What follows belongs to an exercise in optimizing a design on an open flow for a short achievable clock period and few clock cycles; a production flow would make more cautious choices. Where RTL was checked, it was by simulation tests only, not by an equivalence proof against the original. Some runs may be left out. An edit can pass the tests and still lose a function that they never use. Function not checked in runs 2, 3, 5, 7 and 8: the RTL went through the layout flow alone. Power and IR drop assume default switching activity.

Fig. 1: run 1, final layout
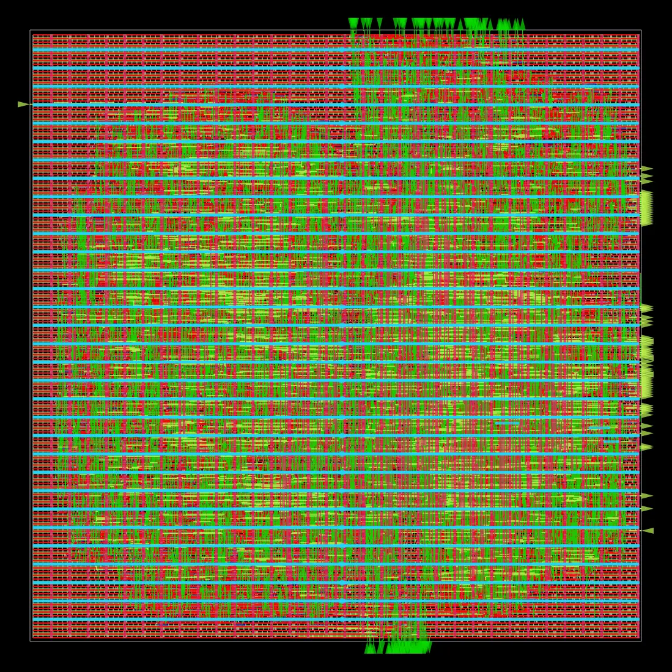
Fig. 2: run 1, where the registers sit
Scale: 1 px per um. Other sequential cells in the stronger grey, the rest of the logic in the fainter grey.
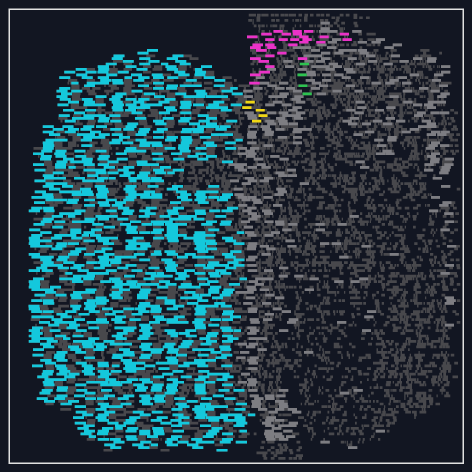
Fig. 3: run 1, wiring by layer
Scale: 1.5 px per um.
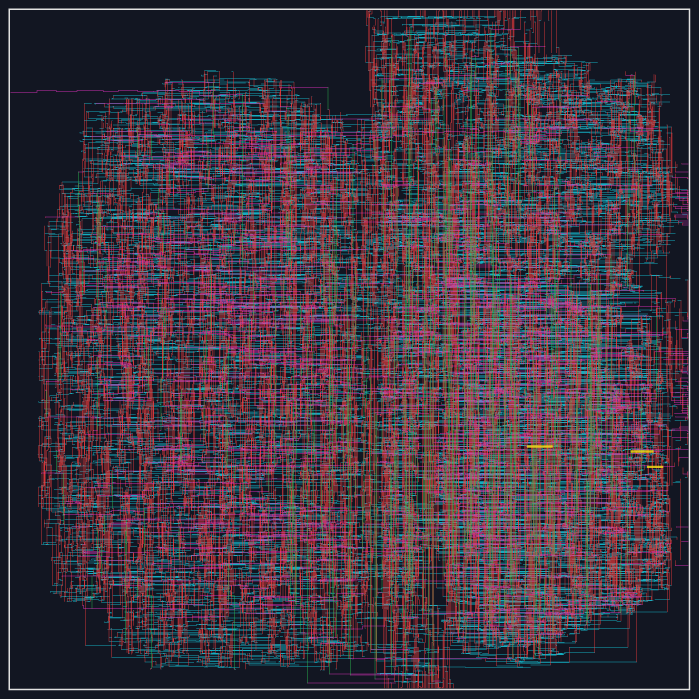
Fig. 4: run 1, cell sizes after repair
Scale: 1.5 px per um.
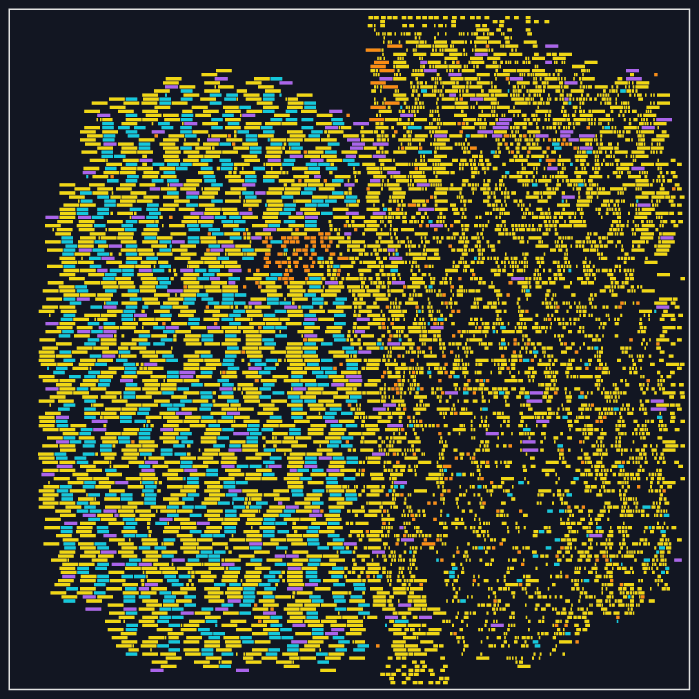
File: flow/design.v
`timescale 1ns / 1ps
module ALU #(
    parameter WIDTH = 32
)(
    input [WIDTH-1:0] a,b,
    input [3:0] f,
    output reg [WIDTH-1:0] y,
    output reg Zero, Less   
);
    always @(*) begin
        casex (f)
            4'b0000: begin
                y = a + b;
                Zero = 0;
                Less = 0;
            end
            4'b1000: begin
                y = a - b;
                Zero = y ? 0 : 1;
                Less = 0;
            end
            4'bx001: begin
                y = a << b;
                Zero = 0;
                Less = 0;
            end
            4'b0010: begin
                y = a - b;
                Zero = y ? 0 : 1;
                Less = ($signed(a) < $signed(b)) ? 1 : 0;
            end
            4'b1010: begin
                y = a - b;
                Zero = y ? 0 : 1;
                Less = (a < b) ? 1 : 0;
            end
            4'bx011: begin
                y = b;
                Zero = 0;
                Less = 0;
            end
            4'bx100: begin
                y = a ^ b;
                Zero = 0;
                Less = 0;
            end
            4'b0101: begin
                y = a >> b;
                Zero = 0;
                Less = 0;
            end
            4'b1101: begin
                y = $signed(a) >>> b;
                Zero = 0;
                Less = 0;
            end
            4'bx110: begin
                y = a | b;
                Zero = 0;
                Less = 0;
            end
            4'bx111: begin
                y = a & b;
                Zero = 0;
                Less = 0;
            end
            default: begin
                y = 0;
                Zero = 0;
                Less = 0;
            end      
        endcase
    end
endmodule
`timescale 1ns / 1ps
module Branch(
    input Zero, Less,
    input [2:0] Branch,
    output reg PCAsrc, PCBsrc
    );
    always @(*) begin
        case (Branch)
            3'b000: begin
                PCAsrc = 1'b0;
                PCBsrc = 1'b0;
            end
            3'b001: begin
                PCBsrc = 1'b0;
                if(Zero) 
                    PCAsrc = 1'b1;
                else 
                    PCAsrc = 1'b0;
            end
            3'b010: begin
                PCBsrc = 1'b0;
                if(Less)
                    PCAsrc = 1'b1;
                else
                    PCAsrc = 1'b0; 
            end
            3'b011: begin
                PCBsrc = 1'b0;
                if(Less)
                    PCAsrc = 1'b1;
                else    
                    PCAsrc = 1'b0;
            end
            3'b100: begin
                PCAsrc = 1'b1;
                PCBsrc = 1'b0;
            end
            3'b101: begin
                PCAsrc = 1'b1;
                PCBsrc = 1'b1;
            end
            default: begin
                PCAsrc = 1'b0;
                PCBsrc = 1'b0;
            end
        endcase
    end
endmodule
`timescale 1ns / 1ps
module Control(
    input [31:0] Instruction,
    output reg ALUAsrc,
    output reg [1:0] ALUBsrc,
    output reg [3:0] ALUop,
    output reg MemRead, MemWrite,
    output reg MemtoReg,
    output reg [2:0] Branch,
    output reg RegWrite
    );
    always @(*) begin
        case (Instruction[6:0])
            7'b0110011: begin
                ALUAsrc = 1'b1;
                ALUBsrc = 2'b00;
                if({Instruction[31:25], Instruction[14:12]} == 10'b0000000000)
                    ALUop = 4'b0000;
                else if({Instruction[31:25], Instruction[14:12]} == 10'b0100000000)
                    ALUop = 4'b1000;
                else if({Instruction[31:25], Instruction[14:12]} == 10'b0000000100)
                    ALUop = 4'b0100;
                else if({Instruction[31:25], Instruction[14:12]} == 10'b0000000110)
                    ALUop = 4'b0110;
                else if({Instruction[31:25], Instruction[14:12]} == 10'b0000000111)
                    ALUop = 4'b0111;
                else    
                    ALUop = 4'b0000;
                MemRead = 1'b0;
                MemWrite = 1'b0;
                MemtoReg = 1'b1;
                Branch = 3'b000;
                RegWrite = 1'b1;
            end
            7'b0010011: begin
                ALUAsrc = 1'b1;
                ALUBsrc = 2'b10;
                if(Instruction[14:12] == 3'b000)
                    ALUop = 4'b0000;
                else if(Instruction[14:12] == 3'b001)
                    ALUop = 4'b0001;
                else if(Instruction[14:12] == 3'b101) begin
                    if(Instruction[31:25] == 7'b0000000)
                        ALUop = 4'b0101;
                    else
                        ALUop = 4'b1101; 
                end
                else
                    ALUop = 4'b0000;
                MemRead = 1'b0;
                MemWrite = 1'b0;
                MemtoReg = 1'b1;
                Branch = 3'b000;
                RegWrite = 1'b1;
            end
            7'b0110111: begin
                ALUAsrc = 1'b0;
                ALUBsrc = 2'b10;
                ALUop = 4'b0011;
                MemRead = 1'b0;
                MemWrite = 1'b0;
                MemtoReg = 1'b1;
                Branch = 3'b000;
                RegWrite = 1'b1;
            end
            7'b0010111: begin
                ALUAsrc = 1'b0;
                ALUBsrc = 2'b10;
                ALUop = 4'b0000;
                MemRead = 1'b0;
                MemWrite = 1'b0;
                MemtoReg = 1'b1;
                Branch = 3'b000;
                RegWrite = 1'b1;
            end
            7'b0000011: begin
                ALUAsrc = 1'b1;
                ALUBsrc = 2'b10;
                ALUop = 4'b0000;
                MemRead = 1'b1;
                MemWrite = 1'b0;
                MemtoReg = 1'b0;
                Branch = 3'b000;
                RegWrite = 1'b1;
            end
            7'b0100011: begin
                ALUAsrc = 1'b1;
                ALUBsrc = 2'b10;
                ALUop = 4'b0000;
                MemRead = 1'b0;
                MemWrite = 1'b1;
                MemtoReg = 1'b0;
                Branch = 3'b000;
                RegWrite = 1'b0;
            end
            7'b1100011: begin
                ALUAsrc = 1'b1;
                ALUBsrc = 2'b00;
                if(Instruction[14:12] == 3'b000) begin
                    ALUop = 4'b1000;
                    Branch = 3'b001;
                end
                else if(Instruction[14:12] == 3'b100) begin
                    ALUop = 4'b0010;
                    Branch = 3'b010;
                end
                else if(Instruction[14:12] == 3'b110) begin
                    ALUop = 4'b1010;
                    Branch = 3'b011;
                end
                else begin
                    ALUop = 4'b0000;
                    Branch = 3'b000;
                end
                MemRead = 1'b0;
                MemWrite = 1'b0;
                MemtoReg = 1'b0;
                RegWrite = 1'b0;
            end
            7'b1101111: begin
                ALUAsrc = 1'b0;
                ALUBsrc = 2'b01;
                ALUop = 4'b0000;
                MemRead = 1'b0;
                MemWrite = 1'b0;
                MemtoReg = 1'b1;
                Branch = 3'b100;
                RegWrite = 1'b1;
            end
            7'b1100111: begin
                ALUAsrc = 1'b0;
                ALUBsrc = 2'b01;
                ALUop = 4'b0000;
                MemRead = 1'b0;
                MemWrite = 1'b0;
                MemtoReg = 1'b1;
                Branch = 3'b101;
                RegWrite = 1'b1;
            end
            default: begin
                ALUAsrc = 1'b1;
                ALUBsrc = 2'b00;
                ALUop = 4'b0000;
                MemRead = 1'b0;
                MemWrite = 1'b0;
                MemtoReg = 1'b0;
                Branch = 3'b000;
                RegWrite = 1'b0;
            end
        endcase
    end
endmodule
module EX_MEM(
    input ID_EX_MemtoReg,
    input ID_EX_RegWrite,
    input ID_EX_MemWrite,
    input [31:0] ALUout,
    input [31:0] ID_EX_RD2,
    input [4:0] ID_EX_RD,
    input clk,
    input rstn,
    output reg EX_MEM_MemtoReg,
    output reg EX_MEM_RegWrite,
    output reg EX_MEM_MemWrite,
    output reg [31:0] EX_MEM_ALUout,
    output reg [31:0] EX_MEM_RD2,
    output reg [4:0] EX_MEM_RD
    );
    always @(posedge clk or negedge rstn) begin
        if(!rstn) begin
            EX_MEM_MemtoReg <= 1'b0;
            EX_MEM_RegWrite <= 1'b0;
            EX_MEM_MemWrite <= 1'b0;
            EX_MEM_ALUout <= 32'b0;
            EX_MEM_RD2 <= 32'b0;
            EX_MEM_RD <= 5'b0;
        end
        else begin
            EX_MEM_MemtoReg <= ID_EX_MemtoReg;
            EX_MEM_RegWrite <= ID_EX_RegWrite;
            EX_MEM_MemWrite <= ID_EX_MemWrite;
            EX_MEM_ALUout <= ALUout;
            EX_MEM_RD2 <= ID_EX_RD2;
            EX_MEM_RD <= ID_EX_RD;
        end
    end
endmodule
`timescale 1ns / 1ps
module Forward(
    input EX_MEM_RegWrite,
    input MEM_WB_RegWrite,
    input [4:0] ID_EX_RS1,
    input [4:0] ID_EX_RS2,
    input [4:0] EX_MEM_RD,
    input [4:0] MEM_WB_RD,
    output reg [1:0] ForwardA,
    output reg [1:0] ForwardB
    );
    always @(*) begin
        if(EX_MEM_RegWrite & (EX_MEM_RD !=0) & (EX_MEM_RD == ID_EX_RS1))
            ForwardA = 2'b10;
        else if(MEM_WB_RegWrite & (MEM_WB_RD !=0) & (MEM_WB_RD == ID_EX_RS1))
            ForwardA = 2'b01;
        else 
            ForwardA = 2'b00;
    end
    always @(*) begin
        if(EX_MEM_RegWrite & (EX_MEM_RD !=0) & (EX_MEM_RD == ID_EX_RS2))
            ForwardB = 2'b10;
        else if(MEM_WB_RegWrite & (MEM_WB_RD !=0) & (MEM_WB_RD == ID_EX_RS2))
            ForwardB = 2'b01;
        else 
            ForwardB = 2'b00;
    end
endmodule
module Hazard_Unit(
    input [4:0] rs1, rs2,
    input ID_EX_MemRead,
    input [4:0] ID_EX_RD,
    input [2:0] ID_EX_Branch,
    input PCAsrc, PCBsrc, 
    output reg stall, IF_ID_Flush, ID_EX_Flush
    );
    always @(*) begin
        if(ID_EX_MemRead & (ID_EX_RD != 5'b0) & ((ID_EX_RD == rs1) | (ID_EX_RD == rs2)))
            stall = 1'b1;
        else
            stall = 1'b0;
    end
    always @(*) begin
        if(ID_EX_Branch == 3'b100 | ID_EX_Branch == 3'b101) begin
            IF_ID_Flush = 1'b1;
            ID_EX_Flush = 1'b1;            
        end
        else if({PCAsrc, PCBsrc} == 2'b10) begin
            IF_ID_Flush = 1'b1;
            ID_EX_Flush = 1'b1; 
        end
        else begin
            IF_ID_Flush = 1'b0;
            ID_EX_Flush = stall ? 1'b1 : 1'b0;
        end
    end
endmodule
module ID_EX(
    input [31:0] IF_ID_PC,
    input ALUAsrc,
    input [1:0] ALUBsrc,
    input [3:0] ALUop,
    input MemRead,
    input MemWrite,
    input MemtoReg,
    input [2:0] Branch,
    input RegWrite,
    input [31:0] RD1, RD2,
    input [4:0] RS1, RS2, RD,
    input [31:0] IMM,
    input ID_EX_Flush,
    input clk,
    input rstn,
    output reg [31:0] ID_EX_PC,
    output reg ID_EX_ALUAsrc,
    output reg [1:0] ID_EX_ALUBsrc,
    output reg [3:0] ID_EX_ALUop,
    output reg ID_EX_MemRead,
    output reg ID_EX_MemWrite,
    output reg ID_EX_MemtoReg,
    output reg [2:0] ID_EX_Branch,
    output reg ID_EX_RegWrite,
    output reg [31:0] ID_EX_RD1,
    output reg [31:0] ID_EX_RD2,
    output reg [4:0] ID_EX_RS1,
    output reg [4:0] ID_EX_RS2,
    output reg [4:0] ID_EX_RD,
    output reg [31:0] ID_EX_IMM
    );
    always @(posedge clk or negedge rstn) begin
        if(!rstn) begin
            ID_EX_PC <= 32'b0;
            ID_EX_ALUAsrc <= 1'b0;
            ID_EX_ALUBsrc <= 2'b0;
            ID_EX_ALUop <= 4'b0;
            ID_EX_MemRead <= 1'b0;
            ID_EX_MemWrite <= 1'b0;
            ID_EX_MemtoReg <= 1'b0;
            ID_EX_Branch <= 3'b0;
            ID_EX_RegWrite <= 1'b0;
            ID_EX_RD1 <= 32'b0;
            ID_EX_RD2 <= 32'b0;
            ID_EX_RS1 <= 5'b0;
            ID_EX_RS2 <= 5'b0;
            ID_EX_RD <= 5'b0;
            ID_EX_IMM <= 32'b0;
        end
        else if(ID_EX_Flush) begin
            ID_EX_PC <= 32'b0;
            ID_EX_ALUAsrc <= 1'b0;
            ID_EX_ALUBsrc <= 2'b0;
            ID_EX_ALUop <= 4'b0;
            ID_EX_MemRead <= 1'b0;
            ID_EX_MemWrite <= 1'b0;
            ID_EX_MemtoReg <= 1'b0;
            ID_EX_Branch <= 3'b0;
            ID_EX_RegWrite <= 1'b0;
            ID_EX_RD1 <= 32'b0;
            ID_EX_RD2 <= 32'b0;
            ID_EX_RS1 <= 5'b0;
            ID_EX_RS2 <= 5'b0;
            ID_EX_RD <= 5'b0;
            ID_EX_IMM <= 32'b0;
        end
        else begin
            ID_EX_PC <= IF_ID_PC;
            ID_EX_ALUAsrc <= ALUAsrc;
            ID_EX_ALUBsrc <= ALUBsrc;
            ID_EX_ALUop <= ALUop;
            ID_EX_MemRead <= MemRead;
            ID_EX_MemWrite <= MemWrite;
            ID_EX_MemtoReg <= MemtoReg;
            ID_EX_Branch <= Branch;
            ID_EX_RegWrite <= RegWrite;
            ID_EX_RD1 <= RD1;
            ID_EX_RD2 <= RD2;
            ID_EX_RS1 <= RS1;
            ID_EX_RS2 <= RS2;
            ID_EX_RD <= RD;
            ID_EX_IMM <= IMM;
        end
    end
endmodule
module IF_ID(
    input [31:0] PC,
    input [31:0] Inst,
    input stall,
    input IF_ID_Flush,
    input clk,
    input rstn,
    output reg [31:0] IF_ID_PC,
    output reg [31:0] IF_ID_Inst
    );
    always @(posedge clk or negedge rstn) begin
        if(!rstn) begin
            IF_ID_PC <= 32'b0;
            IF_ID_Inst <= 32'b0;
        end
        else if(stall) begin
            IF_ID_PC <= IF_ID_PC;
            IF_ID_Inst <= IF_ID_Inst;
        end
        else if(IF_ID_Flush) begin
            IF_ID_PC <= 32'b0;
            IF_ID_Inst <= 32'b0;
        end
        else begin
            IF_ID_PC <= PC;
            IF_ID_Inst <= Inst;
        end
    end
endmodule
module Imm_Gen(
    input [31:0] Instruction,
    output reg [31:0] imm
    );
    always @(*) begin
        case (Instruction[6:0])
            7'b0110011: begin
                imm = 0;
            end
            7'b0010011: begin
                if(Instruction[14:12] == 3'b101)
                    imm = {27'b0, Instruction[24:20]};
                else
                    imm = {{20{Instruction[31]}}, Instruction[31:20]};
            end
            7'b0110111: begin
                imm = {Instruction[31:12], 12'b0};
            end
            7'b0010111: begin
                imm = {Instruction[31:12], 12'b0};
            end
            7'b0000011: begin
                imm = {{20{Instruction[31]}}, Instruction[31:20]};
            end
            7'b0100011: begin
                imm = {{20{Instruction[31]}}, Instruction[31:25],Instruction[11:7]};
            end
            7'b1100011: begin
                imm = {{20{Instruction[31]}}, Instruction[7], Instruction[30:25], Instruction[11:8], 1'b0};
            end
            7'b1101111: begin
                imm = {{12{Instruction[31]}}, Instruction[19:12], Instruction[20], Instruction[30:21], 1'b0};
            end
            7'b1100111: begin
                imm = {{20{Instruction[31]}}, Instruction[31:20]};
            end
            default: begin
                imm = 0;
            end
        endcase
    end
endmodule
module MEM_WB(
    input EX_MEM_MemtoReg,
    input EX_MEM_RegWrite,
    input [31:0] EX_MEM_ALUout,
    input [31:0] MEMout,
    input [4:0] EX_MEM_RD,
    input clk,
    input rstn,
    output reg MEM_WB_MemtoReg,
    output reg MEM_WB_RegWrite,
    output reg [31:0] MEM_WB_ALUout,
    output reg [31:0] MEM_WB_MEMout,
    output reg [4:0] MEM_WB_RD
    );
    always @(posedge clk or negedge rstn) begin
        if(!rstn) begin
            MEM_WB_MemtoReg <= 1'b0;
            MEM_WB_RegWrite <= 1'b0;
            MEM_WB_ALUout <= 32'b0;
            MEM_WB_MEMout <= 32'b0;
            MEM_WB_RD <= 5'b0;
        end 
        else begin
            MEM_WB_MemtoReg <= EX_MEM_MemtoReg;
            MEM_WB_RegWrite <= EX_MEM_RegWrite;
            MEM_WB_ALUout <= EX_MEM_ALUout;
            MEM_WB_MEMout <= MEMout;
            MEM_WB_RD <= EX_MEM_RD;
        end
    end
endmodule
`timescale 1ns / 1ps
module Register_File(
    input clk,
    input [4:0] ra1, ra2,    
    output [31:0] rd1, rd2,  
    input [4:0] wa,          
    input [31:0] wd,         
    input we
    );
    reg [31:0] rf [0:31];    
    assign rd1 = rf[ra1];
    assign rd2 = rf[ra2];
    always @(posedge clk) begin
        rf[0] <= 0;   
        if(we && wa != 5'b0)begin
            rf[wa] <= wd;    
        end   
    end
endmodule
`timescale 1ns / 1ps
module CPU(
    input clk,
    input rstn,
    output [31:0] imem_addr,
    input  [31:0] imem_rdata,
    output [31:0] dmem_addr,
    output [31:0] dmem_wdata,
    output dmem_we,
    input  [31:0] dmem_rdata
    );
    reg [31:0] PC;
    reg [31:0] NPC;
    reg [31:0] NPC_src;
    reg [1:0] cnt;
    wire stall;
    wire PCAsrc;
    wire PCBsrc;
    wire [1:0] ForwardA;
    wire [1:0] ForwardB;
    wire [31:0] IF_ID_PC;
    wire [31:0] IF_ID_Inst;
    wire [31:0] Inst;
    wire IF_ID_Flush;
    wire [31:0] ID_EX_PC;
    wire ID_EX_Flush;
    wire ID_EX_ALUAsrc;
    wire [1:0] ID_EX_ALUBsrc;
    wire [3:0] ID_EX_ALUop;
    wire ID_EX_MemRead;
    wire ID_EX_MemWrite;
    wire ID_EX_MemtoReg;
    wire [2:0] ID_EX_Branch;
    wire ID_EX_RegWrite;
    wire [31:0] ID_EX_RD1;
    wire [31:0] ID_EX_RD2;
    wire [4:0] ID_EX_RS1;
    wire [4:0] ID_EX_RS2;
    wire [4:0] ID_EX_RD;
    wire [31:0] ID_EX_IMM; 
    wire ALUAsrc;
    wire [1:0] ALUBsrc;
    wire [3:0] ALUop;
    wire MemRead;
    wire MemWrite;
    wire MemtoReg;
    wire [2:0] Branch;
    wire RegWrite;
    wire [31:0] rd1;
    wire [31:0] rd2;
    wire [31:0] IMM;
    wire [31:0] EX_MEM_ALUout;
    wire [31:0] EX_MEM_RD2;
    wire EX_MEM_MemtoReg;
    wire EX_MEM_MemWrite;
    wire EX_MEM_RegWrite;
    wire [4:0] EX_MEM_RD;
    wire [31:0] RD1_true;
    wire [31:0] RD2_true;
    wire [31:0] ALUA;
    wire [31:0] ALUB;
    wire Zero;
    wire Less;
    wire [31:0] ALUout;
    wire [31:0] MEMout;
    wire MEM_WB_MemtoReg;
    wire MEM_WB_RegWrite;
    wire [31:0] MEM_WB_ALUout;
    wire [31:0] MEM_WB_MEMout;
    wire [4:0] MEM_WB_RD;
    wire [31:0] MEM_WB_WD;
    always @(posedge clk or negedge rstn) begin
        if(!rstn)
            PC <= 32'h0;
        else if(stall)
            PC <= PC;
        else    
            PC <= NPC;
    end
    always @(*) begin
        case ({PCAsrc, PCBsrc})
            2'b00: begin
                NPC = (PC == 32'h0 | PC == 32'h4) ? (PC + 32'h4) : (NPC_src + 32'h4);
            end
            2'b10: begin
                NPC = ID_EX_IMM + ID_EX_PC;
            end
            2'b11: begin
                NPC = (ID_EX_IMM + ((((ForwardA == 2'b10) ? EX_MEM_ALUout : ((ForwardA == 2'b01) ? MEM_WB_WD : ID_EX_RD1))))) & ~1;
            end
            default: begin
                NPC = 32'h00000000;
            end
        endcase
    end
    reg pre_stall;
    always @(posedge clk or negedge rstn) begin
        if(!rstn)
            pre_stall <= 0;
        else 
            pre_stall <= stall;
    end
    always @(posedge clk or negedge rstn) begin
        if(!rstn) begin
            NPC_src <= 32'b0;
            cnt <= 0;
        end
        else if(ID_EX_Flush & IF_ID_Flush) begin
            NPC_src <= NPC;
            cnt <= 1;
        end
        else if(cnt == 1) begin
            NPC_src <= NPC_src + 32'h4;
            cnt <= 2;
        end
        else if(cnt == 2) begin
            NPC_src <= NPC_src + 32'h4;
            cnt <= 0;
        end
        else begin
            if(stall) begin
                NPC_src <= NPC_src;
                cnt <= cnt;
            end
            else if(pre_stall) begin
                NPC_src <= NPC_src + 4;
                cnt <= cnt;
            end
            else begin
                NPC_src <= NPC;
                cnt <= 0;
            end
        end
    end
    assign imem_addr = PC;
    assign Inst = imem_rdata;
    IF_ID IF_ID_dut(
        .PC(PC),
        .Inst(Inst),
        .stall(stall),
        .IF_ID_Flush(IF_ID_Flush),
        .clk(clk),
        .rstn(rstn),
        .IF_ID_PC(IF_ID_PC),
        .IF_ID_Inst(IF_ID_Inst)
    );
    Control Control_dut(
        .Instruction(IF_ID_Inst),
        .ALUAsrc(ALUAsrc),
        .ALUBsrc(ALUBsrc),
        .ALUop(ALUop),
        .MemRead(MemRead),
        .MemWrite(MemWrite),
        .MemtoReg(MemtoReg),
        .Branch(Branch),
        .RegWrite(RegWrite)
    );
    Register_File Register_File_dut(
        .clk(clk),
        .ra1(IF_ID_Inst[19:15]),
        .ra2(IF_ID_Inst[24:20]),
        .rd1(rd1),
        .rd2(rd2),
        .wa(MEM_WB_RD),
        .wd(MEM_WB_WD),
        .we(MEM_WB_RegWrite)
    );
    Imm_Gen Imm_Gen_dut(
        .Instruction(IF_ID_Inst),
        .imm(IMM)
    );
    wire [31:0] RD1_TRUE, RD2_TRUE;
    assign RD1_TRUE = (MEM_WB_RegWrite && MEM_WB_RD != 5'b0 && IF_ID_Inst[19:15] == MEM_WB_RD) ? MEM_WB_WD : rd1;
    assign RD2_TRUE = (MEM_WB_RegWrite && MEM_WB_RD != 5'b0 && IF_ID_Inst[24:20] == MEM_WB_RD) ? MEM_WB_WD : rd2; 
    ID_EX ID_EX_dut(
        .IF_ID_PC(IF_ID_PC),
        .ALUAsrc(ALUAsrc),
        .ALUBsrc(ALUBsrc),
        .ALUop(ALUop),
        .MemRead(MemRead),
        .MemWrite(MemWrite),
        .MemtoReg(MemtoReg),
        .Branch(Branch),
        .RegWrite(RegWrite),
        .RD1(RD1_TRUE),
        .RD2(RD2_TRUE),
        .RS1(IF_ID_Inst[19:15]),
        .RS2(IF_ID_Inst[24:20]),
        .RD(IF_ID_Inst[11:7]),
        .IMM(IMM),
        .ID_EX_Flush(ID_EX_Flush),
        .clk(clk),
        .rstn(rstn),
        .ID_EX_PC(ID_EX_PC),
        .ID_EX_ALUAsrc(ID_EX_ALUAsrc),
        .ID_EX_ALUBsrc(ID_EX_ALUBsrc),
        .ID_EX_ALUop(ID_EX_ALUop),
        .ID_EX_MemRead(ID_EX_MemRead),
        .ID_EX_MemWrite(ID_EX_MemWrite),
        .ID_EX_MemtoReg(ID_EX_MemtoReg),
        .ID_EX_Branch(ID_EX_Branch),
        .ID_EX_RegWrite(ID_EX_RegWrite),
        .ID_EX_RD1(ID_EX_RD1),
        .ID_EX_RD2(ID_EX_RD2),
        .ID_EX_RS1(ID_EX_RS1),
        .ID_EX_RS2(ID_EX_RS2),
        .ID_EX_RD(ID_EX_RD),
        .ID_EX_IMM(ID_EX_IMM)
    );
    Forward Forward_dut(
        .EX_MEM_RegWrite(EX_MEM_RegWrite),
        .MEM_WB_RegWrite(MEM_WB_RegWrite),
        .ID_EX_RS1(ID_EX_RS1),
        .ID_EX_RS2(ID_EX_RS2),
        .EX_MEM_RD(EX_MEM_RD),
        .MEM_WB_RD(MEM_WB_RD),
        .ForwardA(ForwardA),
        .ForwardB(ForwardB)
    );
    Hazard_Unit Hazard_Unit_dut(
        .rs1(IF_ID_Inst[19:15]),
        .rs2(IF_ID_Inst[24:20]),
        .PCAsrc(PCAsrc),
        .PCBsrc(PCBsrc),
        .ID_EX_MemRead(ID_EX_MemRead),
        .ID_EX_RD(ID_EX_RD),
        .ID_EX_Branch(ID_EX_Branch),
        .stall(stall),
        .IF_ID_Flush(IF_ID_Flush),
        .ID_EX_Flush(ID_EX_Flush)
    );
    assign RD1_true = ((ForwardA == 2'b00) ? ID_EX_RD1 : ((ForwardA == 2'b01) ? MEM_WB_WD : EX_MEM_ALUout));
    assign RD2_true = ((ForwardB == 2'b00) ? ID_EX_RD2 : ((ForwardB == 2'b01) ? MEM_WB_WD : EX_MEM_ALUout));
    assign ALUA = ID_EX_ALUAsrc ? RD1_true : ID_EX_PC;
    assign ALUB = (ID_EX_ALUBsrc == 2'b00) ? RD2_true : ((ID_EX_ALUBsrc == 2'b01) ? 32'h00000004 : ID_EX_IMM);
    ALU ALU_dut(
        .a(ALUA),
        .b(ALUB),
        .f(ID_EX_ALUop),
        .y(ALUout),
        .Zero(Zero),
        .Less(Less)
    );
    Branch Branch_dut(
        .Zero(Zero),
        .Less(Less),
        .Branch(ID_EX_Branch),
        .PCAsrc(PCAsrc),
        .PCBsrc(PCBsrc)
    );
    wire [31:0] RD_DM_TRUE;
    assign RD_DM_TRUE = (ForwardB == 2'b01) ? MEM_WB_WD : ((ForwardB == 2'b10) ? EX_MEM_ALUout : ID_EX_RD2);
    EX_MEM EX_MEM_dut(
        .ID_EX_MemtoReg(ID_EX_MemtoReg),
        .ID_EX_RegWrite(ID_EX_RegWrite),
        .ID_EX_MemWrite(ID_EX_MemWrite),
        .ALUout(ALUout),
        .ID_EX_RD2(RD_DM_TRUE),
        .ID_EX_RD(ID_EX_RD),
        .clk(clk),
        .rstn(rstn),
        .EX_MEM_MemtoReg(EX_MEM_MemtoReg),
        .EX_MEM_RegWrite(EX_MEM_RegWrite),
        .EX_MEM_MemWrite(EX_MEM_MemWrite),
        .EX_MEM_ALUout(EX_MEM_ALUout),
        .EX_MEM_RD2(EX_MEM_RD2),
        .EX_MEM_RD(EX_MEM_RD)
    );
    assign dmem_addr = EX_MEM_ALUout;
    assign dmem_wdata = EX_MEM_RD2;
    assign dmem_we = EX_MEM_MemWrite;
    assign MEMout = dmem_rdata;
    MEM_WB MEM_WB_dut(
        .EX_MEM_MemtoReg(EX_MEM_MemtoReg),
        .EX_MEM_RegWrite(EX_MEM_RegWrite),
        .EX_MEM_ALUout(EX_MEM_ALUout),
        .MEMout(MEMout),
        .EX_MEM_RD(EX_MEM_RD),
        .clk(clk),
        .rstn(rstn),
        .MEM_WB_MemtoReg(MEM_WB_MemtoReg),
        .MEM_WB_RegWrite(MEM_WB_RegWrite),
        .MEM_WB_ALUout(MEM_WB_ALUout),
        .MEM_WB_MEMout(MEM_WB_MEMout),
        .MEM_WB_RD(MEM_WB_RD)
    );
    assign MEM_WB_WD = ((MEM_WB_RD == EX_MEM_RD) && EX_MEM_RegWrite) ? (EX_MEM_MemtoReg ? EX_MEM_ALUout : MEMout) : (MEM_WB_MemtoReg ? MEM_WB_ALUout : MEM_WB_MEMout);
endmodule
File: flow/run.sh
#!/bin/bash
# synth_recipe.tcl (not shown) runs the flow's synth.tcl, then flattens the netlist and writes it again
# the make line also repeats each setting of config.mk as NAME=value (left out here)
make -C /OpenROAD-flow-scripts/flow DESIGN_CONFIG=/design/flow/config.mk WORK_HOME=/design/flow/orfs CLKGATE_MAP_FILE= SYNTH_SCRIPT=/design/flow/synth_recipe.tcl finish
File: flow/config.mk
export PLATFORM = sky130hd
export DESIGN_NAME = CPU
export DESIGN_NICKNAME = CPU
export VERILOG_FILES = /design/flow/design.v
export SDC_FILE = /design/flow/constraint.sdc
export NUM_CORES = 4
export LEC_CHECK = 0
export CAP_MARGIN = 20
export CORE_MARGIN = 2
export CORE_UTILIZATION = 40
export SLEW_MARGIN = 20
File: flow/constraint.sdc
create_clock -name core_clock -period 9.5 [get_ports {clk}]
set_input_delay 1.9000 -clock core_clock [delete_from_list [all_inputs] [get_ports {clk}]]
set_output_delay 1.9000 -clock core_clock [all_outputs]
set_load 0.01 [all_outputs]
==> qor.yml, run 1 <==
status: "no timing/DRC/antenna violations"
slew_violations: 0
buf_share_pct: 3.960
start_util_pct: 40.25
gp_congestion: 1.060
arrival_ns: 9.66
nFlopsAndLatches: 1454
port_buffers: 162
grt_pass1_vias: 58040
r2r_slack_ns: 0.56
reg2reg_depth: 20
setup_viol: 0
yosys.area.top_type: "edfxtp_1"
ys_ff_latch: 1454
synthSimpleGateAreaFrac_pct: 8.925
hold_start: "ID_EX_dut.ID_EX_RegWrite$_DFF_PN0_"
cts_tree: "built"
cts_made_buffers: 159
regMostFlops: "Register_File_dut.rf"
hold_class: "register to register"
drv_cap: 0
syn_inst: 6190
whs_ns: 0.3538
clk_share_pct: 5.940
synth-compound-area-share_pct: 10.91
synth_top_area_share_pct: 37.03
p_leak_nw: 32.37
antennaDiodeCount: 7
grt_max_degree: 116
largest_register_ffs: 1024
startpoint: "MEM_WB_dut.MEM_WB_RD[2]$_DFF_PN0_"
nets: 6574
fin_skew_ns: 0.05960
overflow: 0
sh_seq_area_pct: 45.03
htree_levels: 4
multi_input_area_sq_um: 37320
holdPathEnd: "EX_MEM_dut.EX_MEM_RegWrite$_DFF_PN0_"
worst_setup_path_start_kind: "register"
r2r_start: "MEM_WB_dut.MEM_WB_RD[2]$_DFF_PN0_"
tns_ns: 0
ctsHoldBuffers: 0
antenna_found_initial: 15
Testbench counts for the RTL of run 1, summed over its fixed seeds: cycles 48,352.
Back to the opening pictures, Fig. 1:
Top Ports: 163
Final Instance Area: 91560 sq um
Row Count: 164
Die ar.: 204700 sq um
Finished Layout Cells: 9137

Back to the opening pictures, Fig. 2:
Key: `IF_ID_dut.IF_ID_Inst` = magenta [placed flops 32, where top centre]; `Register_File_dut.rf` = cyan [placed flops 1024]; `EX_MEM_dut.EX_MEM_RD` = yellow [placed flops 5, where top centre]; `ID_EX_dut.ID_EX_ALUop` = green [placed flops 4]

Back to the opening pictures, Fig. 3:
Key: metal 1 = cyan [wire length 122 mm]; metal 4 = green [wire length 20.6 mm]; metal 3 = magenta [wire length 28.5 mm]; metal 5 = yellow [wire length 38.6 um]; metal 2 = red [wire length 147 mm]
drt wl/cell: 34.77 um
total track usage: 30.65%
WL final: 317.7 mm
Via Count: 59240

Back to the opening pictures, Fig. 4:
Key: _3 and _4 cells = orange [cells 295]; _6 and larger = purple [cells 217]; _2 cells = cyan [cells 763]; _0 and _1 cells = yellow [cells 5199]
Synth-to-Final Area Change: 13.81%
Final WS setup: 0.5600 ns
Signal buffers: 410

-- run 1: per-stage QoR --
stage / std cells / setup WS [ns] / utilization, % / instance area, sq um
2_1_floorplan: 6221 / 2.163 / - / 80570
3_3_place_gp: 8834 / 0.2149 / 43.08 / 86090
3_5_place_dp: 8834 / 0.2082 / 43.08 / 86100
4_1_cts: 9130 / 0.7600 / 45.80 / 91540
5_1_grt: 9130 / 0.1517 / 45.80 / 91550
6_report: 9137 / 0.5600 / 45.81 / 91560
-- run 1: routing by layer --
metal	track usage, %	routed length [um]
met5	0	38
met4	17.02	20650
met3	6.533	28490
met2	48.16	146800
met1	39.62	121700
-- run 1: worst max-delay path: cells and delay by family, from the launching register on --
kind,cells,cell delay [ns]
AOI/OAI and AO/OA,9,3.15
DFF,1,0.69
and+or+nand+nor,7,3.55
xor gates and xnor gates,1,0.20
buffers and inverters,2,0.62
adders and majority gates,1,0.57
-- run 1: power breakdown --
| group | internal (mW) | leakage (nW) | total, mW | switching, mW |
|---|---|---|---|---|
| combinational | 1.76 | 15.4 | 4.64 | 2.88 |
| sequential | 7.26 | 14.3 | 8.01 | 0.744 |
| clock | 3.74 | 2.63 | 6.50 | 2.76 |
--- run 2 (changed files replaced; the others as in run 1) ---
==> flow/design.v <==
module ks_add32(
    input  [31:0] a,
    input  [31:0] b,
    input         cin,
    output [31:0] s,
    output        cout
    );
    wire [31:0] p0 = a ^ b;
    wire [31:0] g0 = a & b;
    wire [31:0] g1, p1, g2, p2, g3, p3, g4, p4, g5, p5;
    wire [31:0] gi = {g0[31:1], g0[0] | (p0[0] & cin)};
    genvar i;
    generate
        for (i = 0; i < 32; i = i + 1) begin : l1
            if (i >= 1) begin
                assign g1[i] = gi[i] | (p0[i] & gi[i-1]);
                assign p1[i] = p0[i] & p0[i-1];
            end else begin
                assign g1[i] = gi[i];
                assign p1[i] = p0[i];
            end
        end
        for (i = 0; i < 32; i = i + 1) begin : l2
            if (i >= 2) begin
                assign g2[i] = g1[i] | (p1[i] & g1[i-2]);
                assign p2[i] = p1[i] & p1[i-2];
            end else begin
                assign g2[i] = g1[i];
                assign p2[i] = p1[i];
            end
        end
        for (i = 0; i < 32; i = i + 1) begin : l3
            if (i >= 4) begin
                assign g3[i] = g2[i] | (p2[i] & g2[i-4]);
                assign p3[i] = p2[i] & p2[i-4];
            end else begin
                assign g3[i] = g2[i];
                assign p3[i] = p2[i];
            end
        end
        for (i = 0; i < 32; i = i + 1) begin : l4
            if (i >= 8) begin
                assign g4[i] = g3[i] | (p3[i] & g3[i-8]);
                assign p4[i] = p3[i] & p3[i-8];
            end else begin
                assign g4[i] = g3[i];
                assign p4[i] = p3[i];
            end
        end
        for (i = 0; i < 32; i = i + 1) begin : l5
            if (i >= 16) begin
                assign g5[i] = g4[i] | (p4[i] & g4[i-16]);
                assign p5[i] = p4[i] & p4[i-16];
            end else begin
                assign g5[i] = g4[i];
                assign p5[i] = p4[i];
            end
        end
    endgenerate
    wire [32:0] c = {g5, cin};
    assign s = p0 ^ c[31:0];
    assign cout = c[32];
endmodule
module ks_lt32(
    input  [31:0] a,
    input  [31:0] b,
    output        ltu,
    output        lts
    );
    wire [31:0] s;
    wire        cout;
    ks_add32 sub(.a(a), .b(~b), .cin(1'b1), .s(s), .cout(cout));
    assign ltu = ~cout;
    assign lts = ~cout ^ a[31] ^ b[31];
endmodule
module Register_File(
    input         clk,
    input  [4:0]  ra1, ra2,
    output [31:0] rd1, rd2,
    input  [4:0]  wa,
    input  [31:0] wd,
    input         we
    );
    reg [31:0] rf [1:31];
    assign rd1 = (ra1 == 5'd0) ? 32'd0 : rf[ra1];
    assign rd2 = (ra2 == 5'd0) ? 32'd0 : rf[ra2];
    always @(posedge clk) begin
        if (we && wa != 5'd0)
            rf[wa] <= wd;
    end
endmodule
module CPU(
    input clk,
    input rstn,
    output [31:0] imem_addr,
    input  [31:0] imem_rdata,
    output [31:0] dmem_addr,
    output [31:0] dmem_wdata,
    output dmem_we,
    input  [31:0] dmem_rdata
    );
    reg  [31:0] pc_f;
    reg         v_d;
    reg  [31:0] pc_d;
    reg  [31:0] ir_d;
    reg         hit_d;       
    reg         pt_d;        
    reg         wr_e, ld_e, st_e, beq_e, blt_e, bltu_e, jalr_e, cb_e, jal_e;
    reg         pt_e;
    reg  [4:0]  rd_e;
    reg  [31:0] a_e, b_e, sd_e, pre_e, tgt_e, pc4_e, pc_e;
    reg         fa_e, fb_e, fs_e;            
    reg         s_add_e, s_sub_e, s_xor_e, s_or_e, s_and_e, s_sll_e, s_sr_e, s_pre_e;
    reg         sra_e;
    reg  [4:0]  sh_e;
    reg         wr_m, ld_m, st_m;
    reg  [4:0]  rd_m;
    reg  [31:0] res_m, sd_m;
    reg         btb_v  [0:7];
    reg         btb_t  [0:7];
    reg  [27:0] btb_tag[0:7];
    reg  [31:1] btb_tgt[0:7];
    assign dmem_addr  = res_m;
    assign dmem_wdata = sd_m;
    assign dmem_we    = st_m;
    wire [31:0] wb_data = ld_m ? dmem_rdata : res_m;
    wire [6:0] op  = ir_d[6:0];
    wire [4:0] rs1 = ir_d[19:15];
    wire [4:0] rs2 = ir_d[24:20];
    wire [4:0] rd  = ir_d[11:7];
    wire [2:0] f3  = ir_d[14:12];
    wire is_op    = (op[6:2] == 5'b01100);
    wire is_opi   = (op[6:2] == 5'b00100);
    wire is_lui   = (op[6:2] == 5'b01101);
    wire is_auipc = (op[6:2] == 5'b00101);
    wire is_ld    = (op[6:2] == 5'b00000);
    wire is_st    = (op[6:2] == 5'b01000);
    wire is_br    = (op[6:2] == 5'b11000);
    wire is_jal   = (op[6:2] == 5'b11011);
    wire is_jalr  = (op[6:2] == 5'b11001);
    wire use1 = is_op | is_opi | is_ld | is_st | is_br | is_jalr;
    wire use2 = is_op | is_st | is_br;
    wire wrs  = is_op | is_opi | is_lui | is_auipc | is_ld | is_jal | is_jalr;
    wire stall = v_d & ld_e & ((use1 & (rs1 == rd_e)) | (use2 & (rs2 == rd_e)));
    wire [31:0] imm_i = {{20{ir_d[31]}}, ir_d[31:20]};
    wire [31:0] imm_s = {{20{ir_d[31]}}, ir_d[31:25], ir_d[11:7]};
    wire [31:0] imm_b = {{20{ir_d[31]}}, ir_d[7], ir_d[30:25], ir_d[11:8], 1'b0};
    wire [31:0] imm_u = {ir_d[31:12], 12'b0};
    wire [31:0] imm_j = {{12{ir_d[31]}}, ir_d[19:12], ir_d[20], ir_d[30:21], 1'b0};
    wire [31:0] imm_pc = is_br ? imm_b : (is_jal ? imm_j : imm_u);
    wire [31:0] tgt_d;
    ks_add32 tgt_add(.a(pc_d), .b(imm_pc), .cin(1'b0), .s(tgt_d), .cout());
    wire [31:0] pc4_d = pc_d + 32'd4;
    wire [31:0] rf1, rf2;
    Register_File Register_File_dut(
        .clk(clk), .ra1(rs1), .ra2(rs2), .rd1(rf1), .rd2(rf2),
        .wa(rd_m), .wd(wb_data), .we(wr_m)
    );
    wire byp1 = wr_m & (rd_m == rs1);
    wire byp2 = wr_m & (rd_m == rs2);
    wire [31:0] rv1 = byp1 ? wb_data : rf1;
    wire [31:0] rv2 = byp2 ? wb_data : rf2;
    wire use_imm = is_opi | is_ld | is_st | is_jalr;
    wire [31:0] imm_alu = is_st ? imm_s : imm_i;
    wire go_d       = v_d & ~stall;
    wire redirect_d = go_d & ~hit_d & (is_jal | (is_br & ir_d[31]));
    wire pt_dd      = pt_d | redirect_d;
    wire [31:0] A = fa_e ? res_m : a_e;
    wire [31:0] B = fb_e ? res_m : b_e;
    wire [31:0] S = fs_e ? res_m : sd_e;
    wire [31:0] sum, dif;
    ks_add32 add_u(.a(A), .b(B),  .cin(1'b0), .s(sum), .cout());
    ks_add32 sub_u(.a(A), .b(~B), .cin(1'b1), .s(dif), .cout());
    wire ltu, lts;
    ks_lt32 cmp_u(.a(A), .b(B), .ltu(ltu), .lts(lts));
    wire eq = (A == B);
    wire [31:0] shl = A << sh_e;
    wire [31:0] shr = $signed({sra_e & A[31], A}) >>> sh_e;
    wire [31:0] res_e = ({32{s_add_e}} & sum)
                      | ({32{s_sub_e}} & dif)
                      | ({32{s_xor_e}} & (A ^ B))
                      | ({32{s_or_e }} & (A | B))
                      | ({32{s_and_e}} & (A & B))
                      | ({32{s_sll_e}} & shl)
                      | ({32{s_sr_e }} & shr)
                      | ({32{s_pre_e}} & pre_e);
    wire taken_e    = (beq_e & eq) | (blt_e & lts) | (bltu_e & ltu);
    wire redirect_e = (cb_e & (taken_e ^ pt_e)) | jalr_e;
    wire [31:0] rtgt_e = jalr_e ? {sum[31:1], 1'b0} : (pt_e ? pc4_e : tgt_e);
    assign imem_addr = pc_f;
    wire [2:0]  bi      = pc_f[4:2];
    wire [27:0] ftag    = {pc_f[31:5], pc_f[1]};
    wire        btb_hit = btb_v[bi] & (btb_tag[bi] == ftag);
    wire        btb_pt  = btb_hit & btb_t[bi];
    wire [31:0] pc4_f   = pc_f + 32'd4;
    wire [31:0] npc_a   = btb_pt ? {btb_tgt[bi], 1'b0} : pc4_f;
    wire [31:0] npc_b   = redirect_d ? tgt_d : npc_a;
    wire [31:0] npc     = redirect_e ? rtgt_e : (stall ? pc_f : npc_b);
    always @(posedge clk or negedge rstn) begin
        if (!rstn)
            pc_f <= 32'd0;
        else
            pc_f <= npc;
    end
    always @(posedge clk or negedge rstn) begin
        if (!rstn)
            v_d <= 1'b0;
        else if (redirect_e | redirect_d)
            v_d <= 1'b0;
        else if (!stall)
            v_d <= 1'b1;
    end
    always @(posedge clk) begin
        if (!stall) begin
            pc_d  <= pc_f;
            ir_d  <= imem_rdata;
            hit_d <= btb_hit;
            pt_d  <= btb_pt;
        end
    end
    wire go_e = go_d & ~redirect_e;
    always @(posedge clk or negedge rstn) begin
        if (!rstn) begin
            wr_e <= 1'b0; ld_e <= 1'b0; st_e <= 1'b0;
            beq_e <= 1'b0; blt_e <= 1'b0; bltu_e <= 1'b0;
            jalr_e <= 1'b0; cb_e <= 1'b0; jal_e <= 1'b0;
        end else begin
            wr_e   <= go_e & wrs & (rd != 5'd0);
            ld_e   <= go_e & is_ld;
            st_e   <= go_e & is_st;
            beq_e  <= go_e & is_br & (f3 == 3'b000);
            blt_e  <= go_e & is_br & (f3 == 3'b100);
            bltu_e <= go_e & is_br & (f3 == 3'b110);
            cb_e   <= go_e & is_br;
            jalr_e <= go_e & is_jalr;
            jal_e  <= go_e & is_jal;
        end
    end
    always @(posedge clk) begin
        rd_e    <= rd;
        pt_e    <= pt_dd;
        a_e     <= rv1;
        b_e     <= use_imm ? imm_alu : rv2;
        sd_e    <= rv2;
        fa_e    <= wr_e & (rd_e == rs1);
        fb_e    <= ~use_imm & wr_e & (rd_e == rs2);
        fs_e    <= wr_e & (rd_e == rs2);
        pre_e   <= is_lui ? imm_u : (is_auipc ? tgt_d : pc4_d);
        tgt_e   <= tgt_d;
        pc4_e   <= pc4_d;
        pc_e    <= pc_d;
        s_add_e <= (is_op & ~ir_d[30] & (f3 == 3'b000)) | (is_opi & (f3 == 3'b000)) | is_ld | is_st;
        s_sub_e <= is_op & ir_d[30] & (f3 == 3'b000);
        s_xor_e <= (is_op | is_opi) & (f3 == 3'b100);
        s_or_e  <= (is_op | is_opi) & (f3 == 3'b110);
        s_and_e <= (is_op | is_opi) & (f3 == 3'b111);
        s_sll_e <= is_opi & (f3 == 3'b001);
        s_sr_e  <= is_opi & (f3 == 3'b101);
        s_pre_e <= is_lui | is_auipc | is_jal | is_jalr;
        sra_e   <= ir_d[30];
        sh_e    <= ir_d[24:20];
    end
    always @(posedge clk or negedge rstn) begin
        if (!rstn) begin
            wr_m <= 1'b0; ld_m <= 1'b0; st_m <= 1'b0;
        end else begin
            wr_m <= wr_e; ld_m <= ld_e; st_m <= st_e;
        end
    end
    always @(posedge clk) begin
        rd_m  <= rd_e;
        res_m <= res_e;
        sd_m  <= S;
    end
    wire [2:0]  ei   = pc_e[4:2];
    wire [27:0] etag = {pc_e[31:5], pc_e[1]};
    wire        ehit = btb_v[ei] & (btb_tag[ei] == etag);
    wire        e_tk = taken_e | jal_e;
    integer k;
    always @(posedge clk or negedge rstn) begin
        if (!rstn) begin
            for (k = 0; k < 8; k = k + 1) btb_v[k] <= 1'b0;
        end else if ((cb_e | jal_e) & e_tk) begin
            btb_v[ei] <= 1'b1;
        end
    end
    always @(posedge clk) begin
        if ((cb_e | jal_e) & (e_tk | ehit)) begin
            btb_t[ei]   <= e_tk;
            btb_tag[ei] <= etag;
            btb_tgt[ei] <= tgt_e[31:1];
        end
    end
endmodule
==> flow/config.mk <==
export PLATFORM = sky130hd
export DESIGN_NAME = CPU
export DESIGN_NICKNAME = CPU
export VERILOG_FILES = /design/flow/design.v
export SDC_FILE = /design/flow/constraint.sdc
export NUM_CORES = 4
export LEC_CHECK = 0
export ABC_CLOCK_PERIOD_IN_PS = 2500
export CAP_MARGIN = 20
export CORE_MARGIN = 2
export CORE_UTILIZATION = 40
export SETUP_SLACK_MARGIN = 5
export SLEW_MARGIN = 20
==> run 2 against run 1 <==
Still clean on timing, DRC and antenna. Critical path depth shrank 7. Total power grew 38%. Synthesized area grew 15%. Non-clock buffer count grew 29. Clock power grew about 20%. Flip-flop and latch count grew 458. First-iteration DRC count grew 7.2%. Clock-buffer cell count grew 71. Wire length grew 1.8%. Largest power group unchanged. Highest routed layer unchanged.
==> qor.yml, run 2 <==
status: "no timing/DRC/antenna violations"
overflow: 0
synthSimpleGateAreaFrac_pct: 5.179
startpoint: "fb_e$_DFF_P_"
wl_per_cell_um: 33.64
cts_made_buffers: 197
cts_tree: "built"
power_leader: "registers"
fin_skew_ns: 0.05100
synth_top_area_share_pct: 49.90
grt_use_met3_pct: 5.008
io_pins: 163
antennaDiodeCount: 5
crit_path_end_kind: "register"
drv_cap: 0
buf_share_pct: 4.074
pwr-share-clk_pct: 29.5
nFlopsAndLatches: 1912
drt_wl_total_mm: 323.5
seq_power_share_pct: 43.3
grt.total_usage_pct: 26.93
clk_share_pct: 5.985
setup_viol: 0
wl_met3_mm: 26.90
htree_levels: 4
syn_inst: 6202
switching_share_pct: 34.19
nets: 6617
combPwrFrac_pct: 27.2
holdPathEnd: "wr_m$_DFF_PN0_"
powerClk_mw: 7.77
antenna_found_initial: 17
reg2reg_depth: 13
worst_setup_path_start_kind: "register"
r2r_slack_ns: 5.01
highest_layer: "met5"
grt_max_degree: 104
gp_congestion: 0.9697
multi_input_area_sq_um: 37930
wl_met2_mm: 152.1
whs_ns: 0.3830
arrival_ns: 5.23
place_area_sq_um: 97770
vias: 61040
power_combinational_mw: 7.17
tns_ns: 0
largest_register_ffs: 992
hold_class: "register to register"
p_sw_mw: 9.011
hold_start: "wr_e$_DFF_PN0_"
grt_pass1_vias: 59380
areaGrowthSynthToFinish_pct: 16.03
grt_busiest_layer: "met2"
wl_met1_mm: 125.0
regMostFlops: "Register_File_dut.rf"
r2r_start: "fb_e$_DFF_P_"
buffers: 439
-- run 2: changes by cell type after synthesis, moves of 93 or more --
cell and change:
dfxtp_1 +291, mux2i_1 +164, a22oi_1 +93, edfxtp_1 +544
dfrtp_1 -377, nand2_1 -182
-- run 2: critical path, stage by stage, from the launching register on --
cell       delay (ns)
dfxtp_4          0.37
buf_12           0.14
mux2i_1          0.50
ha_2             0.51
nand4_1          0.22
nor3_1           0.33
nor4_2           0.13
a2111oi_2        0.51
nand3b_1         0.23
a31oi_2          0.20
o21ai_1          0.37
xnor2_2          0.28
a32o_1           0.28
a211o_1          0.26
-- run 2: what timing repair did --
| item | in CTS | in global routing |
|---|---|---|
| gates cloned | 11 | 6 |
| gates resized for setup | 210 | 134 |
| setup buffers | 73 | 44 |
| setup endpoints to repair | 602 | 548 |
| hold endpoints to repair | 0 | 0 |
| hold buffers | 0 | 0 |
| pin swaps | 37 | 32 |
-- run 2: through the flow --
step / power [mW] / worst slack [ns]
after CTS: 26.06 / 4.903
after global placement: 18.00 / 3.219
after detailed placement: 18.06 / 3.231
after floorplan: 14.99 / 5.017
final: 26.36 / 5.005
after global routing: 27.13 / 4.868
Fig. 5: run 2, where the registers sit
Scale: 1 px per um. Other sequential cells in the stronger grey, the rest of the logic in the fainter grey.
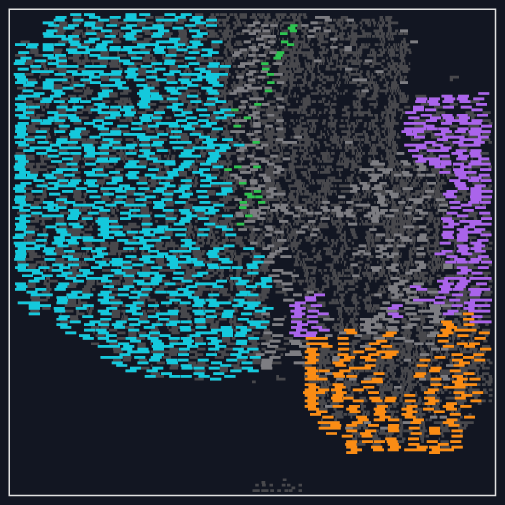
final core utilization: 46.65%
Seq group: 11.4 mW
fraction of area in registers: 50.34%

Fig. 6: run 2, final layout
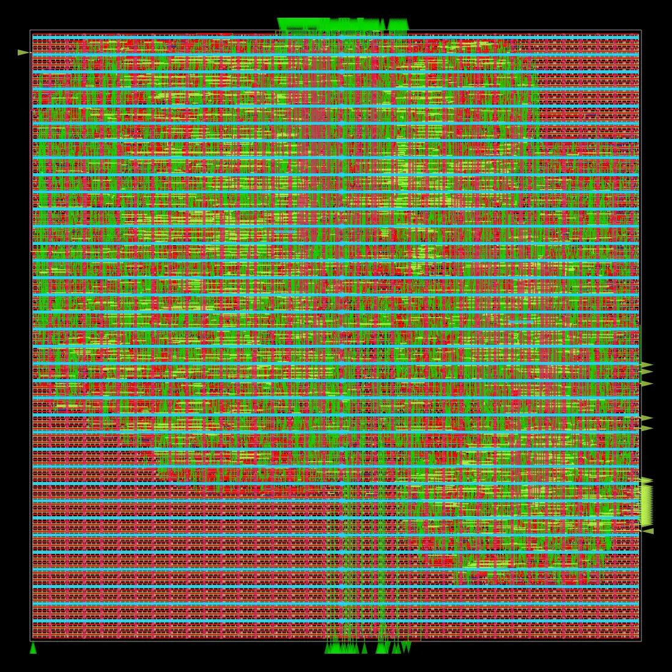
Die Span X: 484.7 um
Row Count: 176
Final Instance Area: 107200 sq um

Fig. 7: run 2, cell area per tile
24 x 24 tiles, from dark blue (low) to red (high), 0 to 100% covered.
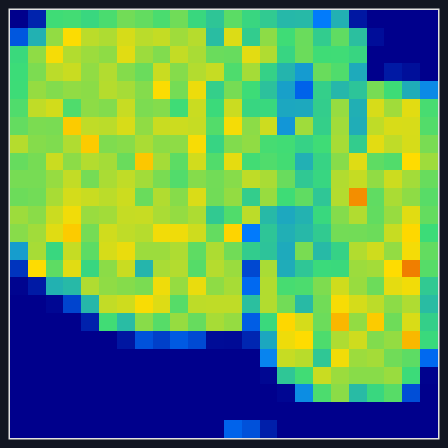
21% of the tiles are nearly empty. The fullest tile reaches 86%. 2.1% of the tiles are over 75% full. The emptiest ninth of the die: lower left. The mean over all tiles is 44%.

--- run 3 (diff from run 2) ---
==> flow/flow/run.sh (new file) <==
#!/bin/bash
# Standard ORFS layout, with repair_timing asked for extra setup margin so
# that it keeps optimising below the (loose) clock constraint.
set -euo pipefail
MARGIN=${MARGIN:-6.2}
bash standard.sh SETUP_SLACK_MARGIN=$MARGIN finish > standard_flow.log 2>&1
==> flow/standard.sh (new file) <==
#!/bin/bash
# synth_recipe.tcl (not shown) runs the flow's synth.tcl, then flattens the netlist and writes it again
# the make line also repeats each setting of config.mk as NAME=value (left out here)
make -C /OpenROAD-flow-scripts/flow DESIGN_CONFIG=/design/flow/config.mk WORK_HOME=/design/flow/orfs CLKGATE_MAP_FILE= SYNTH_SCRIPT=/design/flow/synth_recipe.tcl "${@:-finish}"
--- a/flow/config.mk
+++ b/flow/config.mk
@@ -11,3 +11,2 @@
 export CORE_UTILIZATION = 40
-export SETUP_SLACK_MARGIN = 5
 export SLEW_MARGIN = 20
removed: flow/run.sh
==> run 3 against run 2 <==
Non-clock buffer count is 376 higher. Critical path type unchanged. Synthesized cell count did not move. Sequential power about the same. Critical endpoint is now pc_f[18]$_DFFE_PN0P_.
==> qor.yml, run 3 <==
status: "no timing/DRC/antenna violations"
cts_made_buffers: 200
multi_input_area_sq_um: 40320
cpLargestDelayFamily: "compound AO/OA/AOI/OAI gates"
place_area_sq_um: 98200
yosys.area.top_type: "edfxtp_1"
buffers: 815
hold_class: "register to register"
switching_share_pct: 35.17
overflow: 0
num_rows: 176
pwr-share-clk_pct: 27.8
path_depth: 17
io_pins: 163
gp_congestion: 0.9710
port_buffers: 160
cts_tree: "built"
areaGrowthSynthToFinish_pct: 24.76
regMostFlops: "Register_File_dut.rf"
die-area_sq_um: 234900
wl_per_cell_um: 35.44
largest_register_ffs: 992
seq_power_share_pct: 39.9
dp_cells: 9083
ctsHoldBuffers: 0
grt_busiest_layer: "met2"
report.power.total_mw: 28.46
wl_met1_mm: 127.8
grt.total_usage_pct: 29.09
cpMostUsedCell: "buf_6"
p_int_mw: 18.45
fin_skew_ns: 0.08870
slew_violations: 0
reg2reg_depth: 17
crit_path_end_kind: "register"
arrival_ns: 5.23
clk_share_pct: 5.712
combPwrFrac_pct: 32.3
highest_layer: "met5"
path_cells: "buf_12 > mux2i_4 > ha_4 > nor4_4 > and3_4 > o211ai_1 > buf_4 > and2_4 > buf_6 > a21boi_4 > nor4_4 > buf_6 > o31ai_4 > buf_6 > clkinvlp_4 > a222oi_1 > a22o_1"
[run 3: cell types whose count changed in the layout (fill, tap and decap cells not counted), moves of 34 or more]
cell             delta
o21ai_0            -36
buf_16             +39
buf_4             +160
ha_4               +34
buf_6             +159
mux2i_1            -46
dfxtp_1            -38
buf_12             +46
clkdlybuf4s50_1    -97
dfxtp_4            +36
[run 3: final timing paths]
check | to | start | slack [ns]
min in group asynchronous | btb_v[6]$_DFFE_PN0P_ | rstn | 1.12
worst min-delay path | st_m$_DFF_PN0_ | st_e$_DFF_PN0_ | 0.35
max in group asynchronous | pc_f[29]$_DFFE_PN0P_ | rstn | 7.64
worst max-delay path | pc_f[18]$_DFFE_PN0P_ | fa_e$_DFF_P_ | 5.09
worst min register to register | st_m$_DFF_PN0_ | st_e$_DFF_PN0_ | 0.35
worst max register to register | pc_f[18]$_DFFE_PN0P_ | fa_e$_DFF_P_ | 5.09
[run 3: power by group through the flow]
stage	Clock (mW)	Sequential (mW)	Combinational (mW)
2_1_floorplan	0	10.9	4.23
3_3_place_gp	0	11.6	6.49
3_5_place_dp	0	11.6	6.53
4_1_cts	7.95	11.3	8.43
5_1_grt	8.30	11.4	9.48
6_report	7.91	11.4	9.19
Fig. 8: run 3, cell area per tile
24 x 24 tiles, from dark blue (low) to red (high), 0 to 100% covered.
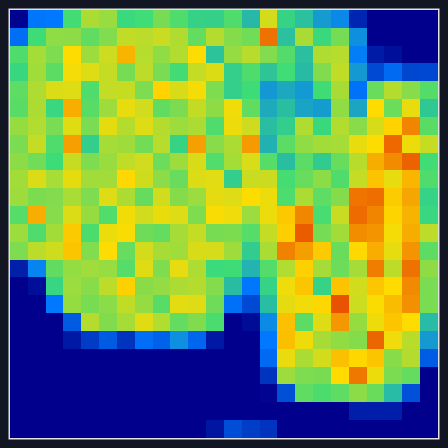
19% of the tiles are nearly empty. The emptiest ninth of the die: lower left. The densest ninth of the die: middle right.
final core utilization: 50.16%
core area: 229900 sq um
Initial Utilization: 40.20%

Fig. 9: run 3, wiring by layer
Scale: 1.5 px per um.
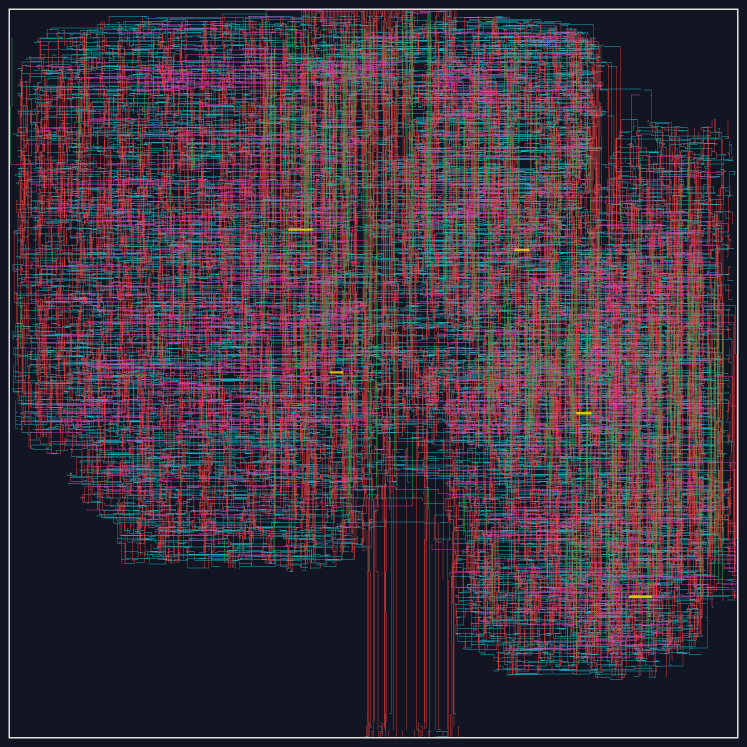
Via Count: 64400
WL final: 355.1 mm

Fig. 10: run 3, where the registers sit
Scale: 1 px per um. Other sequential cells in the stronger grey, the rest of the logic in the fainter grey.
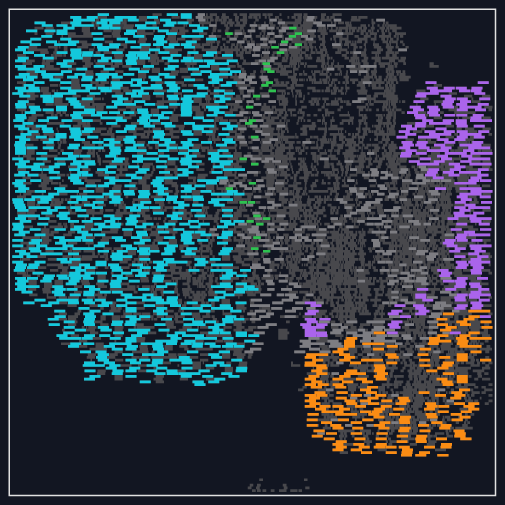
Key: `btb_tag` = orange [placed flops 224, where lower right]; `a_e` = green [placed flops 32]; `btb_tgt` = purple [placed flops 248]; `Register_File_dut.rf` = cyan [placed flops 992]
Another 416 sequential cells are not coloured.
Storage cell area: 54170 sq um
fraction of area in registers: 46.97%

## Run 4: files that changed since run 3, shown whole
==> flow/design.v <==
module ks_add32(
    input  [31:0] a,
    input  [31:0] b,
    input         cin,
    output [31:0] s,
    output        cout
    );
    wire [31:0] p0 = a ^ b;
    wire [31:0] g0 = a & b;
    wire [31:0] g1, p1, g2, p2, g3, p3, g4, p4, g5, p5;
    wire [31:0] gi = {g0[31:1], g0[0] | (p0[0] & cin)};
    genvar i;
    generate
        for (i = 0; i < 32; i = i + 1) begin : l1
            if (i >= 1) begin
                assign g1[i] = gi[i] | (p0[i] & gi[i-1]);
                assign p1[i] = p0[i] & p0[i-1];
            end else begin
                assign g1[i] = gi[i];
                assign p1[i] = p0[i];
            end
        end
        for (i = 0; i < 32; i = i + 1) begin : l2
            if (i >= 2) begin
                assign g2[i] = g1[i] | (p1[i] & g1[i-2]);
                assign p2[i] = p1[i] & p1[i-2];
            end else begin
                assign g2[i] = g1[i];
                assign p2[i] = p1[i];
            end
        end
        for (i = 0; i < 32; i = i + 1) begin : l3
            if (i >= 4) begin
                assign g3[i] = g2[i] | (p2[i] & g2[i-4]);
                assign p3[i] = p2[i] & p2[i-4];
            end else begin
                assign g3[i] = g2[i];
                assign p3[i] = p2[i];
            end
        end
        for (i = 0; i < 32; i = i + 1) begin : l4
            if (i >= 8) begin
                assign g4[i] = g3[i] | (p3[i] & g3[i-8]);
                assign p4[i] = p3[i] & p3[i-8];
            end else begin
                assign g4[i] = g3[i];
                assign p4[i] = p3[i];
            end
        end
        for (i = 0; i < 32; i = i + 1) begin : l5
            if (i >= 16) begin
                assign g5[i] = g4[i] | (p4[i] & g4[i-16]);
                assign p5[i] = p4[i] & p4[i-16];
            end else begin
                assign g5[i] = g4[i];
                assign p5[i] = p4[i];
            end
        end
    endgenerate
    wire [32:0] c = {g5, cin};
    assign s = p0 ^ c[31:0];
    assign cout = c[32];
endmodule
module ks_lt32(
    input  [31:0] a,
    input  [31:0] b,
    output        ltu,
    output        lts
    );
    wire [31:0] s;
    wire        cout;
    ks_add32 sub(.a(a), .b(~b), .cin(1'b1), .s(s), .cout(cout));
    assign ltu = ~cout;
    assign lts = ~cout ^ a[31] ^ b[31];
endmodule
module Register_File(
    input         clk,
    input  [4:0]  ra1, ra2,
    output [31:0] rd1, rd2,
    input  [4:0]  wa,
    input  [31:0] wd,
    input         we
    );
    reg [31:0] rf [1:31];
    assign rd1 = (ra1 == 5'd0) ? 32'd0 : rf[ra1];
    assign rd2 = (ra2 == 5'd0) ? 32'd0 : rf[ra2];
    always @(posedge clk) begin
        if (we && wa != 5'd0)
            rf[wa] <= wd;
    end
endmodule
module CPU(
    input clk,
    input rstn,
    output [31:0] imem_addr,
    input  [31:0] imem_rdata,
    output [31:0] dmem_addr,
    output [31:0] dmem_wdata,
    output dmem_we,
    input  [31:0] dmem_rdata
    );
    reg  [31:0] pc_f;
    reg         wr_e, ld_e, st_e, cb_e, beq_e, blt_e, bltu_e, jalr_e;
    reg         pt_e;
    reg  [4:0]  rd_e;
    reg  [31:0] a_e, b_e, sd_e, pre_e, alt_e;
    reg  [3:0]  bi_e;
    reg         fa_r_e, fa_l_e, fa_n_e;      
    reg         fb_r_e, fb_l_e, fb_n_e;      
    reg         fs_r_e, fs_l_e, fs_n_e;      
    reg         s_add_e, s_sub_e, s_xor_e, s_or_e, s_and_e, s_sll_e, s_sr_e, s_pre_e;
    reg         sra_e;
    reg  [4:0]  sh_e;
    reg         wr_m, ld_m, st_m;
    reg  [4:0]  rd_m;
    reg  [31:0] res_m, sd_m;
    reg         bht_v [0:15];
    reg  [1:0]  bht_c [0:15];
    reg         upd_v, upd_t;
    reg  [3:0]  upd_i;
    assign dmem_addr  = res_m;
    assign dmem_wdata = sd_m;
    assign dmem_we    = st_m;
    wire [31:0] wbd = ld_m ? dmem_rdata : res_m;
    assign imem_addr = pc_f;
    wire [31:0] ir  = imem_rdata;
    wire [6:0]  op  = ir[6:0];
    wire [4:0]  rs1 = ir[19:15];
    wire [4:0]  rs2 = ir[24:20];
    wire [4:0]  rd  = ir[11:7];
    wire [2:0]  f3  = ir[14:12];
    wire is_op    = (op[6:2] == 5'b01100);
    wire is_opi   = (op[6:2] == 5'b00100);
    wire is_lui   = (op[6:2] == 5'b01101);
    wire is_auipc = (op[6:2] == 5'b00101);
    wire is_ld    = (op[6:2] == 5'b00000);
    wire is_st    = (op[6:2] == 5'b01000);
    wire is_br    = (op[6:2] == 5'b11000);
    wire is_jal   = (op[6:2] == 5'b11011);
    wire is_jalr  = (op[6:2] == 5'b11001);
    wire wrs      = is_op | is_opi | is_lui | is_auipc | is_ld | is_jal | is_jalr;
    wire [31:0] imm_i = {{20{ir[31]}}, ir[31:20]};
    wire [31:0] imm_s = {{20{ir[31]}}, ir[31:25], ir[11:7]};
    wire [31:0] imm_b = {{20{ir[31]}}, ir[7], ir[30:25], ir[11:8], 1'b0};
    wire [31:0] imm_u = {ir[31:12], 12'b0};
    wire [31:0] imm_j = {{12{ir[31]}}, ir[19:12], ir[20], ir[30:21], 1'b0};
    wire [31:0] tgt_b, tgt_j, tgt_u;
    ks_add32 add_b(.a(pc_f), .b(imm_b), .cin(1'b0), .s(tgt_b), .cout());
    ks_add32 add_j(.a(pc_f), .b(imm_j), .cin(1'b0), .s(tgt_j), .cout());
    assign tgt_u = {pc_f[31:12] + ir[31:12], pc_f[11:0]};
    wire [31:0] pc4_f = pc_f + 32'd4;
    wire br_nop = ~ir[31] & ~ir[7] & (ir[30:25] == 6'd0) & (ir[11:8] == 4'd2);
    wire cb_f   = is_br & ~br_nop;
    wire [3:0] bi   = pc_f[5:2];
    wire       sdir = (rs1 == rs2) ? (f3 == 3'b000) : ir[31];
    wire       dir  = bht_v[bi] ? bht_c[bi][1] : sdir;
    wire       pt_f = cb_f & dir;
    wire [31:0] rf1, rf2;
    Register_File Register_File_dut(
        .clk(clk), .ra1(rs1), .ra2(rs2), .rd1(rf1), .rd2(rf2),
        .wa(rd_m), .wd(wbd), .we(wr_m)
    );
    wire byp1 = wr_m & (rd_m == rs1);
    wire byp2 = wr_m & (rd_m == rs2);
    wire [31:0] rv1 = byp1 ? wbd : rf1;
    wire [31:0] rv2 = byp2 ? wbd : rf2;
    wire use_imm = is_opi | is_ld | is_st | is_jalr;
    wire [31:0] imm_alu = is_st ? imm_s : imm_i;
    wire m1 = wr_e & (rd_e == rs1);
    wire m2 = wr_e & (rd_e == rs2);
    wire [31:0] A = ({32{fa_r_e}} & res_m) | ({32{fa_l_e}} & dmem_rdata) | ({32{fa_n_e}} & a_e);
    wire [31:0] B = ({32{fb_r_e}} & res_m) | ({32{fb_l_e}} & dmem_rdata) | ({32{fb_n_e}} & b_e);
    wire [31:0] S = ({32{fs_r_e}} & res_m) | ({32{fs_l_e}} & dmem_rdata) | ({32{fs_n_e}} & sd_e);
    wire [31:0] sum, dif;
    ks_add32 add_u(.a(A), .b(B),  .cin(1'b0), .s(sum), .cout());
    ks_add32 sub_u(.a(A), .b(~B), .cin(1'b1), .s(dif), .cout());
    wire ltu, lts;
    ks_lt32 cmp_u(.a(A), .b(B), .ltu(ltu), .lts(lts));
    wire eq = (A == B);
    wire [31:0] shl = A << sh_e;
    wire [31:0] shr = $signed({sra_e & A[31], A}) >>> sh_e;
    wire [31:0] res_e = ({32{s_add_e}} & sum)
                      | ({32{s_sub_e}} & dif)
                      | ({32{s_xor_e}} & (A ^ B))
                      | ({32{s_or_e }} & (A | B))
                      | ({32{s_and_e}} & (A & B))
                      | ({32{s_sll_e}} & shl)
                      | ({32{s_sr_e }} & shr)
                      | ({32{s_pre_e}} & pre_e);
    wire taken_e    = (beq_e & eq) | (blt_e & lts) | (bltu_e & ltu);
    wire redirect_e = (cb_e & (taken_e ^ pt_e)) | jalr_e;
    wire [31:0] rtgt_e = jalr_e ? {sum[31:1], 1'b0} : alt_e;
    wire [31:0] npc_p = is_jal ? tgt_j : (pt_f ? tgt_b : pc4_f);
    wire [31:0] npc   = redirect_e ? rtgt_e : npc_p;
    always @(posedge clk or negedge rstn) begin
        if (!rstn)
            pc_f <= 32'd0;
        else
            pc_f <= npc;
    end
    wire go = ~redirect_e;
    always @(posedge clk or negedge rstn) begin
        if (!rstn) begin
            wr_e <= 1'b0; ld_e <= 1'b0; st_e <= 1'b0; cb_e <= 1'b0;
            beq_e <= 1'b0; blt_e <= 1'b0; bltu_e <= 1'b0; jalr_e <= 1'b0;
        end else begin
            wr_e   <= go & wrs & (rd != 5'd0);
            ld_e   <= go & is_ld;
            st_e   <= go & is_st;
            cb_e   <= go & cb_f;
            beq_e  <= go & cb_f & (f3 == 3'b000);
            blt_e  <= go & cb_f & (f3 == 3'b100);
            bltu_e <= go & cb_f & (f3 == 3'b110);
            jalr_e <= go & is_jalr;
        end
    end
    always @(posedge clk) begin
        rd_e    <= rd;
        pt_e    <= pt_f;
        bi_e    <= bi;
        a_e     <= rv1;
        b_e     <= use_imm ? imm_alu : rv2;
        sd_e    <= rv2;
        alt_e   <= pt_f ? pc4_f : tgt_b;
        fa_r_e  <= m1 & ~ld_e;
        fa_l_e  <= m1 & ld_e;
        fa_n_e  <= ~m1;
        fb_r_e  <= ~use_imm & m2 & ~ld_e;
        fb_l_e  <= ~use_imm & m2 & ld_e;
        fb_n_e  <= use_imm | ~m2;
        fs_r_e  <= m2 & ~ld_e;
        fs_l_e  <= m2 & ld_e;
        fs_n_e  <= ~m2;
        pre_e   <= is_lui ? imm_u : (is_auipc ? tgt_u : pc4_f);
        s_add_e <= (is_op & ~ir[30] & (f3 == 3'b000)) | (is_opi & (f3 == 3'b000)) | is_ld | is_st;
        s_sub_e <= is_op & ir[30] & (f3 == 3'b000);
        s_xor_e <= (is_op | is_opi) & (f3 == 3'b100);
        s_or_e  <= (is_op | is_opi) & (f3 == 3'b110);
        s_and_e <= (is_op | is_opi) & (f3 == 3'b111);
        s_sll_e <= is_opi & (f3 == 3'b001);
        s_sr_e  <= is_opi & (f3 == 3'b101);
        s_pre_e <= is_lui | is_auipc | is_jal | is_jalr;
        sra_e   <= ir[30];
        sh_e    <= ir[24:20];
    end
    always @(posedge clk or negedge rstn) begin
        if (!rstn) begin
            wr_m <= 1'b0; ld_m <= 1'b0; st_m <= 1'b0; upd_v <= 1'b0;
        end else begin
            wr_m <= wr_e; ld_m <= ld_e; st_m <= st_e; upd_v <= cb_e;
        end
    end
    always @(posedge clk) begin
        rd_m  <= rd_e;
        res_m <= res_e;
        sd_m  <= S;
        upd_t <= taken_e;
        upd_i <= bi_e;
    end
    integer k;
    always @(posedge clk or negedge rstn) begin
        if (!rstn) begin
            for (k = 0; k < 16; k = k + 1) bht_v[k] <= 1'b0;
        end else if (upd_v) begin
            bht_v[upd_i] <= 1'b1;
        end
    end
    always @(posedge clk) begin
        if (upd_v) begin
            if (!bht_v[upd_i])
                bht_c[upd_i] <= upd_t ? 2'b11 : 2'b00;
            else if (upd_t && bht_c[upd_i] != 2'b11)
                bht_c[upd_i] <= bht_c[upd_i] + 2'b01;
            else if (!upd_t && bht_c[upd_i] != 2'b00)
                bht_c[upd_i] <= bht_c[upd_i] - 2'b01;
        end
    end
endmodule
==> run 4 against run 3 <==
Still clean on timing, DRC and antenna. Critical path depth up 3. Total power down 27%. Sequential power down 35%. Utilization up 2.2 points. Flip-flop and latch count down 561. Largest cell class unchanged.
==> qor.yml, run 4 <==
status: "no timing/DRC/antenna violations"
r2r_start: "fb_r_e$_DFF_P_"
place_area_sq_um: 76870
dp_slack_ns: 1.785
antennaDiodeCount: 14
worst_slack_ns: 4.371
cts_made_buffers: 146
ys_ff_latch: 1351
antenna_found_initial: 13
core_area_sq_um: 178600
htree_levels: 4
startpoint: "dmem_rdata[5]"
ctsHoldBuffers: 0
overflow: 0
slew_violations: 0
regMostFlops: "Register_File_dut.rf"
gr-usage-met1_pct: 38.43
dp_cells: 7527
setup_viol: 0
buf_share_pct: 11.33
path_cells: "buf_8 > a222oi_1 > buf_4 > inv_4 > ha_4 > inv_4 > a2111oi_4 > a21oi_4 > a211o_4 > a211oi_4 > xnor2_2 > a221oi_4 > buf_12 > mux2i_4 > buf_6 > buf_8 > buf_16 > buf_12 > a21oi_2 > a22oi_1"
grt_max_degree: 76
synth_top_area_share_pct: 42.76
clk_share_pct: 4.992
fin_area_sq_um: 93430
io_pins: 163
r2r_end: "pc_f[28]$_DFF_PN0_"
gp_congestion: 0.9792
multi_input_area_sq_um: 36590
cts_tree: "built"
hold_class: "register to register"
areaGrowthSynthToFinish_pct: 29.92
die-area_sq_um: 183200
Testbench counts for the RTL of run 4, summed over its fixed seeds: cycles 37,683.
-- run 4: worst max-delay path, delay by kind of cell --
kind                     cells  cell delay (ns)
buffers and inverters        9             1.14
AO/OA/AOI/OAI                8             2.13
XOR/XNOR                     1             0.12
adder cells (fa/ha/maj)      1             0.27
multiplexers                 1             0.23
-- run 4: logic make-up after synthesis --
kind of cell | share of synthesized area (%)
xor gates and xnor gates | 1.778
and+or+nand+nor | 5.912
buffers and inverters | 3.238
muxes | 23.23
adders and majority gates | 2.853
DFF | 52.28
AOI/OAI and AO/OA | 10.72
-- run 4: repair_timing --
action | in CTS | in global routing
cloned | 71 | 17
buffers inserted | 424 | 124
gates resized for setup | 1523 | 317
pin swaps | 263 | 194
setup endpoints to repair | 628 | 352
-- run 4: power breakdown --
| group | switching (mW) | total [mW] | internal [mW] | leakage (nW) |
|---|---|---|---|---|
| Combinational | 4.34 | 7.63 | 3.29 | 18.7 |
| Sequential | 0.343 | 7.39 | 7.05 | 12.4 |
| Clock | 2.50 | 5.63 | 3.12 | 2.24 |
Fig. 11: run 4, where the registers sit
Scale: 1 px per um. Other sequential cells in the stronger grey, the rest of the logic in the fainter grey.
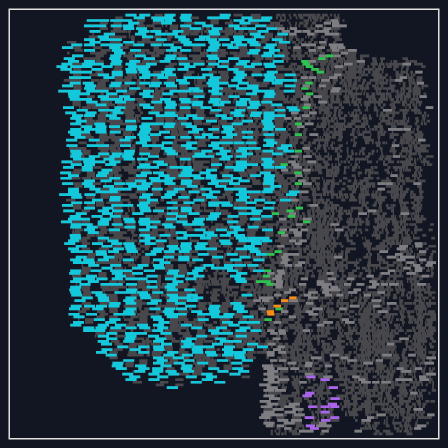
Storage cell area: 37780 sq um
fraction of area in registers: 40.44%

Fig. 12: run 4, wiring by layer
Scale: 1.5 px per um.
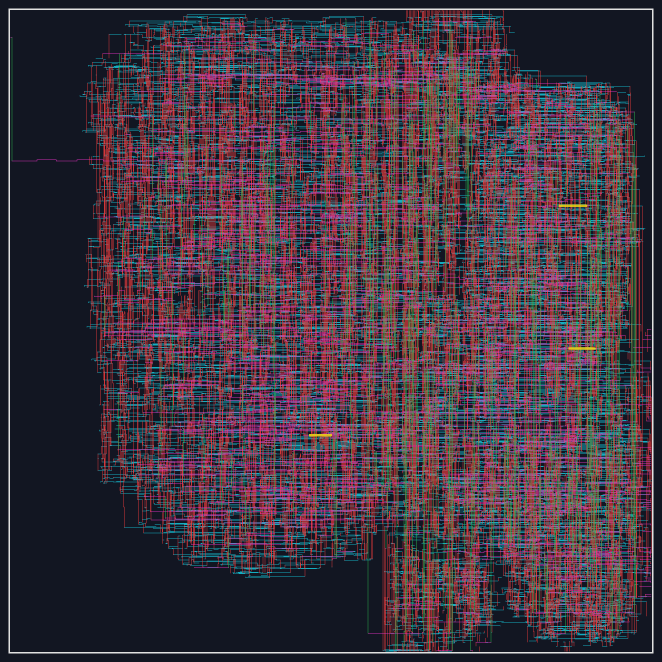
Key: metal 2 = red [wire length 135 mm]; metal 5 = yellow [wire length 47.8 um]; metal 1 = cyan [wire length 104 mm]; metal 4 = green [wire length 23.4 mm]; metal 3 = magenta [wire length 29.0 mm]
WL final: 290.9 mm
total track usage: 30.80%
drt wl/cell: 34.46 um
Via Count: 55210

Fig. 13: run 4, cell sizes after repair
Scale: 1.5 px per um.
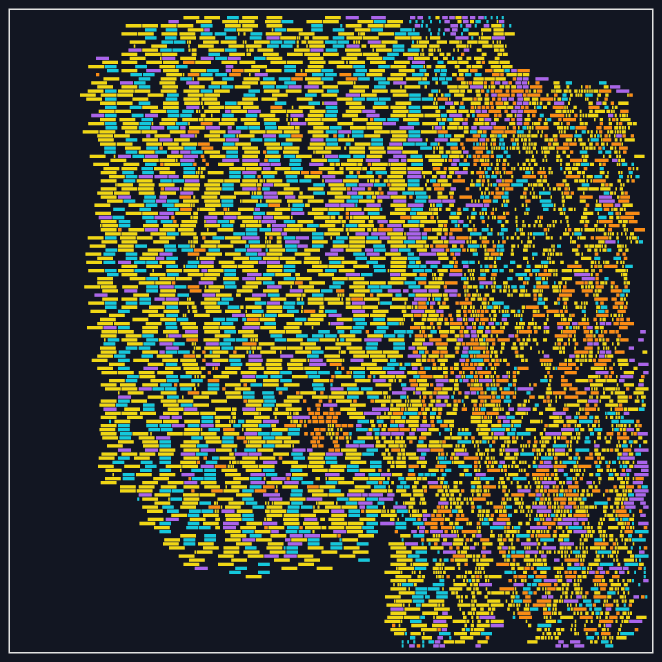
Key: _3 and _4 cells = orange [cells 847]; _2 cells = cyan [cells 1057]; _0 and _1 cells = yellow [cells 3628]; _6 and larger = purple [cells 540]

--- run 5 (diff from run 4) ---
--- a/flow/design.v
+++ b/flow/design.v
@@ -75,2 +75,26 @@
 endmodule
+module cmp32(
+    input  [31:0] a,
+    input  [31:0] b,
+    output        eq,
+    output        ltu,
+    output        lts
+    );
+    assign eq = (a == b);
+    ks_lt32 lt(.a(a), .b(b), .ltu(ltu), .lts(lts));
+endmodule
+module pc_add #(
+    parameter W = 13
+)(
+    input  [31:0]  pc,
+    input  [W-1:0] imm,
+    output [31:0]  s
+    );
+    wire [W:0] lo = {1'b0, pc[W-1:0]} + {1'b0, imm};
+    wire [31-W:0] hi   = pc[31:W];
+    wire [31-W:0] hi_p = hi + 1'b1;
+    wire [31-W:0] hi_m = hi - 1'b1;
+    assign s[W-1:0] = lo[W-1:0];
+    assign s[31:W]  = (imm[W-1] == lo[W]) ? hi : (lo[W] ? hi_p : hi_m);
+endmodule
 module Register_File(
@@ -107,4 +131,4 @@
     reg  [3:0]  bi_e;
-    reg         fa_r_e, fa_l_e, fa_n_e;      
-    reg         fb_r_e, fb_l_e, fb_n_e;      
+    reg         fa_r_e, fa_l_e;      
+    reg         fb_r_e, fb_l_e;      
     reg         fs_r_e, fs_l_e, fs_n_e;      
@@ -115,3 +139,4 @@
     reg  [4:0]  rd_m;
-    reg  [31:0] res_m, sd_m;
+    reg  [31:0] res_m, sd_m, addr_m;
+    reg  [31:0] pc_o;            
     reg         bht_v [0:15];
@@ -120,3 +145,3 @@
     reg  [3:0]  upd_i;
-    assign dmem_addr  = res_m;
+    assign dmem_addr  = addr_m;
     assign dmem_wdata = sd_m;
@@ -124,3 +149,3 @@
     wire [31:0] wbd = ld_m ? dmem_rdata : res_m;
-    assign imem_addr = pc_f;
+    assign imem_addr = pc_o;
     wire [31:0] ir  = imem_rdata;
@@ -147,4 +172,4 @@
     wire [31:0] tgt_b, tgt_j, tgt_u;
-    ks_add32 add_b(.a(pc_f), .b(imm_b), .cin(1'b0), .s(tgt_b), .cout());
-    ks_add32 add_j(.a(pc_f), .b(imm_j), .cin(1'b0), .s(tgt_j), .cout());
+    pc_add #(.W(13)) add_b(.pc(pc_f), .imm(imm_b[12:0]), .s(tgt_b));
+    pc_add #(.W(21)) add_j(.pc(pc_f), .imm(imm_j[20:0]), .s(tgt_j));
     assign tgt_u = {pc_f[31:12] + ir[31:12], pc_f[11:0]};
@@ -170,5 +195,8 @@
     wire m2 = wr_e & (rd_e == rs2);
-    wire [31:0] A = ({32{fa_r_e}} & res_m) | ({32{fa_l_e}} & dmem_rdata) | ({32{fa_n_e}} & a_e);
-    wire [31:0] B = ({32{fb_r_e}} & res_m) | ({32{fb_l_e}} & dmem_rdata) | ({32{fb_n_e}} & b_e);
-    wire [31:0] S = ({32{fs_r_e}} & res_m) | ({32{fs_l_e}} & dmem_rdata) | ({32{fs_n_e}} & sd_e);
+    wire [31:0] D  = dmem_rdata;
+    wire [31:0] Ae = fa_r_e ? res_m : a_e;
+    wire [31:0] Be = fb_r_e ? res_m : b_e;
+    wire [31:0] A  = fa_l_e ? D : Ae;
+    wire [31:0] B  = fb_l_e ? D : Be;
+    wire [31:0] S  = ({32{fs_r_e}} & res_m) | ({32{fs_l_e}} & D) | ({32{fs_n_e}} & sd_e);
     wire [31:0] sum, dif;
@@ -176,5 +204,13 @@
     ks_add32 sub_u(.a(A), .b(~B), .cin(1'b1), .s(dif), .cout());
-    wire ltu, lts;
-    ks_lt32 cmp_u(.a(A), .b(B), .ltu(ltu), .lts(lts));
-    wire eq = (A == B);
+    wire eq_ee, ltu_ee, lts_ee, eq_de, ltu_de, lts_de, eq_ed, ltu_ed, lts_ed;
+    cmp32 c_ee(.a(Ae), .b(Be), .eq(eq_ee), .ltu(ltu_ee), .lts(lts_ee));
+    cmp32 c_de(.a(D),  .b(Be), .eq(eq_de), .ltu(ltu_de), .lts(lts_de));
+    cmp32 c_ed(.a(Ae), .b(D),  .eq(eq_ed), .ltu(ltu_ed), .lts(lts_ed));
+    wire eq  = (~fa_l_e & ~fb_l_e & eq_ee)  | (fa_l_e & ~fb_l_e & eq_de)  | (~fa_l_e & fb_l_e & eq_ed)  | (fa_l_e & fb_l_e);
+    wire ltu = (~fa_l_e & ~fb_l_e & ltu_ee) | (fa_l_e & ~fb_l_e & ltu_de) | (~fa_l_e & fb_l_e & ltu_ed);
+    wire lts = (~fa_l_e & ~fb_l_e & lts_ee) | (fa_l_e & ~fb_l_e & lts_de) | (~fa_l_e & fb_l_e & lts_ed);
+    wire [31:0] jt_e, jt_d;
+    ks_add32 add_je(.a(Ae), .b(b_e), .cin(1'b0), .s(jt_e), .cout());
+    ks_add32 add_jd(.a(D),  .b(b_e), .cin(1'b0), .s(jt_d), .cout());
+    wire [31:0] jt = fa_l_e ? jt_d : jt_e;
     wire [31:0] shl = A << sh_e;
@@ -191,5 +227,5 @@
     wire redirect_e = (cb_e & (taken_e ^ pt_e)) | jalr_e;
-    wire [31:0] rtgt_e = jalr_e ? {sum[31:1], 1'b0} : alt_e;
+    wire [31:0] rtgt_e = jalr_e ? {jt[31:1], 1'b0} : alt_e;
     wire [31:0] npc_p = is_jal ? tgt_j : (pt_f ? tgt_b : pc4_f);
-    wire [31:0] npc   = redirect_e ? rtgt_e : npc_p;
+    wire [31:0] npc   = ({32{redirect_e}} & rtgt_e) | ({32{~redirect_e}} & npc_p);
     always @(posedge clk or negedge rstn) begin
@@ -200,2 +236,4 @@
     end
+    always @(posedge clk)
+        pc_o <= {32{rstn}} & npc;
     wire go = ~redirect_e;
@@ -226,6 +264,4 @@
         fa_l_e  <= m1 & ld_e;
-        fa_n_e  <= ~m1;
         fb_r_e  <= ~use_imm & m2 & ~ld_e;
         fb_l_e  <= ~use_imm & m2 & ld_e;
-        fb_n_e  <= use_imm | ~m2;
         fs_r_e  <= m2 & ~ld_e;
@@ -247,5 +283,5 @@
         if (!rstn) begin
-            wr_m <= 1'b0; ld_m <= 1'b0; st_m <= 1'b0; upd_v <= 1'b0;
+            wr_m <= 1'b0; ld_m <= 1'b0; upd_v <= 1'b0;
         end else begin
-            wr_m <= wr_e; ld_m <= ld_e; st_m <= st_e; upd_v <= cb_e;
+            wr_m <= wr_e; ld_m <= ld_e; upd_v <= cb_e;
         end
@@ -253,2 +289,4 @@
     always @(posedge clk) begin
+        st_m  <= st_e;           
+        addr_m <= sum;
         rd_m  <= rd_e;
==> flow/flow/run.sh (replaced) <==
#!/bin/bash
# Standard ORFS layout with two changes:
#  - no adder-cell mapping in synthesis (the adders are written as
#    parallel-prefix logic and are left to ABC);
#  - repair_timing asked for extra setup margin, so that it keeps optimising
#    below the (loose) clock constraint.
set -euo pipefail
MARGIN=${MARGIN:-6.0}
bash standard.sh ADDER_MAP_FILE= SETUP_SLACK_MARGIN=$MARGIN finish > standard_flow.log 2>&1
==> run 5 against run 4 <==
Still clean on timing, DRC and antenna. Synthesized cell count grew 23%. Utilization decreased by 1.2 points. Die area up 11%. Via count rose by 13%. Register-to-register slack better by 0.22 ns. First-iteration DRC count rose by 1.9%. Flip-flop and latch count increased by 62. Synthesized area is 11% higher. Critical path type unchanged.
==> qor.yml, run 5 <==
num_rows: 163
crit_end: "pc_o[28]$_DFF_P_"
seq-power_mw: 8.06
dp_slack_ns: 2.402
buf_share_pct: 9.292
sh_seq_area_pct: 38.45
synthSimpleGateAreaFrac_pct: 7.606
arrival_ns: 5.39
cts_made_buffers: 155
pwr-share-clk_pct: 30.0
syn_inst: 6495
regArea_sq_um: 38870
start_util_pct: 40.28
antennaDiodeCount: 4
port_buffers: 160
r2r_end: "pc_o[27]$_DFF_P_"
r2r_start: "fa_r_e$_DFF_P_"
grt_max_degree: 102
p_int_mw: 13.79
nets: 6987
synth_xor_area_share_pct: 4.706
cts_tree: "built"
holdPathEnd: "upd_i[2]$_DFF_P_"
die-area_sq_um: 202600
status: "no timing/DRC/antenna violations"
whs_ns: 0.3203
areaGrowthSynthToFinish_pct: 26.98
synth_top_family_by_area: "multiplexers"
grt_pass1_vias: 59690
nFlopsAndLatches: 1413
final_cells: 9693
report.power.total_mw: 21.10
yosys.area.top_type: "edfxtp_1"
reg2reg_depth: 16
setup_viol: 0
drt_wl_total_mm: 315.1
regMostFlops: "Register_File_dut.rf"
tns_ns: 0
power_leader: "registers"
fin_skew_ns: 0.06067
worst_setup_path_start_kind: "input port"
ys_ff_latch: 1413
synth_top_area_share_pct: 38.63
slew_violations: 0
powerClk_mw: 6.33
overflow: 0
combPwrFrac_pct: 31.8
antenna_found_initial: 13
synth.area.mux_share_pct: 21.89
buffers: 784
core_area_sq_um: 197600
power_combinational_mw: 6.72
p_sw_mw: 7.316
place_area_sq_um: 85090
==> run 5: changes by cell type after synthesis, moves of 109 or more <==
| cell | change |
|---|---|
| xnor2_1 | +216 |
| mux2i_1 | +159 |
| nand2_1 | +157 |
| ha_1 | -156 |
| nor2_1 | +130 |
| o21ai_0 | +114 |
| maj3_1 | +109 |
==> run 5: critical path: stages <==
cell,delay [ns]
buf_6,0.10
buf_12,0.14
a31oi_4,0.15
nor4_2,0.07
maj3_2,0.30
maj3_2,0.36
o21ai_4,0.24
a31oi_4,0.16
a211oi_4,0.31
maj3_2,0.30
a221oi_2,0.08
or4b_4,0.48
o211a_1,0.15
xnor2_1,0.14
buf_4,0.24
mux2i_4,0.10
and2_4,0.15
==> run 5: per-layer routing <==
metal	part of all wire, %	global-route usage, %	vias up
li1	-	-	26180
met1	38	39.48	32040
met2	46	46.94	3594
met3	9.4	5.541	751
met4	6.5	16.17	6
met5	0.013	0	-
==> run 5: timing repair <==
| action | 4_1_cts | 5_1_grt |
|---|---|---|
| resized for setup | 1113 | 382 |
| setup buffers | 257 | 153 |
| gates cloned | 53 | 16 |
| pin swaps | 225 | 188 |
| endpoints found under the setup margin | 624 | 278 |
Fig. 14: run 5, final layout
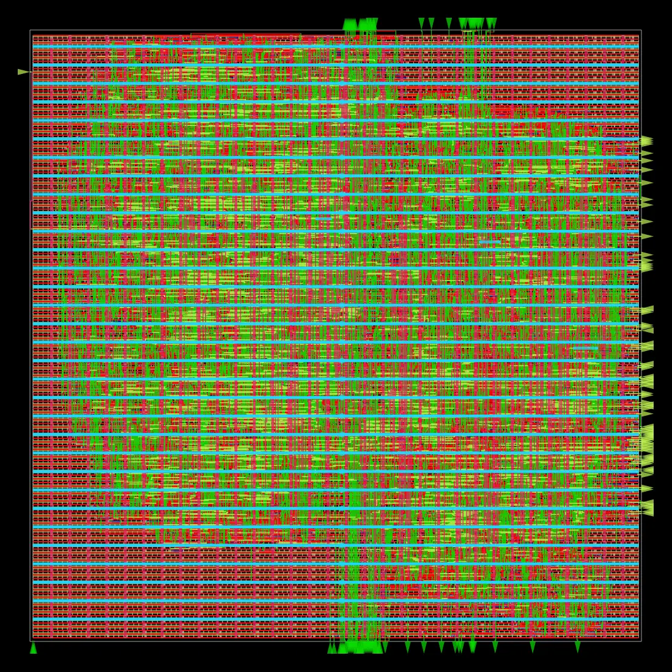
final core utilization: 51.15%
Final Instance Area: 101100 sq um
die span in y: 450.1 um

Fig. 15: run 5, cell sizes after repair
Scale: 1.5 px per um.
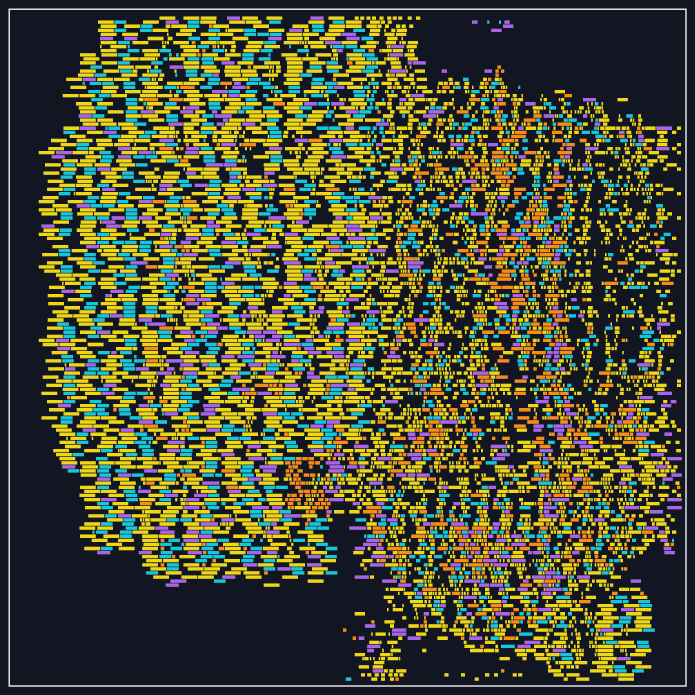
Key: _0 and _1 cells = yellow [cells 4677]; _6 and larger = purple [cells 503]; _3 and _4 cells = orange [cells 744]; _2 cells = cyan [cells 1125]

Fig. 16: run 5, wiring by layer
Scale: 1.5 px per um.
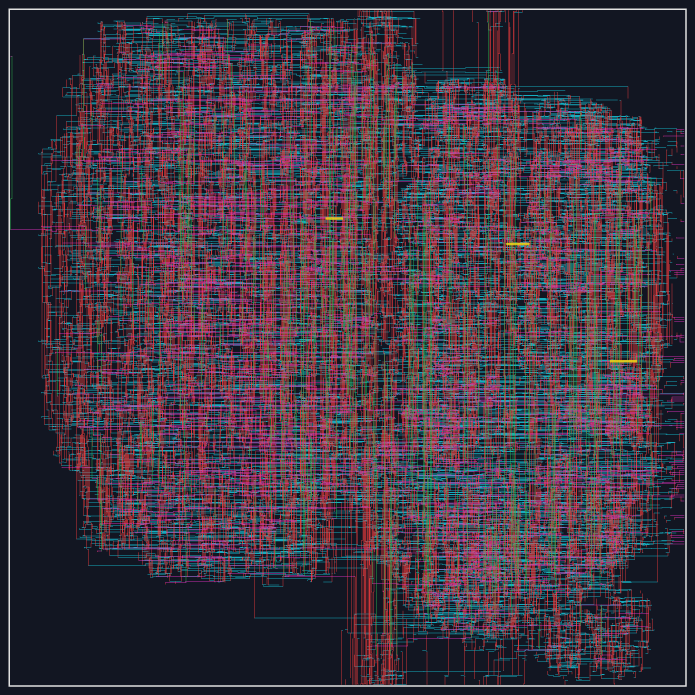
Via Count: 62570
total track usage: 29.96%
drt wl/cell: 32.51 um

--- run 6 (diff from run 5) ---
--- a/flow/design.v
+++ b/flow/design.v
@@ -195,2 +195,3 @@
     wire m2 = wr_e & (rd_e == rs2);
+    wire stall = is_jalr & m1 & ld_e;
     wire [31:0] D  = dmem_rdata;
@@ -211,6 +212,4 @@
     wire lts = (~fa_l_e & ~fb_l_e & lts_ee) | (fa_l_e & ~fb_l_e & lts_de) | (~fa_l_e & fb_l_e & lts_ed);
-    wire [31:0] jt_e, jt_d;
-    ks_add32 add_je(.a(Ae), .b(b_e), .cin(1'b0), .s(jt_e), .cout());
-    ks_add32 add_jd(.a(D),  .b(b_e), .cin(1'b0), .s(jt_d), .cout());
-    wire [31:0] jt = fa_l_e ? jt_d : jt_e;
+    wire [31:0] jt;
+    ks_add32 add_je(.a(Ae), .b(b_e), .cin(1'b0), .s(jt), .cout());
     wire [31:0] shl = A << sh_e;
@@ -229,3 +228,4 @@
     wire [31:0] npc_p = is_jal ? tgt_j : (pt_f ? tgt_b : pc4_f);
-    wire [31:0] npc   = ({32{redirect_e}} & rtgt_e) | ({32{~redirect_e}} & npc_p);
+    wire [31:0] npc_s = stall ? pc_f : npc_p;
+    wire [31:0] npc   = ({32{redirect_e}} & rtgt_e) | ({32{~redirect_e}} & npc_s);
     always @(posedge clk or negedge rstn) begin
@@ -238,3 +238,3 @@
         pc_o <= {32{rstn}} & npc;
-    wire go = ~redirect_e;
+    wire go = ~redirect_e & ~stall;
     always @(posedge clk or negedge rstn) begin
--- a/flow/flow/run.sh
+++ b/flow/flow/run.sh
@@ -8,2 +8,2 @@
 MARGIN=${MARGIN:-6.0}
-bash standard.sh ADDER_MAP_FILE= SETUP_SLACK_MARGIN=$MARGIN finish > standard_flow.log 2>&1
+bash standard.sh ADDER_MAP_FILE= MATCH_CELL_FOOTPRINT=0 SETUP_SLACK_MARGIN=$MARGIN finish > standard_flow.log 2>&1
==> run 6 against run 5 <==
Critical path depth fell by 1. First-iteration DRC count rose by 4.6%. Combinational power fell by 3.4%. Clock-buffer cell count rose by 6. Synthesized cell count fell by 2.9%. Die area fell by 1.6%. Cell count fell by 2.8%. Critical path type unchanged. Highest routed layer unchanged.
==> qor.yml, run 6 <==
path_depth: 16
grt_max_degree: 82
start_util_pct: 40.20
r2r_slack_ns: 4.99
crit_path_end_kind: "register"
antennaDiodeCount: 13
largest_register_ffs: 992
cpLargestDelayFamily: "compound AO/OA/AOI/OAI gates"
htree_levels: 4
startpoint: "dmem_rdata[2]"
yosys.area.top_type: "edfxtp_1"
ys_ff_latch: 1413
holdPathEnd: "upd_i[0]$_DFF_P_"
arrival_ns: 5.21
r2r_end: "pc_f[29]$_DFF_PN0_"
cts_tree: "built"
crit_buf_inv: 4
worst_setup_path_start_kind: "input port"
post_cts_buffers: 228
die_w_um: 446.5
nFlopsAndLatches: 1413
core_area_sq_um: 194800
io_pins: 163
cts_made_buffers: 158
slowest_stage: "or3_4"
drv_cap: 0
reg2reg_depth: 18
antenna_found_initial: 22
hold_class: "register to register"
tns_ns: 0
status: "no timing/DRC/antenna violations"
crit_end: "res_m[19]$_DFF_P_"
hold_start: "bi_e[0]$_DFF_P_"
worst_slack_ns: 4.966
port_buffers: 160
ctsHoldBuffers: 0
nets: 6713
r2r_start: "fa_r_e$_DFF_P_"
clk_share_pct: 5.210
p_leak_nw: 34.70
finish.utilization_pct: 50.33
overflow: 0
vias: 61110
regMostFlops: "Register_File_dut.rf"
cts.repair.resized: 972
dp_cells: 8728
max_stage_delay_ns: 0.39
fin_skew_ns: 0.04728
regArea_sq_um: 38860
grt.total_usage_pct: 30.51
multi_input_area_sq_um: 41830
buf_share_pct: 8.338
setup_viol: 0
Testbench counts for the RTL of run 6, summed over its fixed seeds: cycles 37,683.
## run 6: cells by family (layout without fill, tap and decap cells)
logic type | count (synthesis) | in the layout | share of synthesized area [%]
flip-flops | 1413 | 1413 | 49.59
AO/OA/AOI/OAI | 1403 | 1404 | 11.80
AND/OR/NAND/NOR | 1308 | 1308 | 7.576
multiplexers | 1069 | 1069 | 22.41
buffers and inverters | 664 | 1136 | 3.421
XOR/XNOR | 358 | 358 | 4.013
adder cells (fa/ha/maj) | 92 | 92 | 1.189
other | 0 | 13 | 0
## run 6: power by group
group          leakage (nW)  internal (mW)  switching [mW]
sequential             13.0           7.23           0.754
combinational          19.2           2.79            3.71
clock                  2.48           3.43            2.67
total                  34.7           13.5            7.14
## run 6: layer usage
layer,vias up,global-route usage [%],routed length [um]
met5,-,0,48
met4,8,18.57,22460
met3,794,6.373,31180
met2,3797,47.14,141200
met1,31140,39.45,117000
li1,25370,-,-
## run 6: worst reg2reg max path, delay by kind of cell (launching register included)
| family | cells | cell delay (ns) |
|---|---|---|
| AOI/OAI and AO/OA | 6 | 1.54 |
| DFF | 1 | 0.39 |
| muxes | 4 | 1.22 |
| buffers and inverters | 5 | 0.84 |
| and+or+nand+nor | 3 | 0.38 |
Fig. 17: run 6, final layout
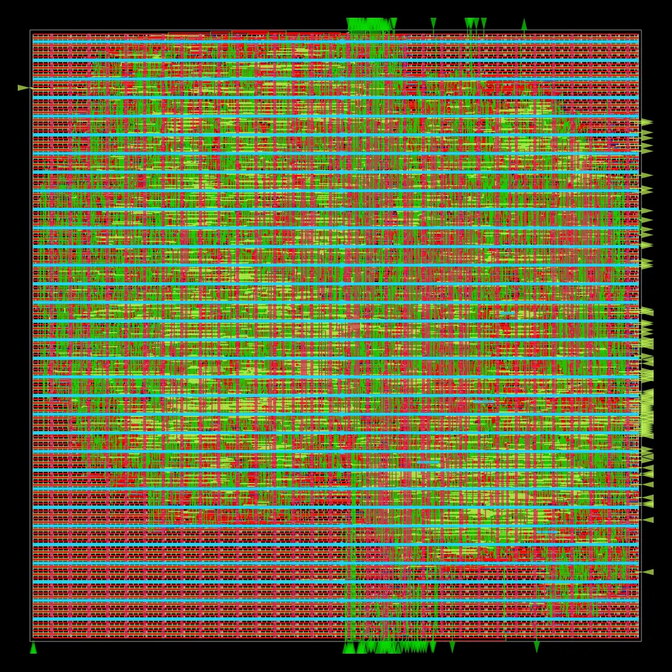
Final Instance Area: 98040 sq um
Finished Layout Cells: 9417
Die ar.: 199300 sq um
Row Count: 162
die span in y: 446.5 um

Fig. 18: run 6, wiring by layer
Scale: 1.5 px per um.
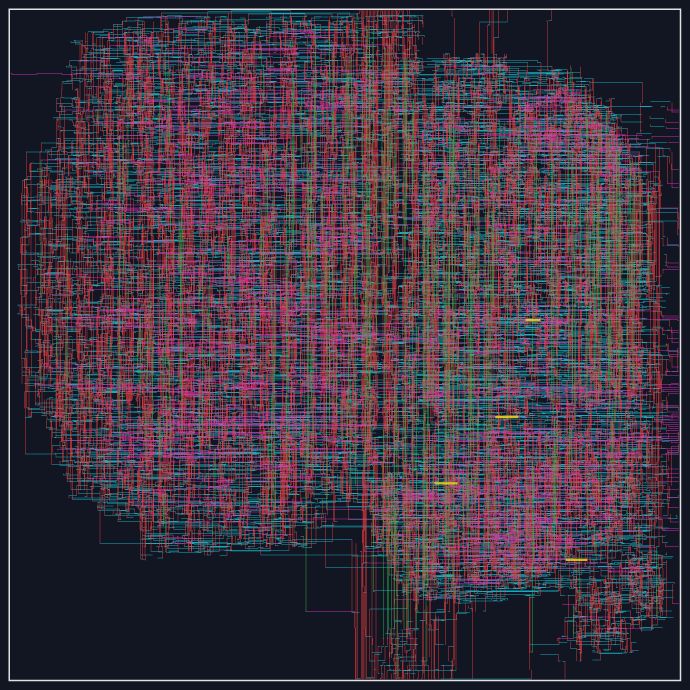
WL final: 311.9 mm
drt wl/cell: 33.12 um

Fig. 19: run 6, cell sizes after repair
Scale: 1.5 px per um.
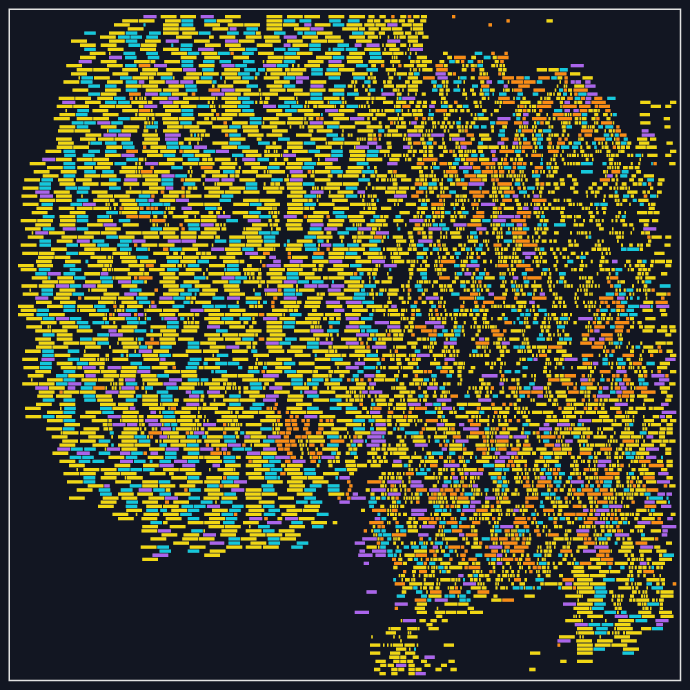
Synth-to-Final Area Change: 25.19%
Signal buffers: 684

--- run 7 (diff from run 6) ---
--- a/flow/design.v
+++ b/flow/design.v
@@ -139,3 +139,4 @@
     reg  [4:0]  rd_m;
-    reg  [31:0] res_m, sd_m, addr_m;
+    reg  [31:0] res_m, sd_m, addr_m, alt_m;
+    reg         late_m, tk_m, pt_m;
     reg  [31:0] pc_o;            
@@ -209,5 +210,8 @@
     cmp32 c_ed(.a(Ae), .b(D),  .eq(eq_ed), .ltu(ltu_ed), .lts(lts_ed));
-    wire eq  = (~fa_l_e & ~fb_l_e & eq_ee)  | (fa_l_e & ~fb_l_e & eq_de)  | (~fa_l_e & fb_l_e & eq_ed)  | (fa_l_e & fb_l_e);
-    wire ltu = (~fa_l_e & ~fb_l_e & ltu_ee) | (fa_l_e & ~fb_l_e & ltu_de) | (~fa_l_e & fb_l_e & ltu_ed);
-    wire lts = (~fa_l_e & ~fb_l_e & lts_ee) | (fa_l_e & ~fb_l_e & lts_de) | (~fa_l_e & fb_l_e & lts_ed);
+    wire late_e  = cb_e & (fa_l_e | fb_l_e);
+    wire taken_ee = (beq_e & eq_ee) | (blt_e & lts_ee) | (bltu_e & ltu_ee);
+    wire eq_l  = (fa_l_e & ~fb_l_e & eq_de)  | (~fa_l_e & fb_l_e & eq_ed)  | (fa_l_e & fb_l_e);
+    wire ltu_l = (fa_l_e & ~fb_l_e & ltu_de) | (~fa_l_e & fb_l_e & ltu_ed);
+    wire lts_l = (fa_l_e & ~fb_l_e & lts_de) | (~fa_l_e & fb_l_e & lts_ed);
+    wire taken_l  = (beq_e & eq_l) | (blt_e & lts_l) | (bltu_e & ltu_l);
     wire [31:0] jt;
@@ -224,4 +228,5 @@
                       | ({32{s_pre_e}} & pre_e);
-    wire taken_e    = (beq_e & eq) | (blt_e & lts) | (bltu_e & ltu);
-    wire redirect_e = (cb_e & (taken_e ^ pt_e)) | jalr_e;
+    wire taken_e    = late_e ? taken_l : taken_ee;
+    wire redirect_l = late_m & (tk_m ^ pt_m);
+    wire redirect_e = ~redirect_l & ((cb_e & ~late_e & (taken_ee ^ pt_e)) | jalr_e);
     wire [31:0] rtgt_e = jalr_e ? {jt[31:1], 1'b0} : alt_e;
@@ -229,3 +234,3 @@
     wire [31:0] npc_s = stall ? pc_f : npc_p;
-    wire [31:0] npc   = ({32{redirect_e}} & rtgt_e) | ({32{~redirect_e}} & npc_s);
+    wire [31:0] npc   = ({32{redirect_l}} & alt_m) | ({32{redirect_e}} & rtgt_e) | ({32{~redirect_l & ~redirect_e}} & npc_s);
     always @(posedge clk or negedge rstn) begin
@@ -238,3 +243,3 @@
         pc_o <= {32{rstn}} & npc;
-    wire go = ~redirect_e & ~stall;
+    wire go = ~redirect_e & ~redirect_l & ~stall;
     always @(posedge clk or negedge rstn) begin
@@ -283,5 +288,6 @@
         if (!rstn) begin
-            wr_m <= 1'b0; ld_m <= 1'b0; upd_v <= 1'b0;
+            wr_m <= 1'b0; ld_m <= 1'b0; upd_v <= 1'b0; late_m <= 1'b0;
         end else begin
-            wr_m <= wr_e; ld_m <= ld_e; upd_v <= cb_e;
+            wr_m <= wr_e & ~redirect_l; ld_m <= ld_e & ~redirect_l;
+            upd_v <= cb_e & ~redirect_l; late_m <= late_e & ~redirect_l;
         end
@@ -289,3 +295,6 @@
     always @(posedge clk) begin
-        st_m  <= st_e;           
+        st_m  <= st_e & ~redirect_l;     
+        tk_m  <= taken_l;
+        pt_m  <= pt_e;
+        alt_m <= alt_e;
         addr_m <= sum;
==> run 7 against run 6 <==
Final area increased by 4.1%. Total power up 3.7%. Register-to-register slack improved by 0.17 ns. Wire length up 5.8%. Critical path type unchanged. Largest power group unchanged.
==> qor.yml, run 7 <==
hold_start: "alt_e[15]$_DFF_P_"
crit_buf_inv: 2
io_pins: 163
r2r_start: "fa_r_e$_DFF_P_"
dp_cells: 8846
gp_congestion: 0.9928
holdPathEnd: "alt_m[15]$_DFF_P_"
place_area_sq_um: 85210
power_leader: "registers"
p_sw_mw: 7.376
r2r_end: "pc_o[20]$_DFF_P_"
drt_wl_total_mm: 330.0
r2r_slack_ns: 5.16
slowest_stage: "a221oi_2"
report.power.total_mw: 21.34
wl_met3_mm: 35.91
cpMostUsedCell: "maj3_2"
status: "no timing/DRC/antenna violations"
path_cells: "clkbuf_2 > buf_6 > a31oi_4 > o31ai_4 > o2111ai_4 > o2111ai_2 > a221oi_2 > o31ai_2 > maj3_2 > maj3_2 > maj3_2 > xnor2_2 > or3_4 > a31oi_4"
tns_ns: 0
grt_pass1_vias: 61090
path_depth: 14
areaGrowthSynthToFinish_pct: 28.29
power_combinational_mw: 6.82
dp_slack_ns: 3.147
ys_ff_latch: 1448
pwr-share-clk_pct: 29.5
worst_setup_path_start_kind: "input port"
arrival_ns: 5.10
start_util_pct: 40.27
crit_end: "pre_e[30]$_DFF_P_"
final_cells: 9697
grt_max_degree: 83
die_w_um: 450.0
syn_inst: 6411
grt.total_usage_pct: 31.45
core_area_sq_um: 197600
whs_ns: 0.3134
worst_slack_ns: 5.143
cts_made_buffers: 158
ctsHoldBuffers: 0
die-area_sq_um: 202500
num_rows: 163
powerClk_mw: 6.30
setup_viol: 0
startpoint: "imem_rdata[13]"
regMostFlops: "Register_File_dut.rf"
cpLargestDelayFamily: "compound AO/OA/AOI/OAI gates"
overflow: 0
hold_class: "register to register"
synth_top_area_share_pct: 38.64
seq_power_share_pct: 38.5
grt_busiest_layer: "met2"
crit_path_end_kind: "register"
==> run 7: cell count changes after synthesis, sizes merged, moves of 23 or more <==
| cell | delta |
|---|---|
| a211oi | -27 |
| a21oi | -32 |
| dfxtp | +34 |
| mux2i | -36 |
| nand2 | +43 |
| nor2 | +33 |
| o21ai | -28 |
| xor2 | +23 |
==> run 7: final cells by class <==
class                   instances  area, sq um
repair inverters                2        16.27
clock inverters                82         1033
repair buffers                868        10030
well taps                    2640         3303
multi-input cells            4282        43240
clock buffers                 200         4198
fillers                     16390        95520
diodes                          9        22.52
inverters                     166        686.9
flip-flops and latches       1448        39570
==> run 7: cells by family after synthesis <==
group                    count (synthesis)  synth area share [%]
XOR/XNOR                               368                 4.069
multiplexers                          1055                 22.09
AO/OA/AOI/OAI                         1360                 11.55
AND/OR/NAND/NOR                       1399                 7.965
adder cells (fa/ha/maj)                 97                 1.229
flip-flops                            1448                 49.68
buffers and inverters                  684                 3.412
==> run 7: what timing repair did <==
| item | 4_1_cts | 5_1_grt |
|---|---|---|
| cloned | 64 | 12 |
| pin swaps | 257 | 172 |
| buffers inserted | 358 | 124 |
| setup endpoints to repair | 569 | 260 |
| resized for setup | 1187 | 293 |
Fig. 20: run 7, wiring by layer
Scale: 1.5 px per um.
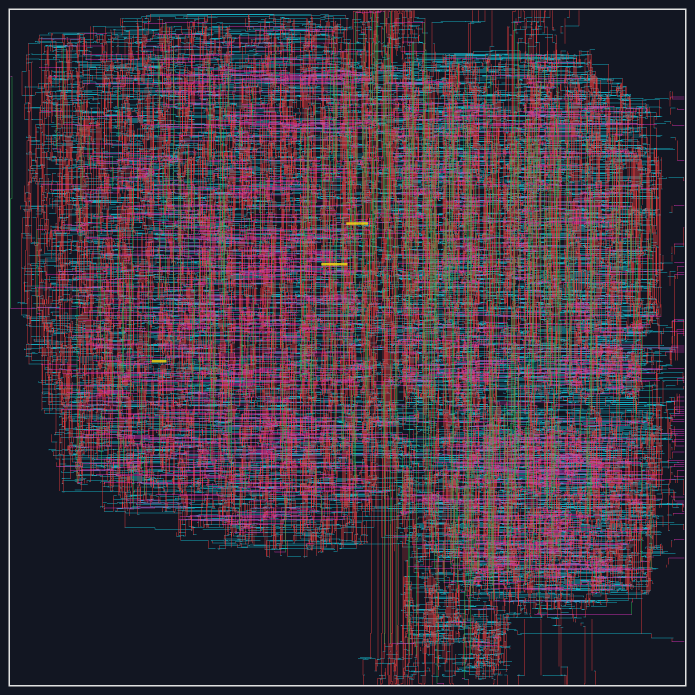
Key: metal 5 = yellow [wire length 36.8 um]; metal 4 = green [wire length 24.7 mm]; metal 1 = cyan [wire length 119 mm]; metal 3 = magenta [wire length 35.9 mm]; metal 2 = red [wire length 150 mm]

Fig. 21: run 7, where the registers sit
Scale: 1 px per um. Other sequential cells in the stronger grey, the rest of the logic in the fainter grey.
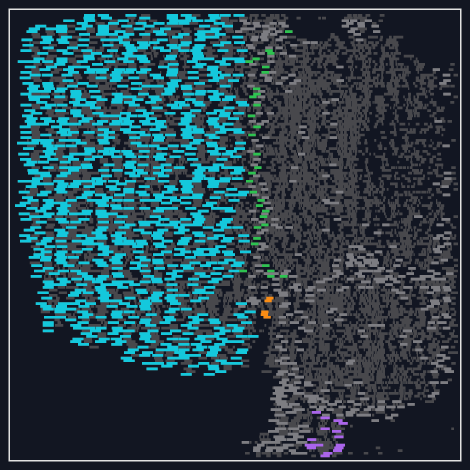
Key: `Register_File_dut.rf` = cyan [placed flops 992]; `rd_e` = orange [placed flops 5]; `a_e` = green [placed flops 32]; `bht_v` = purple [placed flops 16]

Fig. 22: run 7, final layout
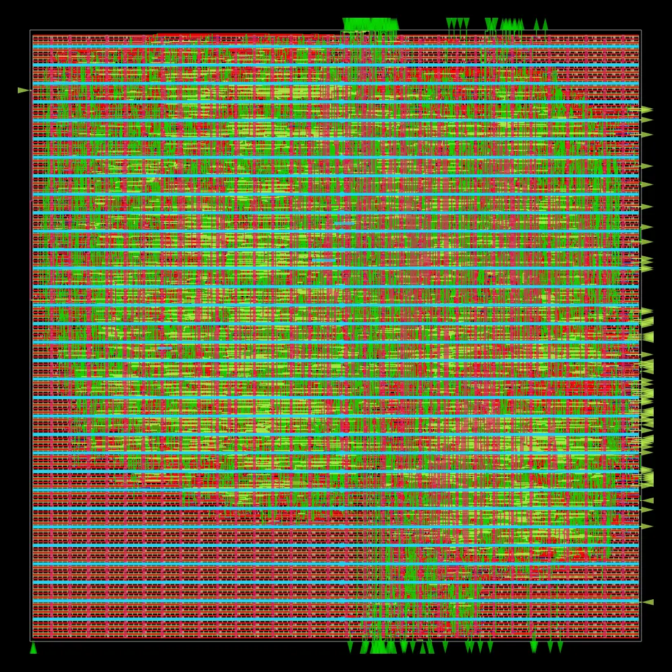
Final Instance Area: 102100 sq um
die span in y: 450.0 um
final core utilization: 51.66%

--- run 8 (diff from run 7) ---
--- a/flow/design.v
+++ b/flow/design.v
@@ -130,2 +130,4 @@
     reg  [31:0] a_e, b_e, sd_e, pre_e, alt_e;
+    reg  [19:0] pch_e;           
+    reg         aui_e;
     reg  [3:0]  bi_e;
@@ -172,6 +174,5 @@
     wire [31:0] imm_j = {{12{ir[31]}}, ir[19:12], ir[20], ir[30:21], 1'b0};
-    wire [31:0] tgt_b, tgt_j, tgt_u;
+    wire [31:0] tgt_b, tgt_j;
     pc_add #(.W(13)) add_b(.pc(pc_f), .imm(imm_b[12:0]), .s(tgt_b));
     pc_add #(.W(21)) add_j(.pc(pc_f), .imm(imm_j[20:0]), .s(tgt_j));
-    assign tgt_u = {pc_f[31:12] + ir[31:12], pc_f[11:0]};
     wire [31:0] pc4_f = pc_f + 32'd4;
@@ -220,2 +221,3 @@
     wire [31:0] shr = $signed({sra_e & A[31], A}) >>> sh_e;
+    wire [31:0] pre_v = {aui_e ? pre_e[31:12] + pch_e : pre_e[31:12], pre_e[11:0]};
     wire [31:0] res_e = ({32{s_add_e}} & sum)
@@ -227,3 +229,3 @@
                       | ({32{s_sr_e }} & shr)
-                      | ({32{s_pre_e}} & pre_e);
+                      | ({32{s_pre_e}} & pre_v);
     wire taken_e    = late_e ? taken_l : taken_ee;
@@ -244,16 +246,12 @@
     wire go = ~redirect_e & ~redirect_l & ~stall;
-    always @(posedge clk or negedge rstn) begin
-        if (!rstn) begin
-            wr_e <= 1'b0; ld_e <= 1'b0; st_e <= 1'b0; cb_e <= 1'b0;
-            beq_e <= 1'b0; blt_e <= 1'b0; bltu_e <= 1'b0; jalr_e <= 1'b0;
-        end else begin
-            wr_e   <= go & wrs & (rd != 5'd0);
-            ld_e   <= go & is_ld;
-            st_e   <= go & is_st;
-            cb_e   <= go & cb_f;
-            beq_e  <= go & cb_f & (f3 == 3'b000);
-            blt_e  <= go & cb_f & (f3 == 3'b100);
-            bltu_e <= go & cb_f & (f3 == 3'b110);
-            jalr_e <= go & is_jalr;
-        end
+    wire gor = go & rstn;
+    always @(posedge clk) begin
+        wr_e   <= gor & wrs & (rd != 5'd0);
+        ld_e   <= gor & is_ld;
+        st_e   <= gor & is_st;
+        cb_e   <= gor & cb_f;
+        beq_e  <= gor & cb_f & (f3 == 3'b000);
+        blt_e  <= gor & cb_f & (f3 == 3'b100);
+        bltu_e <= gor & cb_f & (f3 == 3'b110);
+        jalr_e <= gor & is_jalr;
     end
@@ -274,3 +272,5 @@
         fs_n_e  <= ~m2;
-        pre_e   <= is_lui ? imm_u : (is_auipc ? tgt_u : pc4_f);
+        pre_e   <= is_lui ? imm_u : (is_auipc ? {ir[31:12], pc_f[11:0]} : pc4_f);
+        pch_e   <= pc_f[31:12];
+        aui_e   <= is_auipc;
         s_add_e <= (is_op & ~ir[30] & (f3 == 3'b000)) | (is_opi & (f3 == 3'b000)) | is_ld | is_st;
==> run 8 against run 7 <==
Die area about the same. Combinational power decreased by 4.8%. Largest power group unchanged. Wire length is 5.5% lower. Worst hold slack improved by 0.012 ns. Clock power rose by 2%. Synthesized area barely moved. Still clean. Critical endpoint is now res_m[30]$_DFF_P_. Synthesized cell count up 0.22%.
==> qor.yml, run 8 <==
worst_slack_ns: 4.871
report.power.total_mw: 21.23
dp_cells: 8886
die-area_sq_um: 202500
hold_class: "register to register"
grt_busiest_layer: "met2"
multi_input_area_sq_um: 42400
r2r_start: "fb_l_e$_DFF_P_"
grt_use_met3_pct: 6.076
max_stage_delay_ns: 0.55
port_buffers: 160
hold_start: "bi_e[0]$_DFF_P_"
status: "no timing/DRC/antenna violations"
overflow: 0
cpLargestDelayFamily: "compound AO/OA/AOI/OAI gates"
synth_top_area_share_pct: 38.64
wl_met2_mm: 146.0
vias: 61710
ys_ff_latch: 1469
gp_congestion: 0.9683
regMostFlops: "Register_File_dut.rf"
antenna_found_initial: 26
syn_inst: 6425
fin_area_sq_um: 100300
io_pins: 163
==> run 8: cell types whose count changed in the layout (fill, tap and decap cells not counted), sizes merged, moves of 16 or more <==
cell    change
dfxtp      +29
nor2b      -19
nand2      +32
and2       +28
nor3       +21
buf       -136
nor2       +17
a211oi     -29
xnor2      -16
o221ai     -18
==> run 8: area by class of cell <==
cell class,instances,share of cell area (%)
multi-input combinational,4312,42.26
sequential,1469,39.80
timing repair buffer,736,8.579
clock buffer,197,4.169
tap,2640,3.292
clock inverter,90,1.160
inverter,164,0.6734
antenna,21,0.05237
timing repair inverter,1,0.01122
==> run 8: cell families after synthesis <==
| family | Yosys count |
|---|---|
| AOI/OAI and AO/OA | 1343 |
| xor gates and xnor gates | 351 |
| buffers and inverters | 644 |
| DFF | 1469 |
| adders and majority gates | 94 |
| and+or+nand+nor | 1468 |
| muxes | 1056 |
==> run 8: what timing repair did <==
item,CTS,global route
buffers inserted,224,153
gates resized for setup,969,364
cloned,38,18
pin swaps,156,188
endpoints found under the setup margin,554,217
==> run 8: power by group <==
group	switching, mW	internal (mW)	total (mW)
clock network	2.80	3.61	6.42
registers	0.742	7.59	8.33
logic	3.76	2.73	6.49
Fig. 23: run 8, final layout
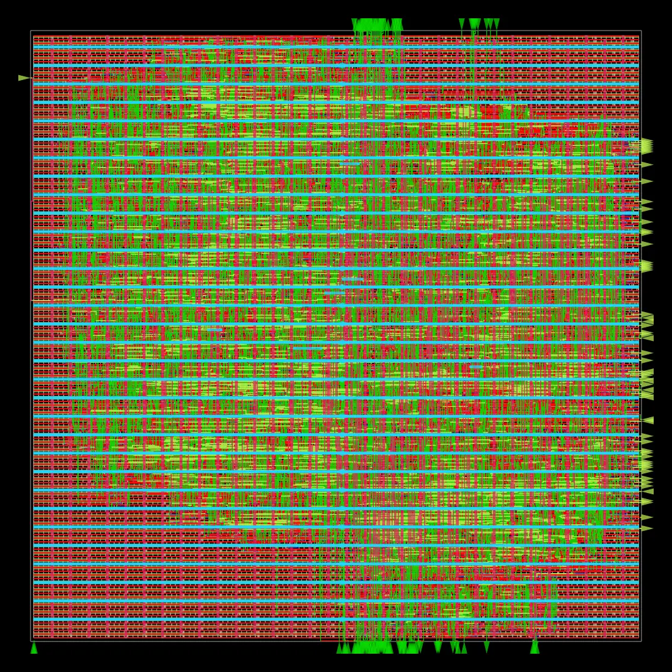
Row Count: 163
die span in y: 450.0 um

Fig. 24: run 8, cell sizes after repair
Scale: 1.5 px per um.
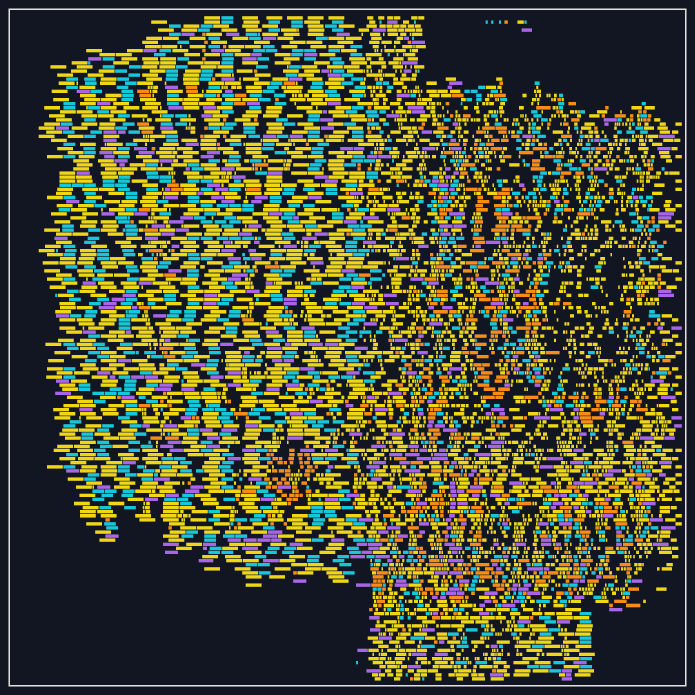
Key: _2 cells = cyan [cells 1109]; _6 and larger = purple [cells 460]; _3 and _4 cells = orange [cells 706]; _0 and _1 cells = yellow [cells 4694]

Fig. 25: run 8, cell area per tile
23 x 23 tiles, from dark blue (low) to red (high), 0 to 100% covered.
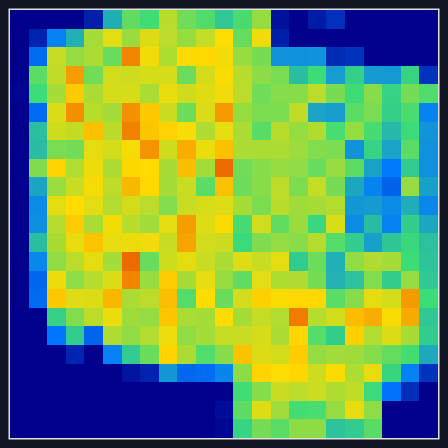
9.8% of the tiles are over 75% full. The mean over all tiles is 48%. 18% of the tiles are nearly empty.
core area: 197600 sq um
Initial Utilization: 40.27%
final core utilization: 50.77%

what the ideal ports hide:
In the flow no input, the clock included, has a driving cell. The finished layouts below were timed again as built, in two steps.
Step 1 assumes that a clkbuf_16 drives the clock port and a buf_2 every other input.
Step 2 times the ports against the registers' clock, not the clock port: input delays grow and output delays shrink by t, the midpoint of the rising clock arrivals with the driver on.
Three values: ideal ports, drivers, drivers and shift; two values: the first two.
| run | t (ns) | setup slack, ns | hold WS [ns] | latest minus earliest clock arrival (ns) | cell pins on the clock port's net |
|---|---|---|---|---|---|
| run 1 | 0.897 | 0.560 / 0.560 / 0.035 | 0.354 / 0.354 / 0.354 | 0.063 / 0.063 | 1 |
| run 2 | 0.932 | 5.005 / 5.005 / 4.992 | 0.383 / 0.383 / 0.383 | 0.054 / 0.054 | 1 |
| run 3 | 0.953 | 5.088 / 5.088 / 5.088 | 0.351 / 0.351 / 0.351 | 0.089 / 0.089 | 1 |
| run 4 | 0.893 | 4.371 / 4.366 / 3.473 | 0.326 / 0.326 / 0.326 | 0.056 / 0.056 | 1 |
| run 5 | 0.908 | 4.815 / 4.815 / 3.907 | 0.320 / 0.320 / 0.320 | 0.067 / 0.067 | 1 |
| run 6 | 0.909 | 4.966 / 4.937 / 4.027 | 0.324 / 0.324 / 0.324 | 0.049 / 0.049 | 1 |
| run 7 | 0.920 | 5.143 / 5.094 / 4.174 | 0.313 / 0.313 / 0.313 | 0.088 / 0.088 | 1 |
| run 8 | 0.917 | 4.871 / 4.821 / 3.904 | 0.326 / 0.326 / 0.326 | 0.090 / 0.089 | 1 |
After both steps every run listed still meets setup and hold. For run 7, which loses most, drivers alone change the setup slack by -0.049 ns; drivers and shift together by -0.969 ns.
